This is an optimization exercise on Yosys and OpenROAD, whose aim is small area, not a production implementation. Only simulation tests tie the RTL to the original design; equivalence was not proved. The series may have gaps, and a smaller design here may also do less where the tests do not look. Power figures rest on the tool's default switching activity, not on a simulated workload. The clock port is modelled as an ideal driver; clocking choices that lean on that would not hold on a real chip.

==> flow/design.v <==
module catv_riscv #(
  parameter logic [31:0] BOOT_ADDR = 32'h0000_2000
) (
  input logic         clk_i,
  input logic         rst_ni,
  output logic [31:0] insn_addr_o,
  output logic        insn_valid_o,
  input logic         insn_ready_i,
  input logic [31:0]  insn_data_i,
  input logic         insn_rvalid_i,
  output logic [31:0] data_addr_o,
  output logic        data_wen_o,
  output logic [31:0] data_wdata_o,
  input logic         data_rvalid_i,
  input logic [31:0]  data_rdata_i,
  output logic [3:0]  data_strb_o,
  output logic        data_valid_o,
  input logic         data_ready_i,
  input logic [19:0]  hartid_i
);
  logic [3:0] slot_q;
  logic       first, last;
  always_ff @(posedge clk_i, negedge rst_ni) begin
    if (!rst_ni) slot_q <= 4'd0;
    else         slot_q <= slot_q + 4'd1;
  end
  assign first = slot_q == 4'd0;
  assign last  = slot_q == 4'd15;
  localparam logic [3:0] S_INIT   = 4'd0,  S_FETCH  = 4'd1,  S_WAITI = 4'd2,
                         S_READY  = 4'd3,  S_EXEC   = 4'd4,  S_EXEC2 = 4'd5,
                         S_EXEC3  = 4'd6,  S_COPY   = 4'd7,  S_MEM   = 4'd8,
                         S_SWAIT  = 4'd9,  S_LWAIT  = 4'd10, S_LREADY = 4'd11,
                         S_WB     = 4'd12;
  logic [3:0] st_q, st_d;
  logic st_init, st_exec, st_exec2, st_exec3, st_copy, st_wb;
  assign st_init  = st_q == S_INIT;
  assign st_exec  = st_q == S_EXEC;
  assign st_exec2 = st_q == S_EXEC2;
  assign st_exec3 = st_q == S_EXEC3;
  assign st_copy  = st_q == S_COPY;
  assign st_wb    = st_q == S_WB;
  logic [31:2] ir_q;
  logic [4:0]  opc, rd, rs1, rs2;
  logic [2:0]  f3;
  assign opc = ir_q[6:2];
  assign rd  = ir_q[11:7];
  assign f3  = ir_q[14:12];
  assign rs1 = ir_q[19:15];
  assign rs2 = ir_q[24:20];
  always_ff @(posedge clk_i) begin
    if (st_q == S_WAITI && insn_rvalid_i)
      ir_q <= {insn_data_i[31:4], insn_data_i[3] | ~insn_data_i[0],
               insn_data_i[2] | ~insn_data_i[0]};
  end
  logic is_load, is_store, is_opimm, is_op, is_lui, is_auipc, is_br, is_jalr, is_jal;
  assign is_load  = opc == 5'b00000;
  assign is_store = opc == 5'b01000;
  assign is_opimm = opc == 5'b00100;
  assign is_op    = opc == 5'b01100;
  assign is_lui   = opc == 5'b01101;
  assign is_auipc = opc == 5'b00101;
  assign is_br    = opc == 5'b11000;
  assign is_jalr  = opc == 5'b11001;
  assign is_jal   = opc == 5'b11011;
  logic op_ok, is_alu, is_sh, is_slt, is_sll, is_mem;
  assign op_ok  = ~ir_q[31] & (ir_q[29:25] == 5'b0) &
                  (~ir_q[30] | f3 == 3'b000 | f3 == 3'b101);
  assign is_alu = is_opimm | (is_op & op_ok);
  assign is_sh  = is_alu & (f3[1:0] == 2'b01);
  assign is_sll = ~f3[2];
  assign is_slt = is_alu & (f3[2:1] == 2'b01);
  assign is_mem = is_load | is_store;
  logic [31:0] imm;
  logic [1:0]  imm_b;
  always_comb begin
    imm = {{21{ir_q[31]}}, ir_q[30:20]};
    if (is_store) imm = {{21{ir_q[31]}}, ir_q[30:25], ir_q[11:7]};
    if (is_br)    imm = {{20{ir_q[31]}}, ir_q[7], ir_q[30:25], ir_q[11:8], 1'b0};
    if (is_lui || is_auipc) imm = {ir_q[31:12], 12'b0};
    if (is_jal)   imm = {{12{ir_q[31]}}, ir_q[19:12], ir_q[20], ir_q[30:21], 1'b0};
  end
  assign imm_b = imm[{slot_q, 1'b0} +: 2];
  logic [31:0]       pc_q;
  logic [1:0]        rd_wd, wd;
  logic              rd_we;
  logic              pc_we;
  logic [1:0]        pc_wd;
  logic [1:0]        rf_out [0:31];
  logic [1:0]        rs1_b, rs2_b, pc_b;
  assign wd = st_init ? 2'b00 : rd_wd;
  assign rf_out[0] = 2'b00;
  for (genvar i = 1; i < 32; i++) begin : g_rf
    logic [31:0] r_q;
    logic        we;
    assign we = st_init | (rd_we && rd == 5'(i));
    always_ff @(posedge clk_i) r_q <= {we ? wd : r_q[1:0], r_q[31:2]};
    assign rf_out[i] = r_q[1:0];
  end
  always_ff @(posedge clk_i) pc_q <= {pc_we ? pc_wd : pc_q[1:0], pc_q[31:2]};
  assign rs1_b = rf_out[rs1];
  assign rs2_b = rf_out[rs2];
  assign pc_b  = pc_q[1:0];
  logic [1:0] op_a, op_b, opb_x, sum, alu_res, alu_m, four_b, boot_b;
  logic       sub, cin, c1, c2, c_q;
  logic       eq_q, cond_q, cond_d, eq_f, lt_u, lt_s;
  assign four_b = (slot_q == 4'd1) ? 2'b01 : 2'b00;
  assign boot_b = BOOT_ADDR[{slot_q, 1'b0} +: 2];
  assign op_a = (st_exec2 || is_auipc || is_jal) ? pc_b :
                (is_lui || is_sh) ? 2'b00 : rs1_b;
  assign op_b = st_exec2 ? (cond_q ? imm_b : four_b) :
                (is_op || is_br) ? rs2_b : imm_b;
  assign sub  = st_exec & ((is_op & ir_q[30] & f3 == 3'b000) | is_br | is_slt);
  assign opb_x = op_b ^ {2{sub}};
  assign cin   = first ? sub : c_q;
  assign sum[0] = op_a[0] ^ opb_x[0] ^ cin;
  assign c1     = (op_a[0] & opb_x[0]) | (op_a[0] & cin) | (opb_x[0] & cin);
  assign sum[1] = op_a[1] ^ opb_x[1] ^ c1;
  assign c2     = (op_a[1] & opb_x[1]) | (op_a[1] & c1) | (opb_x[1] & c1);
  always_comb begin
    alu_res = sum;
    if (is_alu && f3[2]) begin
      case (f3[1:0])
        2'b00:   alu_res = op_a ^ op_b;
        2'b10:   alu_res = op_a | op_b;
        2'b11:   alu_res = op_a & op_b;
        default: alu_res = sum;
      endcase
    end
  end
  assign alu_m = {sum[1], sum[0] & ~(is_jalr & first)};
  assign eq_f = (first | eq_q) & (op_a == op_b);
  assign lt_u = ~c2;
  assign lt_s = (op_a[1] ^ op_b[1]) ? op_a[1] : lt_u;
  always_comb begin
    logic sel_u, use_eq, inv;
    sel_u  = is_br ? f3[1] : f3[0];
    use_eq = is_br & ~f3[2];
    inv    = is_br & f3[0];
    cond_d = inv ^ (use_eq ? eq_f : (sel_u ? lt_u : lt_s));
  end
  always_ff @(posedge clk_i) begin
    c_q  <= c2;
    eq_q <= eq_f;
    if (st_exec && last) cond_q <= cond_d;
  end
  logic [1:0] inc;
  logic       ic_in, ic_m, ic_q;
  assign ic_in  = (slot_q == 4'd1) | (ic_q & ~first);
  assign inc[0] = pc_b[0] ^ ic_in;
  assign ic_m   = pc_b[0] & ic_in;
  assign inc[1] = pc_b[1] ^ ic_m;
  always_ff @(posedge clk_i) ic_q <= pc_b[1] & ic_m;
  logic [31:0] a_q;
  logic        a_sh;
  logic [1:0]  a_in;
  assign a_sh = st_init | (st_exec & ~is_br) | (st_exec2 & is_br) | st_copy | st_wb;
  assign a_in = st_init ? boot_b :
                (st_copy || st_wb) ? pc_b :
                (st_exec2 || is_mem || is_sh || is_jal || is_jalr) ? alu_m : inc;
  always_ff @(posedge clk_i) begin
    if (a_sh) a_q <= {a_in, a_q[31:2]};
  end
  assign pc_we = st_init | (st_exec & ~is_br) | (st_exec2 & is_br);
  assign pc_wd = st_init ? boot_b : (st_exec2 || is_jal || is_jalr) ? alu_m : inc;
  logic [31:0] w_q;
  logic        w_ld, w_sh;
  logic [1:0]  w_in, w_fill;
  logic [4:0]  shamt, amt;
  logic        byte_ld, half_ld;
  assign shamt   = a_q[4:0];
  assign amt     = is_sll ? 5'd0 - shamt : shamt;
  assign byte_ld = f3[1:0] == 2'b00;
  assign half_ld = f3[1:0] == 2'b01;
  assign w_fill = is_sll ? w_q[1:0] : {2{ir_q[30] & w_q[31]}};
  assign w_in   = st_exec ? (is_store ? rs2_b : rs1_b) : w_fill;
  assign w_ld   = (st_q == S_LWAIT) & data_rvalid_i;
  assign w_sh   = st_exec | st_exec3 |
                  (st_exec2 & (slot_q < amt[4:1])) |
                  (st_wb & ~(byte_ld & slot_q >= 4'd3) & ~(half_ld & slot_q >= 4'd7));
  always_ff @(posedge clk_i) begin
    if (w_ld)      w_q <= data_rdata_i;
    else if (w_sh) w_q <= {w_in, w_q[31:2]};
  end
  logic [1:0] sh_out, ld_out, sh_mask;
  logic       ld_ext, ld_sign;
  assign sh_mask[0] = is_sll & ({1'b0, slot_q, 1'b0} < {1'b0, shamt});
  assign sh_mask[1] = is_sll & ({1'b0, slot_q, 1'b1} < {1'b0, shamt});
  assign sh_out = (shamt[0] ? w_q[2:1] : w_q[1:0]) & ~sh_mask;
  assign ld_ext  = (byte_ld & slot_q >= 4'd4) | (half_ld & slot_q >= 4'd8);
  assign ld_sign = w_q[1] & ~f3[2];
  assign ld_out  = ld_ext ? {2{ld_sign}} : w_q[1:0];
  always_comb begin
    rd_we = 1'b0;
    rd_wd = alu_res;
    if (st_exec) begin
      rd_we = (is_alu & ~is_sh & ~is_slt) | is_lui | is_auipc | is_jal | is_jalr;
      rd_wd = (is_jal || is_jalr) ? inc : alu_res;
    end
    if (st_exec2) begin
      rd_we = is_slt;
      rd_wd = {1'b0, cond_q & first};
    end
    if (st_exec3) begin
      rd_we = 1'b1;
      rd_wd = sh_out;
    end
    if (st_wb) begin
      rd_we = 1'b1;
      rd_wd = ld_out;
    end
  end
  always_comb begin
    st_d = st_q;
    case (st_q)
      S_INIT:   if (last) st_d = S_FETCH;
      S_FETCH:  if (insn_ready_i) st_d = S_WAITI;
      S_WAITI:  if (insn_rvalid_i) st_d = last ? S_EXEC : S_READY;
      S_READY:  if (last) st_d = S_EXEC;
      S_EXEC:   if (last) st_d = is_mem ? S_MEM :
                                 (is_br || is_slt || is_sh) ? S_EXEC2 : S_FETCH;
      S_EXEC2:  if (last) st_d = is_sh ? S_EXEC3 : S_FETCH;
      S_EXEC3:  if (last) st_d = S_COPY;
      S_COPY:   if (last) st_d = S_FETCH;
      S_MEM:    if (data_ready_i) st_d = is_store ? (last ? S_COPY : S_SWAIT) : S_LWAIT;
      S_SWAIT:  if (last) st_d = S_COPY;
      S_LWAIT:  if (data_rvalid_i) st_d = last ? S_WB : S_LREADY;
      S_LREADY: if (last) st_d = S_WB;
      S_WB:     if (last) st_d = S_FETCH;
      default:  st_d = S_INIT;
    endcase
  end
  always_ff @(posedge clk_i, negedge rst_ni) begin
    if (!rst_ni) st_q <= S_INIT;
    else         st_q <= st_d;
  end
  assign insn_valid_o = st_q == S_FETCH;
  assign insn_addr_o  = a_q;
  assign data_valid_o = st_q == S_MEM;
  assign data_addr_o  = a_q;
  assign data_wen_o   = is_store;
  assign data_wdata_o = w_q;
  assign data_strb_o  = {f3[1], f3[1], f3[1] | f3[0], 1'b1};
endmodule  
==> flow/run.sh <==
#!/bin/bash
# synth_recipe.tcl (not shown) runs the flow's synth.tcl, then flattens the netlist and writes it again
# the make line also repeats each setting of config.mk as NAME=value (left out here)
make -C /OpenROAD-flow-scripts/flow DESIGN_CONFIG=/design/flow/config.mk WORK_HOME=/design/flow/orfs CLKGATE_MAP_FILE= SYNTH_SCRIPT=/design/flow/synth_recipe.tcl finish
==> flow/config.mk <==
export PLATFORM = sky130hd
export DESIGN_NAME = catv_riscv
export DESIGN_NICKNAME = catv_riscv
export VERILOG_FILES = /design/flow/design.v
export SDC_FILE = /design/flow/constraint.sdc
export NUM_CORES = 4
export LEC_CHECK = 0
export CAP_MARGIN = 20
export CORE_MARGIN = 2
export CORE_UTILIZATION = 40
export SETUP_SLACK_MARGIN = 0.3
export SLEW_MARGIN = 20
==> flow/constraint.sdc <==
create_clock -name core_clock -period 12.5 [get_ports {clk_i}]
set_input_delay 2.5000 -clock core_clock [delete_from_list [all_inputs] [get_ports {clk_i}]]
set_output_delay 2.5000 -clock core_clock [all_outputs]
set_load 0.01 [all_outputs]
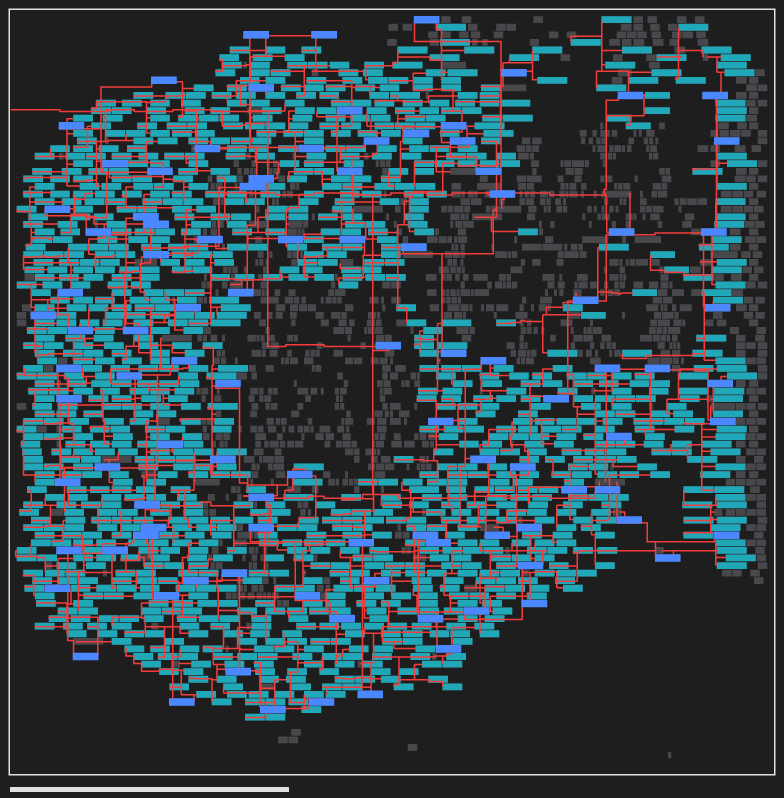
**Above:** run 1 (clock network drawn from the DEF).
Scale bar: 100 microns.
clock-net drivers: in blue, count 100. clock wires: in red, length 10,800 microns. flip-flops: in cyan, count 1,130.
Position of the flops: spread over the die. There are 101 routed clock nets.

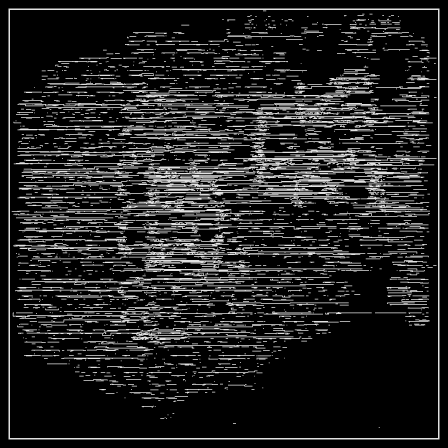
**Above:** run 1 (metal 1).
The longest straight run is 79.6 microns. The wires run mostly horizontal. The layer carries 25.7 mm of wire.

==> metrics.csv, run 1 <==
metric,value,unit
cts.repair.resized,0,
rsz0062_at_grt,no,
synthFlopType,dfxtp_1,
htreeDepth,3,
cp.arrival,6.20,ns
cts_buffers,100,
cp_data_required_time,13.00,ns
cts.sinks,1130,
root_buffer,clkbuf_16,
synth-edff-count,95,
synth_cell_types,92,
power_density,266,nW/um^2
tns,0,ns
crit_chain,mux2_2 -> a211oi_1 -> o22ai_1 -> nor4b_1 -> a21oi_1 -> a21oi_1 -> inv_1 -> ha_1 -> nor2b_1 -> a21oi_1 -> a22o_1 -> or3_1 -> nand3b_1 -> a221o_2 -> o22ai_1,
critPathSlowestCell,edfxtp_1,
via_per_inst,4.68,
ant_nets,0,
status,timing/DRC/antenna clean,
use_met3,3.42,%
max_stage_delay,1.02,ns
relSlewSlack,20.7,%
tightestPinTransition,1.17,ns
postLayoutCellArea,35000,sq um
fp.dieH,274,microns
dp_cells,3014,
period_share,45.6,%
synth.yosys.seq_area_share,80.9,%
cts.path.max_buffers,3,
ys_ff_latch,1130,
fin_cells,3193,
die_w,274,microns
hold_class,flip-flop to flip-flop,
grt_use_met1,19.7,%
antenna_found_initial,0,
end_kind,flip-flop,
hold_buffers,0,
final_nets,2269,
drv_cap,0,
setup_viol,0,
drt_wl_total,55.5,mm
pin_count,193,
grt_use_met2,23.2,%
first_global_vias,14600,
grt_pass1_wl,84.2,mm
p_leak,0.0137,uW
layout-drive-gt1-share,10.8,%
syn_area,29200,sq um
start_kind,flip-flop,
crit_path_max_fanout,31,
fin_skew,0.0492,ns
dr.first_iter.drc_count,810,
ir_drop,176,uV
row_count,99,
critical_path.most_common_cell,a21oi_1,
drcViolationCount,0,
period_minus_slack,5.70,ns
max_clock_freq,175,MHz
postCtsSetupBuffers,0,
dieArea,75100,sq um
portBuffers,170,
grt_max_degree,51,
cts.clk_slew.worst_paths,0.06,ns
critical_path_class,flip-flop to flip-flop,
syn-num-nets,2094,
busiest_layer,met2,
clk_latency,0.68,ns
syn2layout_area_growth,20.0,%
finalHoldViolations,0,
core_area,72600,sq um
synth_top_area_share,70.4,%
slew_viol_final,0,
overflow,0,
groute.usage.overall,14.7,%
synthTopCellsByCount,"dfxtp_1 (1,027), edfxtp_1 (95), nand2_1 (75)",
avgSynthCellArea,14.7,sq um
routabilityCongestion,0.857,
syn_inst,1983,
yosysMostFrequentCell,dfxtp_1,
num_antenna_cells,0,
cts_tree,yes,
synth_top_area_cell,dfxtp_1,
dpl_cell_area,31600,sq um
drt_first_pass_iters,5,
initial_utilization,40.2,%
synthTopCellsByArea,"dfxtp_1 (70%), edfxtp_1 (9.8%), mux2_2 (1.9%), buf_4 (0.98%), nand2_1 (0.96%)",
synth-async-reset-ratio,0.708,%
ys_warn_count,2,
hpwl,36.1,mm
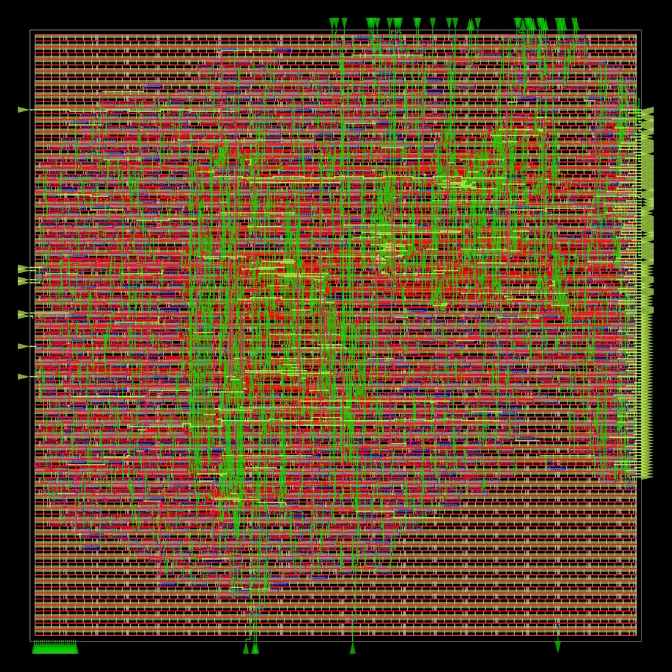
**Above:** run 1 (routing view).
WL per Instance: 17.4 microns
Via Count: 14,900

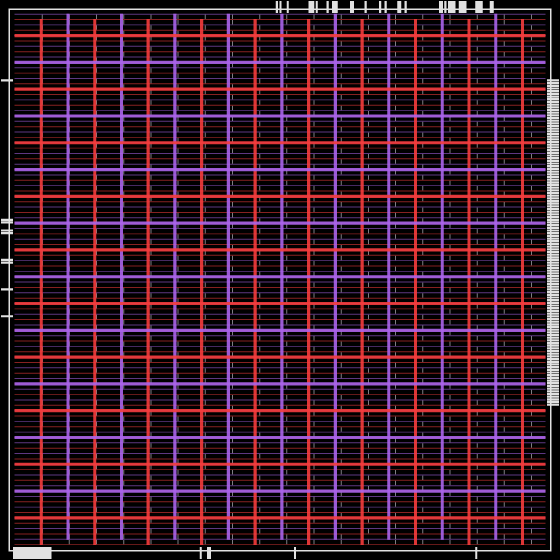
**Above:** run 1 (power grid).
Pins as bars on the die edge. Tap cells in gray.
VDD: in purple. VSS: in red.
100 met1 rails follow the rows. 19 straps on met5. The core has 99 rows.

[run 1: where the power goes]
part           internal, uW  switching (uW)  leakage (uW)
clock                  1770            1310       0.00167
combinational           503             550       0.00253
sequential             4780             420       0.00946
[run 1: layout make-up]
cell class	instances	area (sq um)
Tap cell	959	1200
Inverter	62	233
Fill cell	6222	37600
Clock buffer	135	2890
Multi-Input combinational cell	682	4760
Sequential cell	1130	23600
Clock inverter	43	532
Timing Repair Buffer	182	1810
[run 1: metal layers]
layer	vias up	routed length [microns]
li1	7140	-
met1	7199	25700
met2	475	24800
met3	124	3300
met4	0	1730
met5	-	0
[run 1: cells in the final DEF, fill, tap and decap left out, types with 19 or more instances in the layout]
| master | netlist | layout |
|---|---|---|
| o22ai_1 | 43 | 43 |
| clkbuf_16 | 0 | 105 |
| mux2i_1 | 24 | 24 |
| edfxtp_1 | 95 | 95 |
| dfxtp_1 | 1027 | 1027 |
| mux2_2 | 48 | 48 |
| inv_1 | 62 | 62 |
| o21ai_0 | 50 | 50 |
| o211ai_1 | 32 | 32 |
| o21ai_1 | 31 | 31 |
| nand3_1 | 25 | 24 |
| nor2b_1 | 24 | 24 |
| nand2_1 | 75 | 75 |
| ha_1 | 19 | 19 |
| clkdlybuf4s50_1 | 0 | 170 |
| nor2_1 | 45 | 45 |
| a21oi_1 | 35 | 35 |
[run 1: sequential cells by signal, indices dropped and copies added, names as in the netlist]
register / cells
a_q: 32
c_q: 1
cond_q: 1
eq_q: 1
g_rf.r_q: 992
ic_q: 1
ir_q: 30
pc_q: 32
slot_q: 4
st_q: 4
w_q: 32
[run 1: worst max-delay path, delay by kind of cell (launching register included)]
kind            cells  cell delay, ns
compound gates      8            2.27
fa+ha+maj           1            0.20
buf+inv             1            0.08
flops               1            1.02
mux                 1            0.42
simple gates        4            1.49
[run 1: kinds of logic after synthesis]
group                      Yosys count  synth area share [%]
AOI/OAI and AO/OA                  304                  7.07
and+or+nand+nor                    272                  5.11
buffers and inverters              171                  2.89
DFF                               1130                  80.9
adders and majority gates           22                 0.986
xor gates and xnor gates             9                 0.270
muxes                               74                  2.75
other                                1                0.0128
[run 1: per-stage QoR]
step	utilization [%]	worst slack (ns)	total power, uW	hold slack (ns)
finish	48.3	6.80	9330	0.298
global route	48.3	6.58	9770	0.303
CTS	48.2	6.92	9440	0.301
detailed placement	43.5	6.97	6330	0.312
global placement	43.5	7.02	6290	0.309
floorplan	-	7.79	5730	0.310
[run 1: path summary, 6_finish.rpt]
check                                       start                       to  slack (ns)  cells past startpoint
hold / removal             g_rf[1].r_q[6]$_DFF_P_   g_rf[1].r_q[4]$_DFF_P_        0.30                      0
hold reg to reg            g_rf[1].r_q[6]$_DFF_P_   g_rf[1].r_q[4]$_DFF_P_        0.30                      0
max in group asynchronous                  rst_ni      slot_q[2]$_DFF_PN0_        9.95                      1
setup / recovery               ir_q[18]$_DFFE_PP_  g_rf[3].r_q[31]$_DFF_P_        6.80                     15
min in group asynchronous                  rst_ni      slot_q[1]$_DFF_PN0_        2.20                      1
setup reg to reg               ir_q[18]$_DFFE_PP_  g_rf[3].r_q[31]$_DFF_P_        6.80                     15
==> run 2, diff against run 1 <==
--- a/flow/design.v
+++ b/flow/design.v
@@ -28,16 +28,15 @@
   assign last  = slot_q == 4'd15;
   localparam logic [3:0] S_INIT   = 4'd0,  S_FETCH  = 4'd1,  S_WAITI = 4'd2,
                          S_READY  = 4'd3,  S_EXEC   = 4'd4,  S_EXEC2 = 4'd5,
-                         S_EXEC3  = 4'd6,  S_COPY   = 4'd7,  S_MEM   = 4'd8,
-                         S_SWAIT  = 4'd9,  S_LWAIT  = 4'd10, S_LREADY = 4'd11,
-                         S_WB     = 4'd12;
+                         S_EXEC3  = 4'd6,  S_FETCHX = 4'd7,  S_MEM   = 4'd8,
+                         S_LWAIT  = 4'd10, S_LREADY = 4'd11, S_WB     = 4'd12;
   logic [3:0] st_q, st_d;
-  logic st_init, st_exec, st_exec2, st_exec3, st_copy, st_wb;
+  logic st_init, st_exec, st_exec2, st_exec3, st_fetchx, st_wb;
   assign st_init  = st_q == S_INIT;
   assign st_exec  = st_q == S_EXEC;
   assign st_exec2 = st_q == S_EXEC2;
   assign st_exec3 = st_q == S_EXEC3;
-  assign st_copy  = st_q == S_COPY;
+  assign st_fetchx = st_q == S_FETCHX;
   assign st_wb    = st_q == S_WB;
   logic [31:2] ir_q;
   logic [4:0]  opc, rd, rs1, rs2;
@@ -47,10 +46,13 @@
   assign f3  = ir_q[14:12];
   assign rs1 = ir_q[19:15];
   assign rs2 = ir_q[24:20];
+  logic [31:0] a_q;
   always_ff @(posedge clk_i) begin
     if (st_q == S_WAITI && insn_rvalid_i)
       ir_q <= {insn_data_i[31:4], insn_data_i[3] | ~insn_data_i[0],
                insn_data_i[2] | ~insn_data_i[0]};
+    else if (st_exec && last && is_sh)
+      ir_q[24:20] <= a_q[6:2];
   end
   logic is_load, is_store, is_opimm, is_op, is_lui, is_auipc, is_br, is_jalr, is_jal;
   assign is_load  = opc == 5'b00000;
@@ -150,16 +152,7 @@
   assign ic_m   = pc_b[0] & ic_in;
   assign inc[1] = pc_b[1] ^ ic_m;
   always_ff @(posedge clk_i) ic_q <= pc_b[1] & ic_m;
-  logic [31:0] a_q;
-  logic        a_sh;
-  logic [1:0]  a_in;
-  assign a_sh = st_init | (st_exec & ~is_br) | (st_exec2 & is_br) | st_copy | st_wb;
-  assign a_in = st_init ? boot_b :
-                (st_copy || st_wb) ? pc_b :
-                (st_exec2 || is_mem || is_sh || is_jal || is_jalr) ? alu_m : inc;
-  always_ff @(posedge clk_i) begin
-    if (a_sh) a_q <= {a_in, a_q[31:2]};
-  end
+  always_ff @(posedge clk_i) a_q <= {st_exec ? sum : a_q[1:0], a_q[31:2]};
   assign pc_we = st_init | (st_exec & ~is_br) | (st_exec2 & is_br);
   assign pc_wd = st_init ? boot_b : (st_exec2 || is_jal || is_jalr) ? alu_m : inc;
   logic [31:0] w_q;
@@ -167,7 +160,7 @@
   logic [1:0]  w_in, w_fill;
   logic [4:0]  shamt, amt;
   logic        byte_ld, half_ld;
-  assign shamt   = a_q[4:0];
+  assign shamt   = rs2;
   assign amt     = is_sll ? 5'd0 - shamt : shamt;
   assign byte_ld = f3[1:0] == 2'b00;
   assign half_ld = f3[1:0] == 2'b01;
@@ -193,12 +186,12 @@
     rd_we = 1'b0;
     rd_wd = alu_res;
     if (st_exec) begin
-      rd_we = (is_alu & ~is_sh & ~is_slt) | is_lui | is_auipc | is_jal | is_jalr;
-      rd_wd = (is_jal || is_jalr) ? inc : alu_res;
-    end
-    if (st_exec2) begin
-      rd_we = is_slt;
-      rd_wd = {1'b0, cond_q & first};
+      rd_we = (is_alu & ~is_sh) | is_lui | is_auipc | is_jal | is_jalr;
+      rd_wd = (is_jal || is_jalr) ? inc : is_slt ? 2'b00 : alu_res;
+    end
+    if (st_fetchx) begin
+      rd_we = is_slt & first;
+      rd_wd = {1'b0, cond_q};
     end
     if (st_exec3) begin
       rd_we = 1'b1;
@@ -213,16 +206,16 @@
     st_d = st_q;
     case (st_q)
       S_INIT:   if (last) st_d = S_FETCH;
-      S_FETCH:  if (insn_ready_i) st_d = S_WAITI;
+      S_FETCH:  if (first && insn_ready_i) st_d = S_WAITI;
+      S_FETCHX: st_d = insn_ready_i ? S_WAITI : S_FETCH;
       S_WAITI:  if (insn_rvalid_i) st_d = last ? S_EXEC : S_READY;
       S_READY:  if (last) st_d = S_EXEC;
       S_EXEC:   if (last) st_d = is_mem ? S_MEM :
-                                 (is_br || is_slt || is_sh) ? S_EXEC2 : S_FETCH;
+                                 (is_br || is_sh) ? S_EXEC2 : S_FETCHX;
       S_EXEC2:  if (last) st_d = is_sh ? S_EXEC3 : S_FETCH;
-      S_EXEC3:  if (last) st_d = S_COPY;
-      S_COPY:   if (last) st_d = S_FETCH;
-      S_MEM:    if (data_ready_i) st_d = is_store ? (last ? S_COPY : S_SWAIT) : S_LWAIT;
-      S_SWAIT:  if (last) st_d = S_COPY;
+      S_EXEC3:  if (last) st_d = S_FETCH;
+      S_MEM:    if (first && data_ready_i)
+                  st_d = is_store ? (insn_ready_i ? S_WAITI : S_FETCH) : S_LWAIT;
       S_LWAIT:  if (data_rvalid_i) st_d = last ? S_WB : S_LREADY;
       S_LREADY: if (last) st_d = S_WB;
       S_WB:     if (last) st_d = S_FETCH;
@@ -233,9 +226,10 @@
     if (!rst_ni) st_q <= S_INIT;
     else         st_q <= st_d;
   end
-  assign insn_valid_o = st_q == S_FETCH;
-  assign insn_addr_o  = a_q;
-  assign data_valid_o = st_q == S_MEM;
+  assign insn_valid_o = first & insn_ready_i &
+                        (st_q == S_FETCH | st_fetchx | (st_q == S_MEM & is_store & data_ready_i));
+  assign insn_addr_o  = pc_q;
+  assign data_valid_o = first & data_ready_i & (st_q == S_MEM);
   assign data_addr_o  = a_q;
   assign data_wen_o   = is_store;
   assign data_wdata_o = w_q;
==> run 2 against run 1 <==
  * Clock-buffer cell count rose by 7
  * Flip-flop and latch count did not move
  * Clock skew rose by 0.0037 ns
  * Core utilization rose by 0.82 points
  * Clock power rose by 4%
  * Final cell count fell by 0.31%
  * Combinational power fell by about 20%
  * Setup slack got worse by 0.84 ns
  * Non-clock buffer count rose by 1
  * Final area rose by 0.16%
  * First-iteration DRC count rose by 2.8%
  * Sequential share of layout area fell by 1.0 points
==> metrics.csv, run 2 <==
metric,value,unit,change
fin_util,49.1,%,+0.82 points
synthTopCellsByArea,"dfxtp_1 (73%), edfxtp_1 (6.6%), mux2i_1 (2.5%), nand2_1 (1.4%), mux2_2 (1.4%)",,
syn-num-nets,2053,,-2.0%
routed.top_layer,met4,,
wl_met1,26.6,mm,+3.5%
dr.first_iter.drc_count,833,,+2.8%
overflow,0,,unchanged
finalHoldViolations,0,,unchanged
end_kind,primary output,,
dr_wl_met2,24.6,mm,-0.89%
drv_cap,0,,unchanged
p_leak,0.0135,uW,-0.87%
layout-drive-gt1-share,11.7,%,+0.90 points
power,7990,uW,-14%
max_clock_freq,153,MHz,-13%
clk_latency,0.67,ns,about the same
cts_buffers,100,,unchanged
cp_data_required_time,10.00,ns,-3.00 ns
syn_area,28900,sq um,-1.1%
synth_top_area_share,73.4,%,+3.0 points
syn2layout_area_growth,21.6,%,
rr_worst_depth,17,,+2
hold_buffers,0,,unchanged
row_count,98,,-1.0%
fin_skew,0.0529,ns,+0.00374 ns
synthTopCellsByCount,"dfxtp_1 (1,059), nand2_1 (111), mux2i_1 (71)",,
antenna_found_initial,0,,unchanged
final_common_cell,dfxtp_1,,
status,timing/DRC/antenna clean,,
tns,0,ns,unchanged
n_fill_cell,6107,,-1.8%
period_share,52.4,%,+6.8 points
multi_input_area,5130,sq um,+7.8%
drt_wl_total,56.3,mm,+1.3%
drt_first_pass_iters,5,,unchanged
start_kind,primary input,,
initial_utilization,40.4,%,+0.18 points
synth-async-reset-ratio,0.708,%,unchanged
hpwl,37.5,mm,+3.7%
tightestPinTransition,1.23,ns,+0.0542 ns
seq_area,23300,sq um,-1.4%
cts.path.max_buffers,3,,unchanged
setup_viol,0,,unchanged
ir_drop,152,uV,-14%
postCtsSetupBuffers,0,,unchanged
first_global_vias,14400,,-1.9%
yosysMostFrequentCell,dfxtp_1,,
pin_count,193,,unchanged
htreeDepth,3,,unchanged
dieArea,74300,sq um,-1.1%
period_minus_slack,6.54,ns,+0.845 ns
synth.yosys.seq_area_share,80.7,%,-0.23 points
largest_reg_flops,992,,unchanged
min_path_cells,0,,unchanged
regMostFlops,g_rf.r_q,,
cts.clk_slew.worst_paths,0.06,ns,about the same
root_buffer,clkbuf_16,,
cp.arrival,4.04,ns,-2.16 ns
ys_ff_latch,1130,,unchanged
syn_inst,1938,,-2.3%
drt-wirelength-per-cell,17.7,microns,+1.7%
synthFlopType,dfxtp_1,,
slew_viol_final,0,,unchanged
route.vias.total,14600,,-2.5%
ys_warn_count,2,,unchanged
drcViolationCount,0,,unchanged
critical_path_class,primary input to primary output,,
fp.dieH,273,microns,-0.53%
groute.usage.overall,15.1,%,+0.36 points
rsz0062_at_grt,no,,
dr_wl_met3,3.00,mm,-9.0%
die_w,273,microns,-0.53%
ant_nets,0,,unchanged
layout_common_cells,"dfxtp_1 (1,059), clkdlybuf4s50_1 (170), nand2_1 (110)",,
synth_cell_types,100,,+8.7%
cts.repair.resized,0,,unchanged
grt_pass1_wl,85.0,mm,+0.96%
relSlewSlack,17.4,%,-3.3 points
grt_max_degree,66,,+29%
synth_top_area_cell,dfxtp_1,,
cts_tree,yes,,
power_density,228,nW/um^2,-15%
crit_path_max_fanout,3,,-90%
portBuffers,170,,unchanged
cts.sinks,1130,,unchanged
hold_class,flip-flop to flip-flop,,
avgSynthCellArea,14.9,sq um,+1.2%
synth-edff-count,63,,-34%
final_nets,2265,,-0.18%
via_per_inst,4.58,,-2.2%
core_area,71500,sq um,-1.5%
num_antenna_cells,0,,unchanged
-- run 2: cell types whose count changed after synthesis, sizes merged, moves of 15 or more --
cell    previous run  this run
buf               78        25
mux2i             24        71
inv               62        22
nand2             76       111
o22ai             43         8
nand3             25        59
dfxtp           1027      1059
edfxtp            95        63
o21ai             81        54
o211ai            32         8
clkbuf            31        46
-- run 2: through the flow --
stage / cells / cell area, sq um / setup WS (ns) / hold WS (ns)
floorplan: 1938 / 28900 / 7.06 / 0.310
CTS: 3183 / 35100 / 5.95 / 0.295
global route: 3183 / 35100 / 5.91 / 0.301
finish: 3183 / 35100 / 5.96 / 0.291
detailed placement: 2998 / 31500 / 5.95 / 0.312
global placement: 2998 / 31500 / 5.93 / 0.310
-- run 2: worst max-delay path: stages --
cell and delay, ns:
clkdlybuf4s50_1 0.51, a31oi_1 0.09, o31ai_1 0.19, and3_1 0.19, clkdlybuf4s50_1 0.55
-- run 2: layer usage --
layer,up-vias,GRT usage [%]
li1,7065,-
met1,7002,20.5
met2,382,23.0
met3,114,3.61
met4,0,6.28
met5,-,0
-- run 2: cell families (layout without fill, tap and decap cells) --
group | Yosys count | in the layout | share of synthesized area, %
fa+ha+maj | 26 | 26 | 1.17
other cells | 1 | 1 | 0.0130
simple gates | 351 | 351 | 6.62
compound gates | 215 | 215 | 5.38
xor+xnor | 9 | 9 | 0.273
mux | 111 | 111 | 4.18
buf+inv | 95 | 390 | 1.68
flops | 1130 | 1130 | 80.7
-- run 2: path summary, 6_finish.rpt --
check	from	end	slack, ns
max reg2reg	ir_q[20]$_DFFE_PP_	g_rf[18].r_q[31]$_DFF_P_	7.08
max	data_ready_i	insn_valid_o	5.96
min	g_rf[10].r_q[8]$_DFF_P_	g_rf[10].r_q[6]$_DFF_P_	0.29
min reg2reg	g_rf[10].r_q[8]$_DFF_P_	g_rf[10].r_q[6]$_DFF_P_	0.29
max in group asynchronous	rst_ni	st_q[0]$_DFFE_PN0P_	10.02
min in group asynchronous	rst_ni	slot_q[3]$_DFF_PN0_	2.15
-- run 2: cell type report --
type / count / area share (%)
sequential: 1130 / 66.4
multi-input combinational: 713 / 14.6
clock buffer: 142 / 8.34
timing repair buffer: 183 / 5.13
tap: 950 / 3.39
clock inverter: 43 / 1.93
inverter: 22 / 0.235
-- run 2: power breakdown --
group	internal [uW]	total (uW)	leakage [uW]	switching (uW)
sequential	3820	3940	0.00922	124
combinational	356	844	0.00256	488
clock	1900	3200	0.00177	1300
total	6070	7990	0.0135	1910
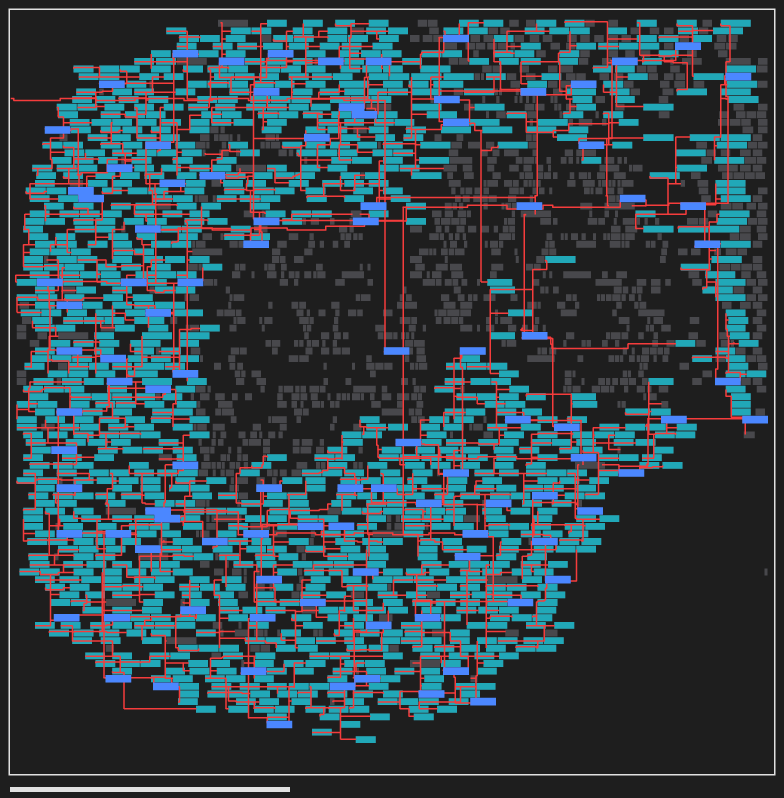
**Above:** run 2 (clock network drawn from the DEF).
Scale bar: 100 microns.
clock-net drivers: in blue, count 100. flip-flops: in cyan, count 1,130. clock wires: in red, length 10,800 microns.
There are 101 routed clock nets.

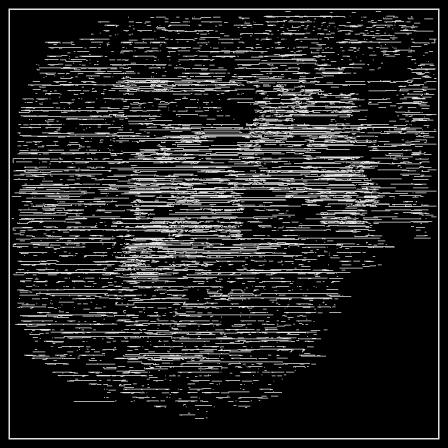
**Above:** run 2 (metal 1).
The wires run mostly horizontal. The longest straight run is 94.8 microns. The layer holds 47% of the routed length. The layer carries 26.6 mm of wire. 2,123 nets have wire on it.

**Run 2: metal layers overlaid**

Scale bar: 100 microns. Only two layers are drawn.
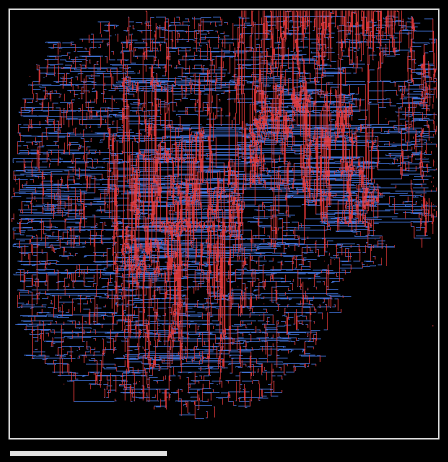

==> run 3: a larger rewrite; changed files in full <==
removed: flow/run.sh
==> flow/design.v <==
module catv_riscv #(
  parameter logic [31:0] BOOT_ADDR = 32'h0000_2000
) (
  input logic         clk_i,
  input logic         rst_ni,
  output logic [31:0] insn_addr_o,
  output logic        insn_valid_o,
  input logic         insn_ready_i,
  input logic [31:0]  insn_data_i,
  input logic         insn_rvalid_i,
  output logic [31:0] data_addr_o,
  output logic        data_wen_o,
  output logic [31:0] data_wdata_o,
  input logic         data_rvalid_i,
  input logic [31:0]  data_rdata_i,
  output logic [3:0]  data_strb_o,
  output logic        data_valid_o,
  input logic         data_ready_i,
  input logic [19:0]  hartid_i
);
  logic [3:0] slot_q;
  logic       first, last;
  always_ff @(posedge clk_i, negedge rst_ni) begin
    if (!rst_ni) slot_q <= 4'd0;
    else         slot_q <= slot_q + 4'd1;
  end
  assign first = slot_q == 4'd0;
  assign last  = slot_q == 4'd15;
  localparam logic [3:0] S_INIT   = 4'd0,  S_FETCH  = 4'd1,  S_WAITI = 4'd2,
                         S_READY  = 4'd3,  S_EXEC   = 4'd4,  S_EXEC2 = 4'd5,
                         S_EXEC3  = 4'd6,  S_FETCHX = 4'd7,  S_MEM   = 4'd8,  S_RS2   = 4'd9,
                         S_LWAIT  = 4'd10, S_LREADY = 4'd11, S_WB     = 4'd12;
  logic [3:0] st_q, st_d;
  logic st_init, st_exec, st_exec2, st_exec3, st_fetchx, st_wb;
  assign st_init  = st_q == S_INIT;
  assign st_exec  = st_q == S_EXEC;
  assign st_exec2 = st_q == S_EXEC2;
  assign st_exec3 = st_q == S_EXEC3;
  assign st_fetchx = st_q == S_FETCHX;
  assign st_wb    = st_q == S_WB;
  logic [31:2] ir_q;
  logic [4:0]  opc, rd, rs1, rs2;
  logic [2:0]  f3;
  assign opc = ir_q[6:2];
  assign rd  = ir_q[11:7];
  assign f3  = ir_q[14:12];
  assign rs1 = ir_q[19:15];
  assign rs2 = ir_q[24:20];
  logic [31:0] a_q, w_q;
  always_ff @(posedge clk_i) begin
    if (st_q == S_WAITI && insn_rvalid_i)
      ir_q <= {insn_data_i[31:4], insn_data_i[3] | ~insn_data_i[0],
               insn_data_i[2] | ~insn_data_i[0]};
    else if (st_q == S_RS2 && last && is_sh)
      ir_q[24:20] <= w_q[6:2];
  end
  logic is_load, is_store, is_opimm, is_op, is_lui, is_auipc, is_br, is_jalr, is_jal;
  assign is_load  = opc == 5'b00000;
  assign is_store = opc == 5'b01000;
  assign is_opimm = opc == 5'b00100;
  assign is_op    = opc == 5'b01100;
  assign is_lui   = opc == 5'b01101;
  assign is_auipc = opc == 5'b00101;
  assign is_br    = opc == 5'b11000;
  assign is_jalr  = opc == 5'b11001;
  assign is_jal   = opc == 5'b11011;
  logic op_ok, is_alu, is_sh, is_slt, is_sll, is_mem;
  assign op_ok  = ~ir_q[31] & (ir_q[29:25] == 5'b0) &
                  (~ir_q[30] | f3 == 3'b000 | f3 == 3'b101);
  assign is_alu = is_opimm | (is_op & op_ok);
  assign is_sh  = is_alu & (f3[1:0] == 2'b01);
  assign is_sll = ~f3[2];
  assign is_slt = is_alu & (f3[2:1] == 2'b01);
  assign is_mem = is_load | is_store;
  logic need_rs2;
  assign need_rs2 = (is_op & op_ok) | is_br | is_store;
  logic [1:0]  imm_b;
  logic        is_u, is_sb, hi_take;
  assign is_u  = is_lui | is_auipc;
  assign is_sb = is_store | is_br;
  assign hi_take = is_u | (is_jal & ~slot_q[3]) | (is_jal & slot_q[3:1] == 3'b100);
  always_comb begin
    imm_b = 2'b00;
    case (slot_q)
      4'd0: imm_b = {is_sb ? ir_q[8] : ir_q[21],
                     is_store ? ir_q[7] : (is_br | is_jal) ? 1'b0 : ir_q[20]};
      4'd1: imm_b = is_sb ? ir_q[10:9] : ir_q[23:22];
      4'd2: imm_b = {ir_q[25], is_sb ? ir_q[11] : ir_q[24]};
      4'd3: imm_b = ir_q[27:26];
      4'd4: imm_b = ir_q[29:28];
      4'd5: imm_b = {is_br ? ir_q[7] : is_jal ? ir_q[20] : ir_q[31], ir_q[30]};
      default: imm_b = hi_take ? ir_q[{slot_q, 1'b1} -: 2] : {2{ir_q[31]}};
    endcase
    if (is_u && slot_q < 4'd6) imm_b = 2'b00;
  end
  logic [31:0]       pc_q;
  logic [1:0]        rd_wd, wd;
  logic              rd_we;
  logic              pc_we;
  logic [1:0]        pc_wd;
  logic [1:0]        rf_out [0:31];
  logic [1:0]        rs1_b, pc_b;
  assign wd = st_init ? 2'b00 : rd_wd;
  assign rf_out[0] = 2'b00;
  for (genvar i = 1; i < 32; i++) begin : g_rf
    logic [31:0] r_q;
    logic        we;
    assign we = st_init | (rd_we && rd == 5'(i));
    always_ff @(posedge clk_i) r_q <= {we ? wd : r_q[1:0], r_q[31:2]};
    assign rf_out[i] = r_q[1:0];
  end
  always_ff @(posedge clk_i) pc_q <= {pc_we ? pc_wd : pc_q[1:0], pc_q[31:2]};
  assign rs1_b = rf_out[(st_q == S_RS2) ? rs2 : rs1];
  assign pc_b  = pc_q[1:0];
  logic [1:0] op_a, op_b, opb_x, sum, alu_res, alu_m, four_b, boot_b;
  logic       sub, cin, c1, c2, c_q;
  logic       eq_q, cond_q, cond_d, eq_f, lt_u, lt_s;
  assign four_b = (slot_q == 4'd1) ? 2'b01 : 2'b00;
  assign boot_b = BOOT_ADDR[{slot_q, 1'b0} +: 2];
  assign op_a = (st_exec2 || is_auipc || is_jal) ? pc_b :
                (is_lui || is_sh) ? 2'b00 : rs1_b;
  assign op_b = st_exec2 ? (cond_q ? imm_b : four_b) :
                (is_op || is_br) ? w_q[1:0] : imm_b;
  assign sub  = st_exec & ((is_op & ir_q[30] & f3 == 3'b000) | is_br | is_slt);
  assign opb_x = op_b ^ {2{sub}};
  assign cin   = first ? sub : c_q;
  assign sum[0] = op_a[0] ^ opb_x[0] ^ cin;
  assign c1     = (op_a[0] & opb_x[0]) | (op_a[0] & cin) | (opb_x[0] & cin);
  assign sum[1] = op_a[1] ^ opb_x[1] ^ c1;
  assign c2     = (op_a[1] & opb_x[1]) | (op_a[1] & c1) | (opb_x[1] & c1);
  always_comb begin
    alu_res = sum;
    if (is_alu && f3[2]) begin
      case (f3[1:0])
        2'b00:   alu_res = op_a ^ op_b;
        2'b10:   alu_res = op_a | op_b;
        2'b11:   alu_res = op_a & op_b;
        default: alu_res = sum;
      endcase
    end
  end
  assign alu_m = {sum[1], sum[0] & ~(is_jalr & first)};
  assign eq_f = (first | eq_q) & (op_a == op_b);
  assign lt_u = ~c2;
  assign lt_s = (op_a[1] ^ op_b[1]) ? op_a[1] : lt_u;
  always_comb begin
    logic sel_u, use_eq, inv;
    sel_u  = is_br ? f3[1] : f3[0];
    use_eq = is_br & ~f3[2];
    inv    = is_br & f3[0];
    cond_d = inv ^ (use_eq ? eq_f : (sel_u ? lt_u : lt_s));
  end
  always_ff @(posedge clk_i) begin
    c_q  <= c2;
    eq_q <= eq_f;
    if (st_exec && last) cond_q <= cond_d;
  end
  logic [1:0] inc;
  logic       ic_in, ic_m, ic_q;
  assign ic_in  = (slot_q == 4'd1) | (ic_q & ~first);
  assign inc[0] = pc_b[0] ^ ic_in;
  assign ic_m   = pc_b[0] & ic_in;
  assign inc[1] = pc_b[1] ^ ic_m;
  always_ff @(posedge clk_i) ic_q <= pc_b[1] & ic_m;
  always_ff @(posedge clk_i) a_q <= {st_exec ? sum : a_q[1:0], a_q[31:2]};
  assign pc_we = st_init | (st_exec & ~is_br) | (st_exec2 & is_br);
  assign pc_wd = st_init ? boot_b : (st_exec2 || is_jal || is_jalr) ? alu_m : inc;
  logic        w_ld, w_sh;
  logic [1:0]  w_in, w_fill;
  logic [4:0]  shamt;
  logic        lt_fl, lt_ce;
  logic        byte_ld, half_ld;
  assign shamt   = rs2;
  assign lt_fl   = slot_q < shamt[4:1];
  assign lt_ce   = lt_fl | (shamt[0] & slot_q == shamt[4:1]);
  assign byte_ld = f3[1:0] == 2'b00;
  assign half_ld = f3[1:0] == 2'b01;
  assign w_fill = is_sll ? w_q[1:0] : {2{ir_q[30] & w_q[31]}};
  assign w_in   = (st_exec || st_q == S_RS2) ? rs1_b : w_fill;
  assign w_ld   = (st_q == S_LWAIT) & data_rvalid_i;
  assign w_sh   = (st_exec & ~is_store) | (st_q == S_RS2) | st_exec3 |
                  (st_exec2 & (is_sll ? ~lt_ce : lt_fl)) |
                  (st_wb & ~(byte_ld & slot_q >= 4'd3) & ~(half_ld & slot_q >= 4'd7));
  always_ff @(posedge clk_i) begin
    if (w_ld)      w_q <= data_rdata_i;
    else if (w_sh) w_q <= {w_in, w_q[31:2]};
  end
  logic [1:0] sh_out, ld_out, sh_mask;
  logic       ld_ext, ld_sign;
  assign sh_mask[0] = is_sll & lt_ce;
  assign sh_mask[1] = is_sll & lt_fl;
  assign sh_out = (shamt[0] ? w_q[2:1] : w_q[1:0]) & ~sh_mask;
  assign ld_ext  = (byte_ld & slot_q >= 4'd4) | (half_ld & slot_q >= 4'd8);
  assign ld_sign = w_q[1] & ~f3[2];
  assign ld_out  = ld_ext ? {2{ld_sign}} : w_q[1:0];
  always_comb begin
    rd_we = 1'b0;
    rd_wd = alu_res;
    if (st_exec) begin
      rd_we = (is_alu & ~is_sh) | is_lui | is_auipc | is_jal | is_jalr;
      rd_wd = (is_jal || is_jalr) ? inc : is_slt ? 2'b00 : alu_res;
    end
    if (st_fetchx) begin
      rd_we = is_slt & first;
      rd_wd = {1'b0, cond_q};
    end
    if (st_exec3) begin
      rd_we = 1'b1;
      rd_wd = sh_out;
    end
    if (st_wb) begin
      rd_we = 1'b1;
      rd_wd = ld_out;
    end
  end
  always_comb begin
    st_d = st_q;
    case (st_q)
      S_INIT:   if (last) st_d = S_FETCH;
      S_FETCH:  if (first && insn_ready_i) st_d = S_WAITI;
      S_FETCHX: st_d = insn_ready_i ? S_WAITI : S_FETCH;
      S_WAITI:  if (insn_rvalid_i) st_d = last ? (need_rs2 ? S_RS2 : S_EXEC) : S_READY;
      S_READY:  if (last) st_d = need_rs2 ? S_RS2 : S_EXEC;
      S_RS2:    if (last) st_d = S_EXEC;
      S_EXEC:   if (last) st_d = is_mem ? S_MEM :
                                 (is_br || is_sh) ? S_EXEC2 : S_FETCHX;
      S_EXEC2:  if (last) st_d = is_sh ? S_EXEC3 : S_FETCH;
      S_EXEC3:  if (last) st_d = S_FETCH;
      S_MEM:    if (first && data_ready_i)
                  st_d = is_store ? (insn_ready_i ? S_WAITI : S_FETCH) : S_LWAIT;
      S_LWAIT:  if (data_rvalid_i) st_d = last ? S_WB : S_LREADY;
      S_LREADY: if (last) st_d = S_WB;
      S_WB:     if (last) st_d = S_FETCH;
      default:  st_d = S_INIT;
    endcase
  end
  always_ff @(posedge clk_i, negedge rst_ni) begin
    if (!rst_ni) st_q <= S_INIT;
    else         st_q <= st_d;
  end
  assign insn_valid_o = first & insn_ready_i &
                        (st_q == S_FETCH | st_fetchx | (st_q == S_MEM & is_store & data_ready_i));
  assign insn_addr_o  = pc_q;
  assign data_valid_o = first & data_ready_i & (st_q == S_MEM);
  assign data_addr_o  = a_q;
  assign data_wen_o   = is_store;
  assign data_wdata_o = w_q;
  assign data_strb_o  = {f3[1], f3[1], f3[1] | f3[0], 1'b1};
endmodule  
==> flow/flow/run.sh <==
#!/bin/bash
# Standard ORFS layout with three changes to how the layout is made:
#  - port buffers use sky130_fd_sc_hd__buf_1 (every port still gets one);
#  - clock tree: clkbuf_16 only, larger sink clusters, no dummy loads;
#  - power recovery (downsizing of non-critical cells) after global route.
# The full make output goes to flow_make.log; ORFS keeps each step's log
# under orfs/logs/.
set -euo pipefail
export BUFFER_PORTS_ARGS="-buffer_cell sky130_fd_sc_hd__buf_1"
export CTS_ARGS="-sink_clustering_enable -repair_clock_nets -dont_use_dummy_load -buf_list sky130_fd_sc_hd__clkbuf_16 -sink_clustering_size 30 -sink_clustering_max_diameter 150"
export RECOVER_POWER=100
bash standard.sh > flow_make.log 2>&1
==> flow/standard.sh <==
#!/bin/bash
# synth_recipe.tcl (not shown) runs the flow's synth.tcl, then flattens the netlist and writes it again
# the make line also repeats each setting of config.mk as NAME=value (left out here)
make -C /OpenROAD-flow-scripts/flow DESIGN_CONFIG=/design/flow/config.mk WORK_HOME=/design/flow/orfs CLKGATE_MAP_FILE= SYNTH_SCRIPT=/design/flow/synth_recipe.tcl "${@:-finish}"
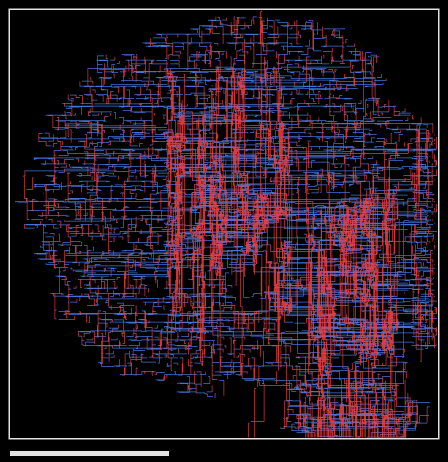
**Above:** run 3 (metal layers overlaid).
Scale bar: 100 microns. Only two layers are drawn.
M1: in blue, wire length 25.7 mm. M2: in red, wire length 22.9 mm.

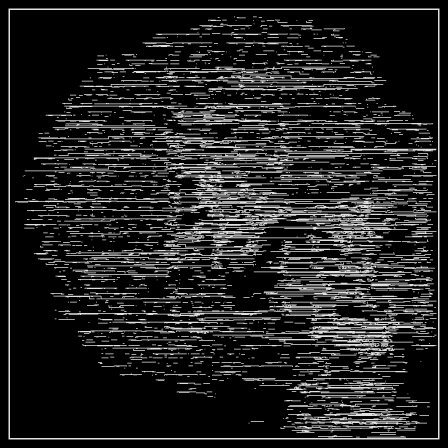
**Above:** run 3 (metal 1).
The longest straight run is 72.6 microns. The layer carries 25.7 mm of wire.

==> run 3 against run 2 <==
  * Now fails the layout checks on capacitance limit, slew limit
  * Synthesized cell count decreased by 0.41%
  * Global-route usage down 0.67 points
  * Final area decreased by 12%
  * Clock skew shrank 0.017 ns
  * Register-to-register slack worse by 2.7 ns
  * Clock power is about 50% lower
  * Clock-buffer cell count fell by 99
  * Flip-flop and latch count unchanged
  * Fmax is 20% lower
  * Routed wire length is 5.9% lower
  * Highest routed layer unchanged
==> metrics.csv, run 3 <==
metric,value,unit,change
drv_cap,5,,+5
synth-edff-count,63,,unchanged
cts.path.max_buffers,3,,unchanged
period_minus_slack,8.16,ns,+1.61 ns
row_count,97,,-1.0%
violations,"capacitance limit, slew limit",,
period_share,65.3,%,+13 points
relSlewSlack,-37.9,%,-55 points
drcViolationCount,0,,unchanged
postCtsSetupBuffers,0,,unchanged
crit_path_max_fanout,31,,+28
syn2layout_area_growth,9.61,%,
final_nets,2195,,-3.1%
die_w,269,microns,-1.2%
root_buffer,clkbuf_16,,
hpwl,36.0,mm,-3.8%
drt_first_pass_iters,5,,unchanged
ant_nets,0,,unchanged
synthTopCellsByCount,"dfxtp_1 (1,059), nand2_1 (108), nand3_1 (88)",,
initial_utilization,40.3,%,-0.095 points
groute.usage.overall,14.4,%,-0.67 points
dpl_cell_area,29800,sq um,-5.3%
dr.first_iter.drc_count,1029,,+24%
ir_drop,121,uV,-20%
finalHoldViolations,0,,unchanged
synth_cell_types,76,,-24%
yosysMostFrequentCell,dfxtp_1,,
cp.arrival,8.58,ns,+4.54 ns
start_kind,flip-flop,,
status,"complete, but fails checks",,
grt_max_degree,66,,unchanged
drt_wl_total,53.0,mm,-5.9%
cts.repair.resized,0,,unchanged
synth-async-reset-ratio,0.708,%,unchanged
end_kind,flip-flop,,
synth_top_area_cell,dfxtp_1,,
hold_class,flip-flop to flip-flop,,
clk_latency,0.61,ns,-0.06 ns
regMostFlops,g_rf.r_q,,
hold_buffers,0,,unchanged
routabilityCongestion,0.889,,
rsz0062_at_grt,no,,
cts_buffers,43,,-57%
critical_path_class,flip-flop to flip-flop,,
synth.yosys.seq_area_share,82.7,%,+2.0 points
tns,0,ns,unchanged
portBuffers,170,,unchanged
postLayoutCellArea,30900,sq um,-12%
htreeDepth,2,,-1
syn_inst,1930,,-0.41%
avgSynthCellArea,14.6,sq um,-2.0%
route.vias.total,13900,,-4.2%
slew_viol_final,162,,+162
cts.clk_slew.worst_paths,0.12,ns,+0.06 ns
synthTopCellsByArea,"dfxtp_1 (75%), edfxtp_1 (6.7%), nand3_1 (1.6%), mux2_2 (1.4%), nand2_1 (1.4%)",,
core_area,69900,sq um,-2.2%
syn-num-nets,2035,,-0.88%
synth_top_area_share,75.3,%,+1.8 points
largest_reg_flops,992,,unchanged
synthFlopType,dfxtp_1,,
ys_warn_count,2,,unchanged
power_density,204,nW/um^2,-10%
cts.sinks,1130,,unchanged
first_global_vias,13400,,-6.5%
grt_pass1_wl,80.6,mm,-5.3%
syn_area,28200,sq um,-2.4%
layout_common_cells,"dfxtp_1 (1,059), buf_1 (169), nand2_1 (107)",,
setup_viol,0,,unchanged
max_clock_freq,123,MHz,-20%
fin_skew,0.0361,ns,-0.0168 ns
cts_tree,yes,,
dieArea,72500,sq um,-2.4%
layout-drive-gt1-share,4.84,%,-6.9 points
final_common_cell,dfxtp_1,,
antenna_found_initial,4,,+4
pin_count,193,,unchanged
via_per_inst,4.60,,+0.59%
p_leak,0.0116,uW,-15%
fp.dieH,269,microns,-1.2%
overflow,0,,unchanged
cp_data_required_time,12.92,ns,+2.92 ns
ys_ff_latch,1130,,unchanged
drt-wirelength-per-cell,17.5,microns,-1.2%
tightestPinTransition,2.07,ns,+0.841 ns
[run 3: changes by cell type after synthesis, sizes merged, moves of 7 or more]
cell | previous run | this run
buf | 25 | 17
mux2i | 71 | 32
o21ai | 54 | 87
nor2b | 28 | 18
ha | 23 | 13
nand3 | 59 | 88
nor2 | 41 | 58
a221oi | 9 | 2
nor3 | 9 | 22
[run 3: layout make-up]
type                            count  area, sq um
Clock buffer                       43         1080
Sequential cell                  1130        23300
Inverter                           25         93.8
Fill cell                        6337        39000
Multi-Input combinational cell    706         4510
Timing Repair Buffer              184          717
Antenna cell                        3         7.51
Tap cell                          940         1180
[run 3: critical path, cell delays in order, from the launching register on]
cell       delay, ns
dfrtp_1         0.83
nand4bb_1       0.22
clkbuf_1        1.06
mux2i_1         0.61
a22o_1          0.39
a222oi_1        0.48
o22ai_1         0.15
a2111oi_0       0.78
clkbuf_1        0.29
o21a_1          0.22
fa_1            0.32
nand2_1         0.08
o31a_1          0.14
o2111ai_1       0.19
a21boi_0        0.19
o41ai_4         0.36
clkbuf_1        1.31
o21ai_0         0.30
[run 3: cells by family (layout without fill, tap and decap cells)]
| kind of cell | Yosys count | after routing | synth area share (%) |
|---|---|---|---|
| fa+ha+maj | 16 | 16 | 0.755 |
| compound gates | 219 | 219 | 4.98 |
| simple gates | 390 | 390 | 6.92 |
| mux | 75 | 75 | 3.14 |
| buf+inv | 94 | 252 | 1.34 |
| flops | 1130 | 1130 | 82.7 |
| other cells | 1 | 4 | 0.0133 |
| xor+xnor | 5 | 5 | 0.156 |
[run 3: final timing paths]
kind | start | endpoint | slack [ns] | cells after the start
setup / recovery | st_q[1]$_DFFE_PN0P_ | g_rf[22].r_q[30]$_DFF_P_ | 4.34 | 17
hold / removal | g_rf[4].r_q[14]$_DFF_P_ | g_rf[4].r_q[12]$_DFF_P_ | 0.30 | 0
setup reg to reg | st_q[1]$_DFFE_PN0P_ | g_rf[22].r_q[30]$_DFF_P_ | 4.34 | 17
hold reg to reg | g_rf[4].r_q[14]$_DFF_P_ | g_rf[4].r_q[12]$_DFF_P_ | 0.30 | 0
max in group asynchronous | rst_ni | slot_q[3]$_DFF_PN0_ | 10.24 | 1
min in group asynchronous | rst_ni | st_q[1]$_DFFE_PN0P_ | 1.86 | 1
[run 3: per-stage QoR]
stage	total power [uW]	hold WS (ns)	utilization, %	cells	worst slack, ns
finish	6290	0.302	44.2	3031	4.34
detailed placement	4800	0.312	42.7	2985	6.54
global placement	4800	0.310	42.7	2985	6.55
CTS	6380	0.310	44.2	3028	6.50
global route	6560	0.312	44.1	3028	3.83
floorplan	4460	0.310	-	1930	6.92
[run 3: layer usage]
layer / global-route usage [%] / vias up / wire length (microns)
met3: 2.49 / 89 / 2640
met4: 5.41 / 0 / 1670
met2: 21.9 / 376 / 22900
li1: - / 6797 / -
met1: 20.6 / 6687 / 25700
met5: 0 / - / 0
[run 3: report_power, final]
part           switching [uW]  internal [uW]
combinational             484            230
clock                     964            623
sequential                163           3830
**Run 3: routing view**

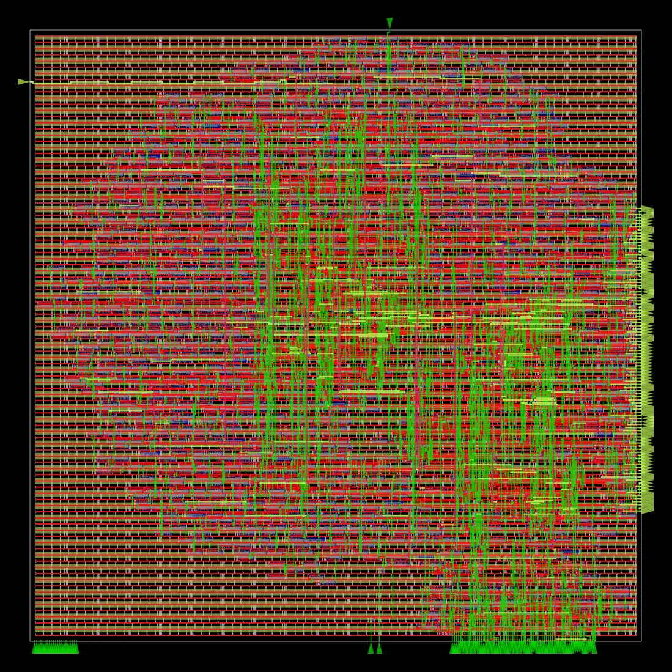

==> run 4, diff against run 3 <==
==> flow/flow/run.sh (replaced) <==
#!/bin/bash
# Standard ORFS layout with two changes to how the layout is made:
#  - port buffers use sky130_fd_sc_hd__buf_1 (every port still gets one);
#  - clock tree: clkbuf_16 only, larger sink clusters, no dummy loads.
# The full make output goes to flow_make.log; ORFS keeps each step's log
# under orfs/logs/.
set -euo pipefail
export BUFFER_PORTS_ARGS="-buffer_cell sky130_fd_sc_hd__buf_1"
export CTS_ARGS="-sink_clustering_enable -repair_clock_nets -dont_use_dummy_load -buf_list sky130_fd_sc_hd__clkbuf_16 -sink_clustering_size 30 -sink_clustering_max_diameter 150"
bash standard.sh > flow_make.log 2>&1
--- a/flow/config.mk
+++ b/flow/config.mk
@@ -5,6 +5,7 @@
 export SDC_FILE = /design/flow/constraint.sdc
 export NUM_CORES = 4
 export LEC_CHECK = 0
+export ABC_AREA = 1
 export CAP_MARGIN = 20
 export CORE_MARGIN = 2
 export CORE_UTILIZATION = 40
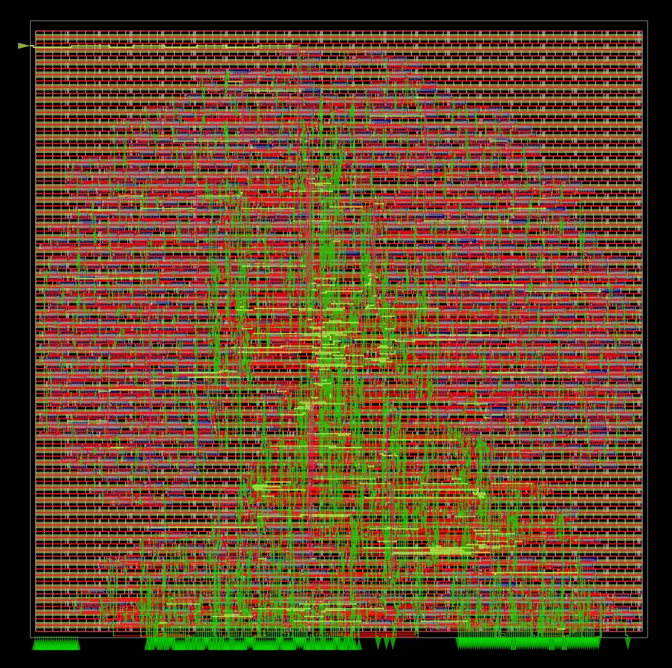
**Above:** run 4 (routing view).
Highest Signal Layer: met4
Via Count: 14,100

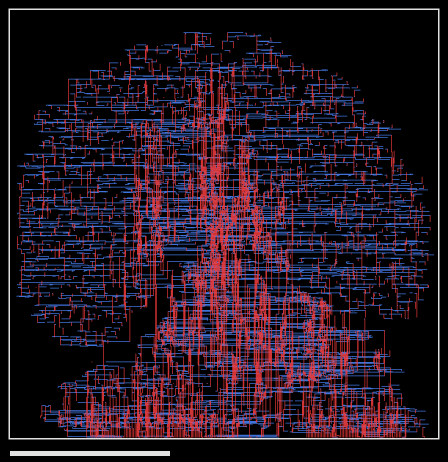
**Above:** run 4 (metal layers overlaid).
Scale bar: 100 microns. Only two layers are drawn.
M1: in blue, wire length 26.7 mm. M2: in red, wire length 22.3 mm.

==> run 4 against run 3 <==
  * Now clean on timing, DRC and antenna
  * Global-route usage increased by 0.17 points
  * Synthesized cell count is 8.9% higher
  * Combinational power increased by 53%
  * Critical path depth fell by 13
  * Synthesized area down 0.82%
  * Critical path type is now primary input to primary output
  * Critical endpoint is now insn_valid_o
==> metrics.csv, run 4 <==
metric,value,unit,change
status,timing/DRC/antenna clean,,
syn_area,27900,sq um,-0.82%
cp.arrival,3.32,ns,-5.26 ns
dr.first_iter.drc_count,956,,-7.1%
clkPwrFrac,21.0,%,-4.2 points
synthFlopType,dfxtp_1,,
ys_warn_count,2,,unchanged
slew_viol_final,0,,-100%
p_switching,2090,uW,+29%
hpwl,37.3,mm,+3.5%
period_minus_slack,5.82,ns,-2.33 ns
syn2layout_area_growth,9.86,%,
synth_adder_area_share,0.726,%,-0.030 points
ys_ff_latch,1130,,unchanged
synthTopCellsByArea,"dfxtp_1 (76%), edfxtp_1 (6.8%), nand2_1 (4.6%), nand3_1 (1.8%), nor2_1 (1.5%)",,
synthTopCellsByCount,"dfxtp_1 (1,059), nand2_1 (343), nor2_1 (113)",,
hold_class,flip-flop to flip-flop,,
tns,0,ns,unchanged
max_clock_freq,172,MHz,+40%
pwr-share-comb,14.4,%,+3.1 points
die_w,268,microns,-0.40%
drt_wl_total,52.7,mm,-0.50%
avgSynthCellArea,13.3,sq um,-8.9%
largest_reg_flops,992,,unchanged
relSlewSlack,23.1,%,+61 points
drt_first_pass_iters,5,,unchanged
regMostFlops,g_rf.r_q,,
syn_inst,2101,,+8.9%
cts_buffers,43,,unchanged
postLayoutCellArea,30700,sq um,-0.60%
final_nets,2389,,+8.8%
layout-drive-gt1-share,4.34,%,-0.50 points
htreeDepth,2,,unchanged
tightestPinTransition,1.14,ns,-0.924 ns
synth_top_area_cell,dfxtp_1,,
synth-async-reset-ratio,0.708,%,unchanged
preCtsSetupSlack,6.67,ns,+0.132 ns
initial_utilization,40.6,%,+0.30 points
timing.final.ws_setup,6.68,ns,+2.33 ns
final_common_cell,dfxtp_1,,
row_count,96,,-1.0%
finalHoldViolations,0,,unchanged
portBuffers,170,,unchanged
yosys.area_share.simple,9.86,%,+2.9 points
drt-wirelength-per-cell,16.4,microns,-6.2%
pin_count,193,,unchanged
dieArea,72000,sq um,-0.81%
switching_share,27.5,%,+1.9 points
setup_viol,0,,unchanged
via_per_inst,4.40,,-4.4%
layout_common_cells,"dfxtp_1 (1,059), nand2_1 (343), buf_1 (170)",,
grt_pass1_wl,79.2,mm,-1.7%
root_buffer,clkbuf_16,,
antenna_found_initial,1,,-3
synthXorXnorAreaFrac,0.157,%,+0.0013 points
dpl_cell_area,29600,sq um,-0.70%
crit_path_max_fanout,4,,-87%
synth_top_family_by_area,simple AND/OR/NAND/NOR gates,,
ant_nets,0,,unchanged
drcViolationCount,0,,unchanged
p_int,5510,uW,+18%
fp.dieH,268,microns,-0.40%
synth_top_area_share,75.9,%,+0.62 points
groute.usage.overall,14.6,%,+0.17 points
synth_compound_area_share,3.39,%,-1.6 points
syn-num-nets,2206,,+8.4%
fin_skew,0.0444,ns,+0.00829 ns
cts.sinks,1130,,unchanged
rsz0062_at_grt,no,,
critical_path_class,primary input to primary output,,
grt_max_degree,36,,-45%
routabilityCongestion,0.878,,-1.2%
synth-edff-count,63,,unchanged
cp_data_required_time,10.00,ns,-2.92 ns
start_kind,primary input,,
ir_drop,143,uV,+19%
cts.path.max_buffers,3,,unchanged
power,7600,uW,+21%
hold_buffers,0,,unchanged
cts.clk_slew.worst_paths,0.12,ns,about the same
synth.yosys.seq_area_share,83.4,%,+0.69 points
end_kind,primary output,,
yosysMostFrequentCell,dfxtp_1,,
drv_cap,0,,-5
core_area,68800,sq um,-1.5%
postCtsSetupBuffers,0,,unchanged
synth_mux_area_share,0.116,%,-3.0 points
p_leak,0.0125,uW,+8.3%
synth_cell_types,52,,-32%
cts_tree,yes,,
power_density,248,nW/um^2,+21%
clk_latency,0.61,ns,about the same
cts.repair.resized,0,,unchanged
overflow,0,,unchanged
first_global_vias,13400,,-0.037%
power_frac_seq,64.7,%,+1.3 points
period_share,46.6,%,-19 points
==> run 4: worst max-delay path, stage by stage <==
cell and delay (ns):
buf_1 0.18, inv_1 0.13, a211oi_1 0.27, buf_1 0.25
==> run 4: through the flow <==
stage / hold slack (ns) / util [%] / std cells
2_1_floorplan: 0.310 / - / 2101
3_3_place_gp: 0.310 / 43.0 / 3170
3_5_place_dp: 0.312 / 43.0 / 3170
4_1_cts: 0.322 / 44.6 / 3213
5_1_grt: 0.333 / 44.6 / 3213
6_report: 0.321 / 44.6 / 3214
==> run 4: layout make-up <==
class,count,area (sq um)
fillers,6220,38100
flip-flops and latches,1130,23300
multi-input cells,812,4010
well taps,931,1160
clock buffers,43,1080
repair buffers,178,698
inverters,119,447
diodes,1,2.50
==> run 4: cells by family (layout without fill, tap and decap cells) <==
kind of cell | after synthesis | after routing
other | 1 | 2
XOR/XNOR | 5 | 5
multiplexers | 3 | 3
buffers and inverters | 159 | 340
adder cells (fa/ha/maj) | 15 | 15
flip-flops | 1130 | 1130
AO/OA/AOI/OAI | 161 | 161
AND/OR/NAND/NOR | 627 | 627
==> run 4: worst paths after layout <==
path,from,endpoint,slack (ns),cells after the start
setup / recovery,insn_ready_i,insn_valid_o,6.68,4
hold / removal,g_rf[24].r_q[15]$_DFF_P_,g_rf[24].r_q[13]$_DFF_P_,0.32,0
setup reg to reg,st_q[0]$_DFFE_PN0P_,g_rf[31].r_q[31]$_DFF_P_,6.81,21
hold reg to reg,g_rf[24].r_q[15]$_DFF_P_,g_rf[24].r_q[13]$_DFF_P_,0.32,0
max in group asynchronous,rst_ni,slot_q[2]$_DFF_PN0_,9.99,1
min in group asynchronous,rst_ni,slot_q[1]$_DFF_PN0_,1.95,1
==> run 4: metal layers <==
metal | track usage [%] | vias to the layer above | routed length (microns)
li1 | - | 7035 | -
met1 | 21.8 | 6693 | 26700
met2 | 21.7 | 330 | 22300
met3 | 2.12 | 85 | 2350
met4 | 4.67 | 0 | 1330
met5 | 0 | - | 0
==> run 4: power groups by stage <==
stage / Combinational, uW / Clock [uW] / Sequential, uW
after floorplan: 647 / 0 / 4920
after global placement: 1090 / 0 / 4980
after detailed placement: 1090 / 0 / 5000
after CTS: 1090 / 1650 / 4930
after global routing: 1200 / 1780 / 5010
final: 1090 / 1590 / 4910
==> run 5, diff against run 4 <==
--- a/flow/flow/run.sh
+++ b/flow/flow/run.sh
@@ -6,5 +6,5 @@
 # under orfs/logs/.
 set -euo pipefail
 export BUFFER_PORTS_ARGS="-buffer_cell sky130_fd_sc_hd__buf_1"
-export CTS_ARGS="-sink_clustering_enable -repair_clock_nets -dont_use_dummy_load -buf_list sky130_fd_sc_hd__clkbuf_16 -sink_clustering_size 30 -sink_clustering_max_diameter 150"
+export CTS_ARGS="-sink_clustering_enable -repair_clock_nets -dont_use_dummy_load -buf_list sky130_fd_sc_hd__clkbuf_16 -sink_clustering_size 35 -sink_clustering_max_diameter 100"
 bash standard.sh > flow_make.log 2>&1
--- a/flow/config.mk
+++ b/flow/config.mk
@@ -8,6 +8,6 @@
 export ABC_AREA = 1
 export CAP_MARGIN = 20
 export CORE_MARGIN = 2
-export CORE_UTILIZATION = 40
+export CORE_UTILIZATION = 60
 export SETUP_SLACK_MARGIN = 0.3
 export SLEW_MARGIN = 20
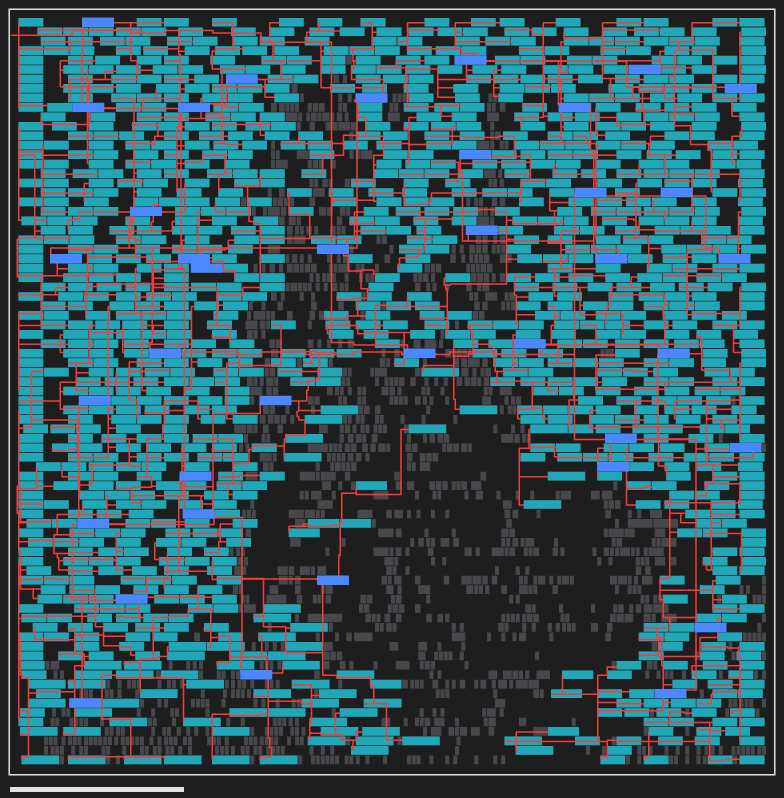
**Above:** run 5 (clock network drawn from the DEF).
Scale bar: 50 microns.
clock wires: in red, length 9,020 microns. clock-net drivers: in blue, count 38. flip-flops: in cyan, count 1,130.
There are 39 routed clock nets. Position of the flops: spread over the die.

==> run 5 against run 4 <==
  * Still clean on timing, DRC and antenna
  * Non-clock buffer count is 3 higher
  * Clock power fell by 6%
  * Clock-buffer cell count down 5
  * Final cell count is 10% lower
  * Final area decreased by 1.6%
  * Fmax is 2.9% higher
==> metrics.csv, run 5 <==
metric,value,unit,change
final_nets,2387,,-0.084%
htreeDepth,2,,unchanged
ys_ff_latch,1130,,unchanged
synthFlopType,dfxtp_1,,
worstReg2RegEnd,g_rf[16].r_q[30]$_DFF_P_,,
grt_max_degree,36,,unchanged
dieArea,48300,sq um,-33%
cts.path.max_buffers,3,,unchanged
tns,0,ns,unchanged
drt_first_pass_iters,7,,+2
layout_common_cells,"dfxtp_1 (1,059), nand2_1 (343), buf_1 (170)",,
drt-wirelength-per-cell,18.0,microns,+9.5%
syn_area,27900,sq um,unchanged
grt_pass1_wl,77.0,mm,-2.8%
first_global_vias,13600,,+1.3%
hold_buffers,0,,unchanged
p_leak,0.0125,uW,-0.31%
critical_path_class,primary input to primary output,,
crit_path_max_fanout,3,,-1
ant_nets,0,,unchanged
cp_data_required_time,10.00,ns,about the same
initial_utilization,60.4,%,+20 points
critPathCapture,insn_valid_o,,
pin_count,193,,unchanged
avgSynthCellArea,13.3,sq um,unchanged
synth_cell_types,52,,unchanged
groute.usage.overall,21.4,%,+6.8 points
die_w,220,microns,-18%
fp.dieH,220,microns,-18%
synthTopCellsByCount,"dfxtp_1 (1,059), nand2_1 (343), nor2_1 (113)",,
period_share,45.3,%,-1.3 points
root_buffer,clkbuf_16,,
critPathLaunch,data_ready_i,,
hpwl,35.2,mm,-5.8%
status,timing/DRC/antenna clean,,
antenna_found_initial,1,,unchanged
setup_viol,0,,unchanged
fin_skew,0.0606,ns,+0.0162 ns
synth_top_area_share,75.9,%,unchanged
ir_drop,211,uV,+48%
cts.repair.resized,0,,unchanged
synth_top_area_cell,dfxtp_1,,
cts_tree,yes,,
syn-num-nets,2206,,unchanged
period_minus_slack,5.66,ns,-0.162 ns
synth-edff-count,63,,unchanged
dr.first_iter.drc_count,907,,-5.1%
r2r_setup_slack,7.04,ns,+0.23 ns
hold_class,flip-flop to flip-flop,,
power,7520,uW,-0.98%
overflow,0,,unchanged
drt_wl_total,51.9,mm,-1.6%
finalHoldViolations,0,,unchanged
drcViolationCount,0,,unchanged
synth.yosys.seq_area_share,83.4,%,unchanged
hold_start,g_rf[9].r_q[19]$_DFF_P_,,
via_per_inst,4.87,,+11%
routed.top_layer,met4,,
synthTopCellsByArea,"dfxtp_1 (76%), edfxtp_1 (6.8%), nand2_1 (4.6%), nand3_1 (1.8%), nor2_1 (1.5%)",,
cts.sinks,1130,,unchanged
max_clock_freq,177,MHz,+2.9%
cts.clk_slew.worst_paths,0.11,ns,about the same
slew_viol_final,0,,unchanged
routabilityCongestion,0.911,,+3.7%
postCtsSetupBuffers,0,,unchanged
start_kind,primary input,,
clk_latency,0.60,ns,about the same
dr_wl_met3,2.25,mm,-4.4%
layout-drive-gt1-share,4.21,%,-0.13 points
cts_buffers,38,,-12%
power_density,249,nW/um^2,+0.61%
syn_inst,2101,,unchanged
rsz0062_at_grt,no,,
syn2layout_area_growth,8.12,%,
worstReg2RegStart,st_q[0]$_DFFE_PN0P_,,
core_area,46300,sq um,-33%
drv_cap,0,,unchanged
tightestPinTransition,1.03,ns,-0.119 ns
synth-async-reset-ratio,0.708,%,unchanged
portBuffers,170,,unchanged
rr_worst_depth,20,,-4.8%
n_fill_cell,3406,,-45%
ys_warn_count,2,,unchanged
final_common_cell,dfxtp_1,,
route.vias.total,14100,,-0.45%
dr_wl_met2,23.3,mm,+4.5%
largest_reg_flops,992,,unchanged
relSlewSlack,31.1,%,+8.0 points
regMostFlops,g_rf.r_q,,
row_count,79,,-18%
yosysMostFrequentCell,dfxtp_1,,
wl_met1,24.9,mm,-6.9%
cp.arrival,3.16,ns,-0.16 ns
end_kind,primary output,,
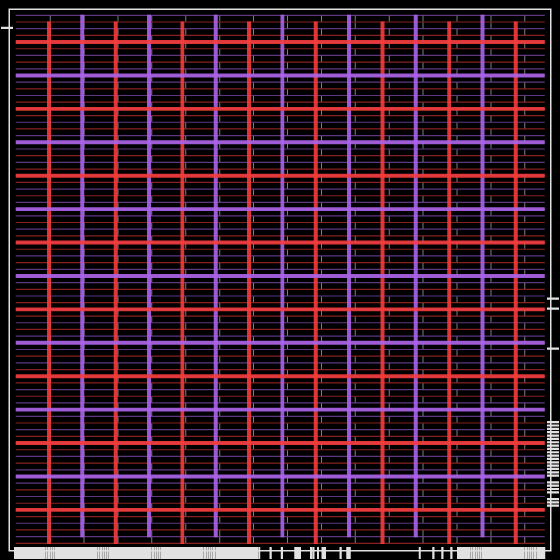
**Above:** run 5 (power grid).
Pins as bars on the die edge. Tap cells in gray.
VSS: in red. VDD: in purple.
15 straps on met4. 193 signal pins sit on the boundary.

-- run 5: cell counts after synthesis --
Identical to the previous run, type by type.
-- run 5: worst max-delay path, cell delays in order --
cell and delay [ns]:
buf_1 0.12, a31oi_1 0.10, a211oi_1 0.26, buf_1 0.19
-- run 5: worst min path at each step --
stage	to	slack, ns	depth (start not counted)
floorplan	g_rf[10].r_q[0]$_DFF_P_	0.31	0
finish	g_rf[9].r_q[17]$_DFF_P_	0.30	0
detailed placement	g_rf[22].r_q[26]$_DFF_P_	0.31	0
global route	g_rf[8].r_q[18]$_DFF_P_	0.31	0
global placement	g_rf[5].r_q[14]$_DFF_P_	0.31	0
CTS	g_rf[9].r_q[17]$_DFF_P_	0.30	0
-- run 5: layout make-up --
cell class / count / area [sq um] / share of cell area, %
clock buffers: 38 / 951 / 3.15
flip-flops and latches: 1130 / 23300 / 77.1
diodes: 2 / 5.00 / 0.0166
inverters: 119 / 447 / 1.48
well taps: 607 / 759 / 2.51
multi-input cells: 812 / 4010 / 13.3
repair buffers: 181 / 741 / 2.45
-- run 5: where the power goes --
part           leakage, uW  internal, uW  switching [uW]
Combinational      0.00262           298             786
Clock             0.000468           556             949
Sequential         0.00939          4600             334
Total               0.0125          5450            2070
-- run 5: through the flow --
stage                     setup slack, ns  cell area [sq um]  std cells  hold WS, ns  util [%]
final                                6.84              30200       2889        0.299      65.3
after CTS                            6.83              30200       2887        0.304      65.3
after detailed placement             6.84              29200       2849        0.312      63.2
after global placement               6.87              29200       2848        0.310      63.2
after global routing                 6.80              30200       2888        0.310      65.3
after floorplan                      7.07              27900       2101        0.310         -
-- run 5: cells by family after synthesis --
logic type,after synthesis,share of synthesized area (%)
muxes,3,0.116
adders and majority gates,15,0.726
other,1,0.0134
buffers and inverters,159,2.36
xor gates and xnor gates,5,0.157
DFF,1130,83.4
AOI/OAI and AO/OA,161,3.39
and+or+nand+nor,627,9.86
-- run 5: per-layer routing --
metal  vias to the layer above  global-route usage [%]
met5                         -                       0
met4                         0                    6.85
met3                        85                    2.94
met2                       313                    34.2
met1                      6654                    30.5
li1                       7028                       -

==> layout pictures side by side <==
Power grid.
Pins as bars on the die edge. Tap cells in gray.
image #1
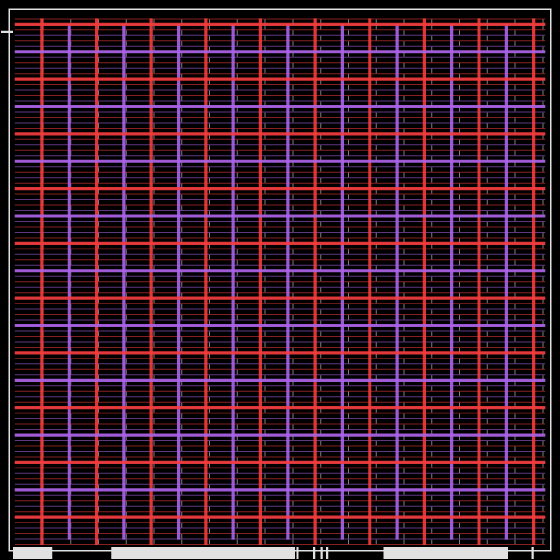
image #2
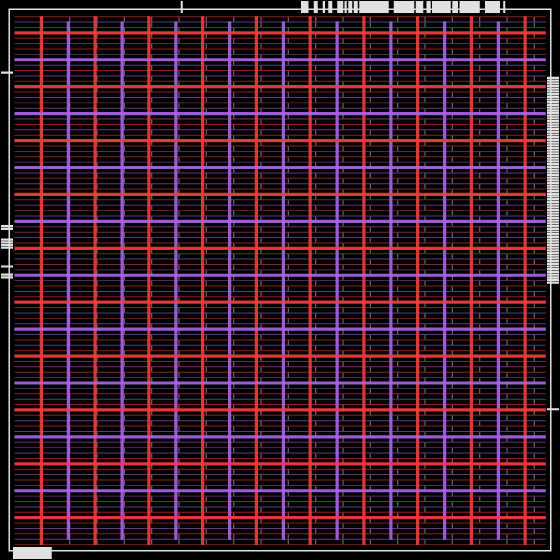
image #3
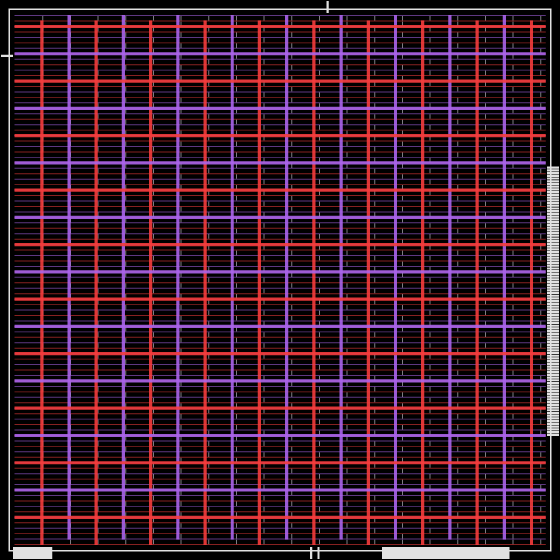
Run 2 is image #2.
Run 4 is image #1.
Run 3 is image #3.

Key to image #1:
VSS: in red. VDD: in purple.
19 straps on met5. 19 straps on met4. 97 met1 rails follow the rows.

## port drivers added, routing unchanged
How much do the figures lean on ideal ports? The routed layouts below were timed once more, with nothing changed but the port constraints. Step 1: set_driving_cell puts a clkbuf_16 on clk_i and a buf_2 on each other input, an assumption about the parent block. Step 2 also shifts input and output timing later by t, the mid clock arrival at the registers, as if the neighbouring blocks saw the same clock. a / b / c = ideal / step 1 / step 2; a / b = the first two.
run	shift t [ns]	setup WS [ns]	clock arrival spread, ns	pins driven straight from the clock port
run 1	0.716	6.800 / 6.800 / 6.800	0.053 / 0.053	1
run 2	0.700	5.955 / 5.914 / 5.914	0.057 / 0.057	1
run 3	0.650	4.341 / 4.341 / 4.341	0.038 / 0.038	1
run 4	0.654	6.675 / 6.617 / 6.617	0.045 / 0.046	1
run 5	0.625	6.837 / 6.815 / 6.815	0.062 / 0.062	1
The setup slack of run 4, which loses most, moves by -0.058 ns with the drivers and by -0.058 ns with both steps.
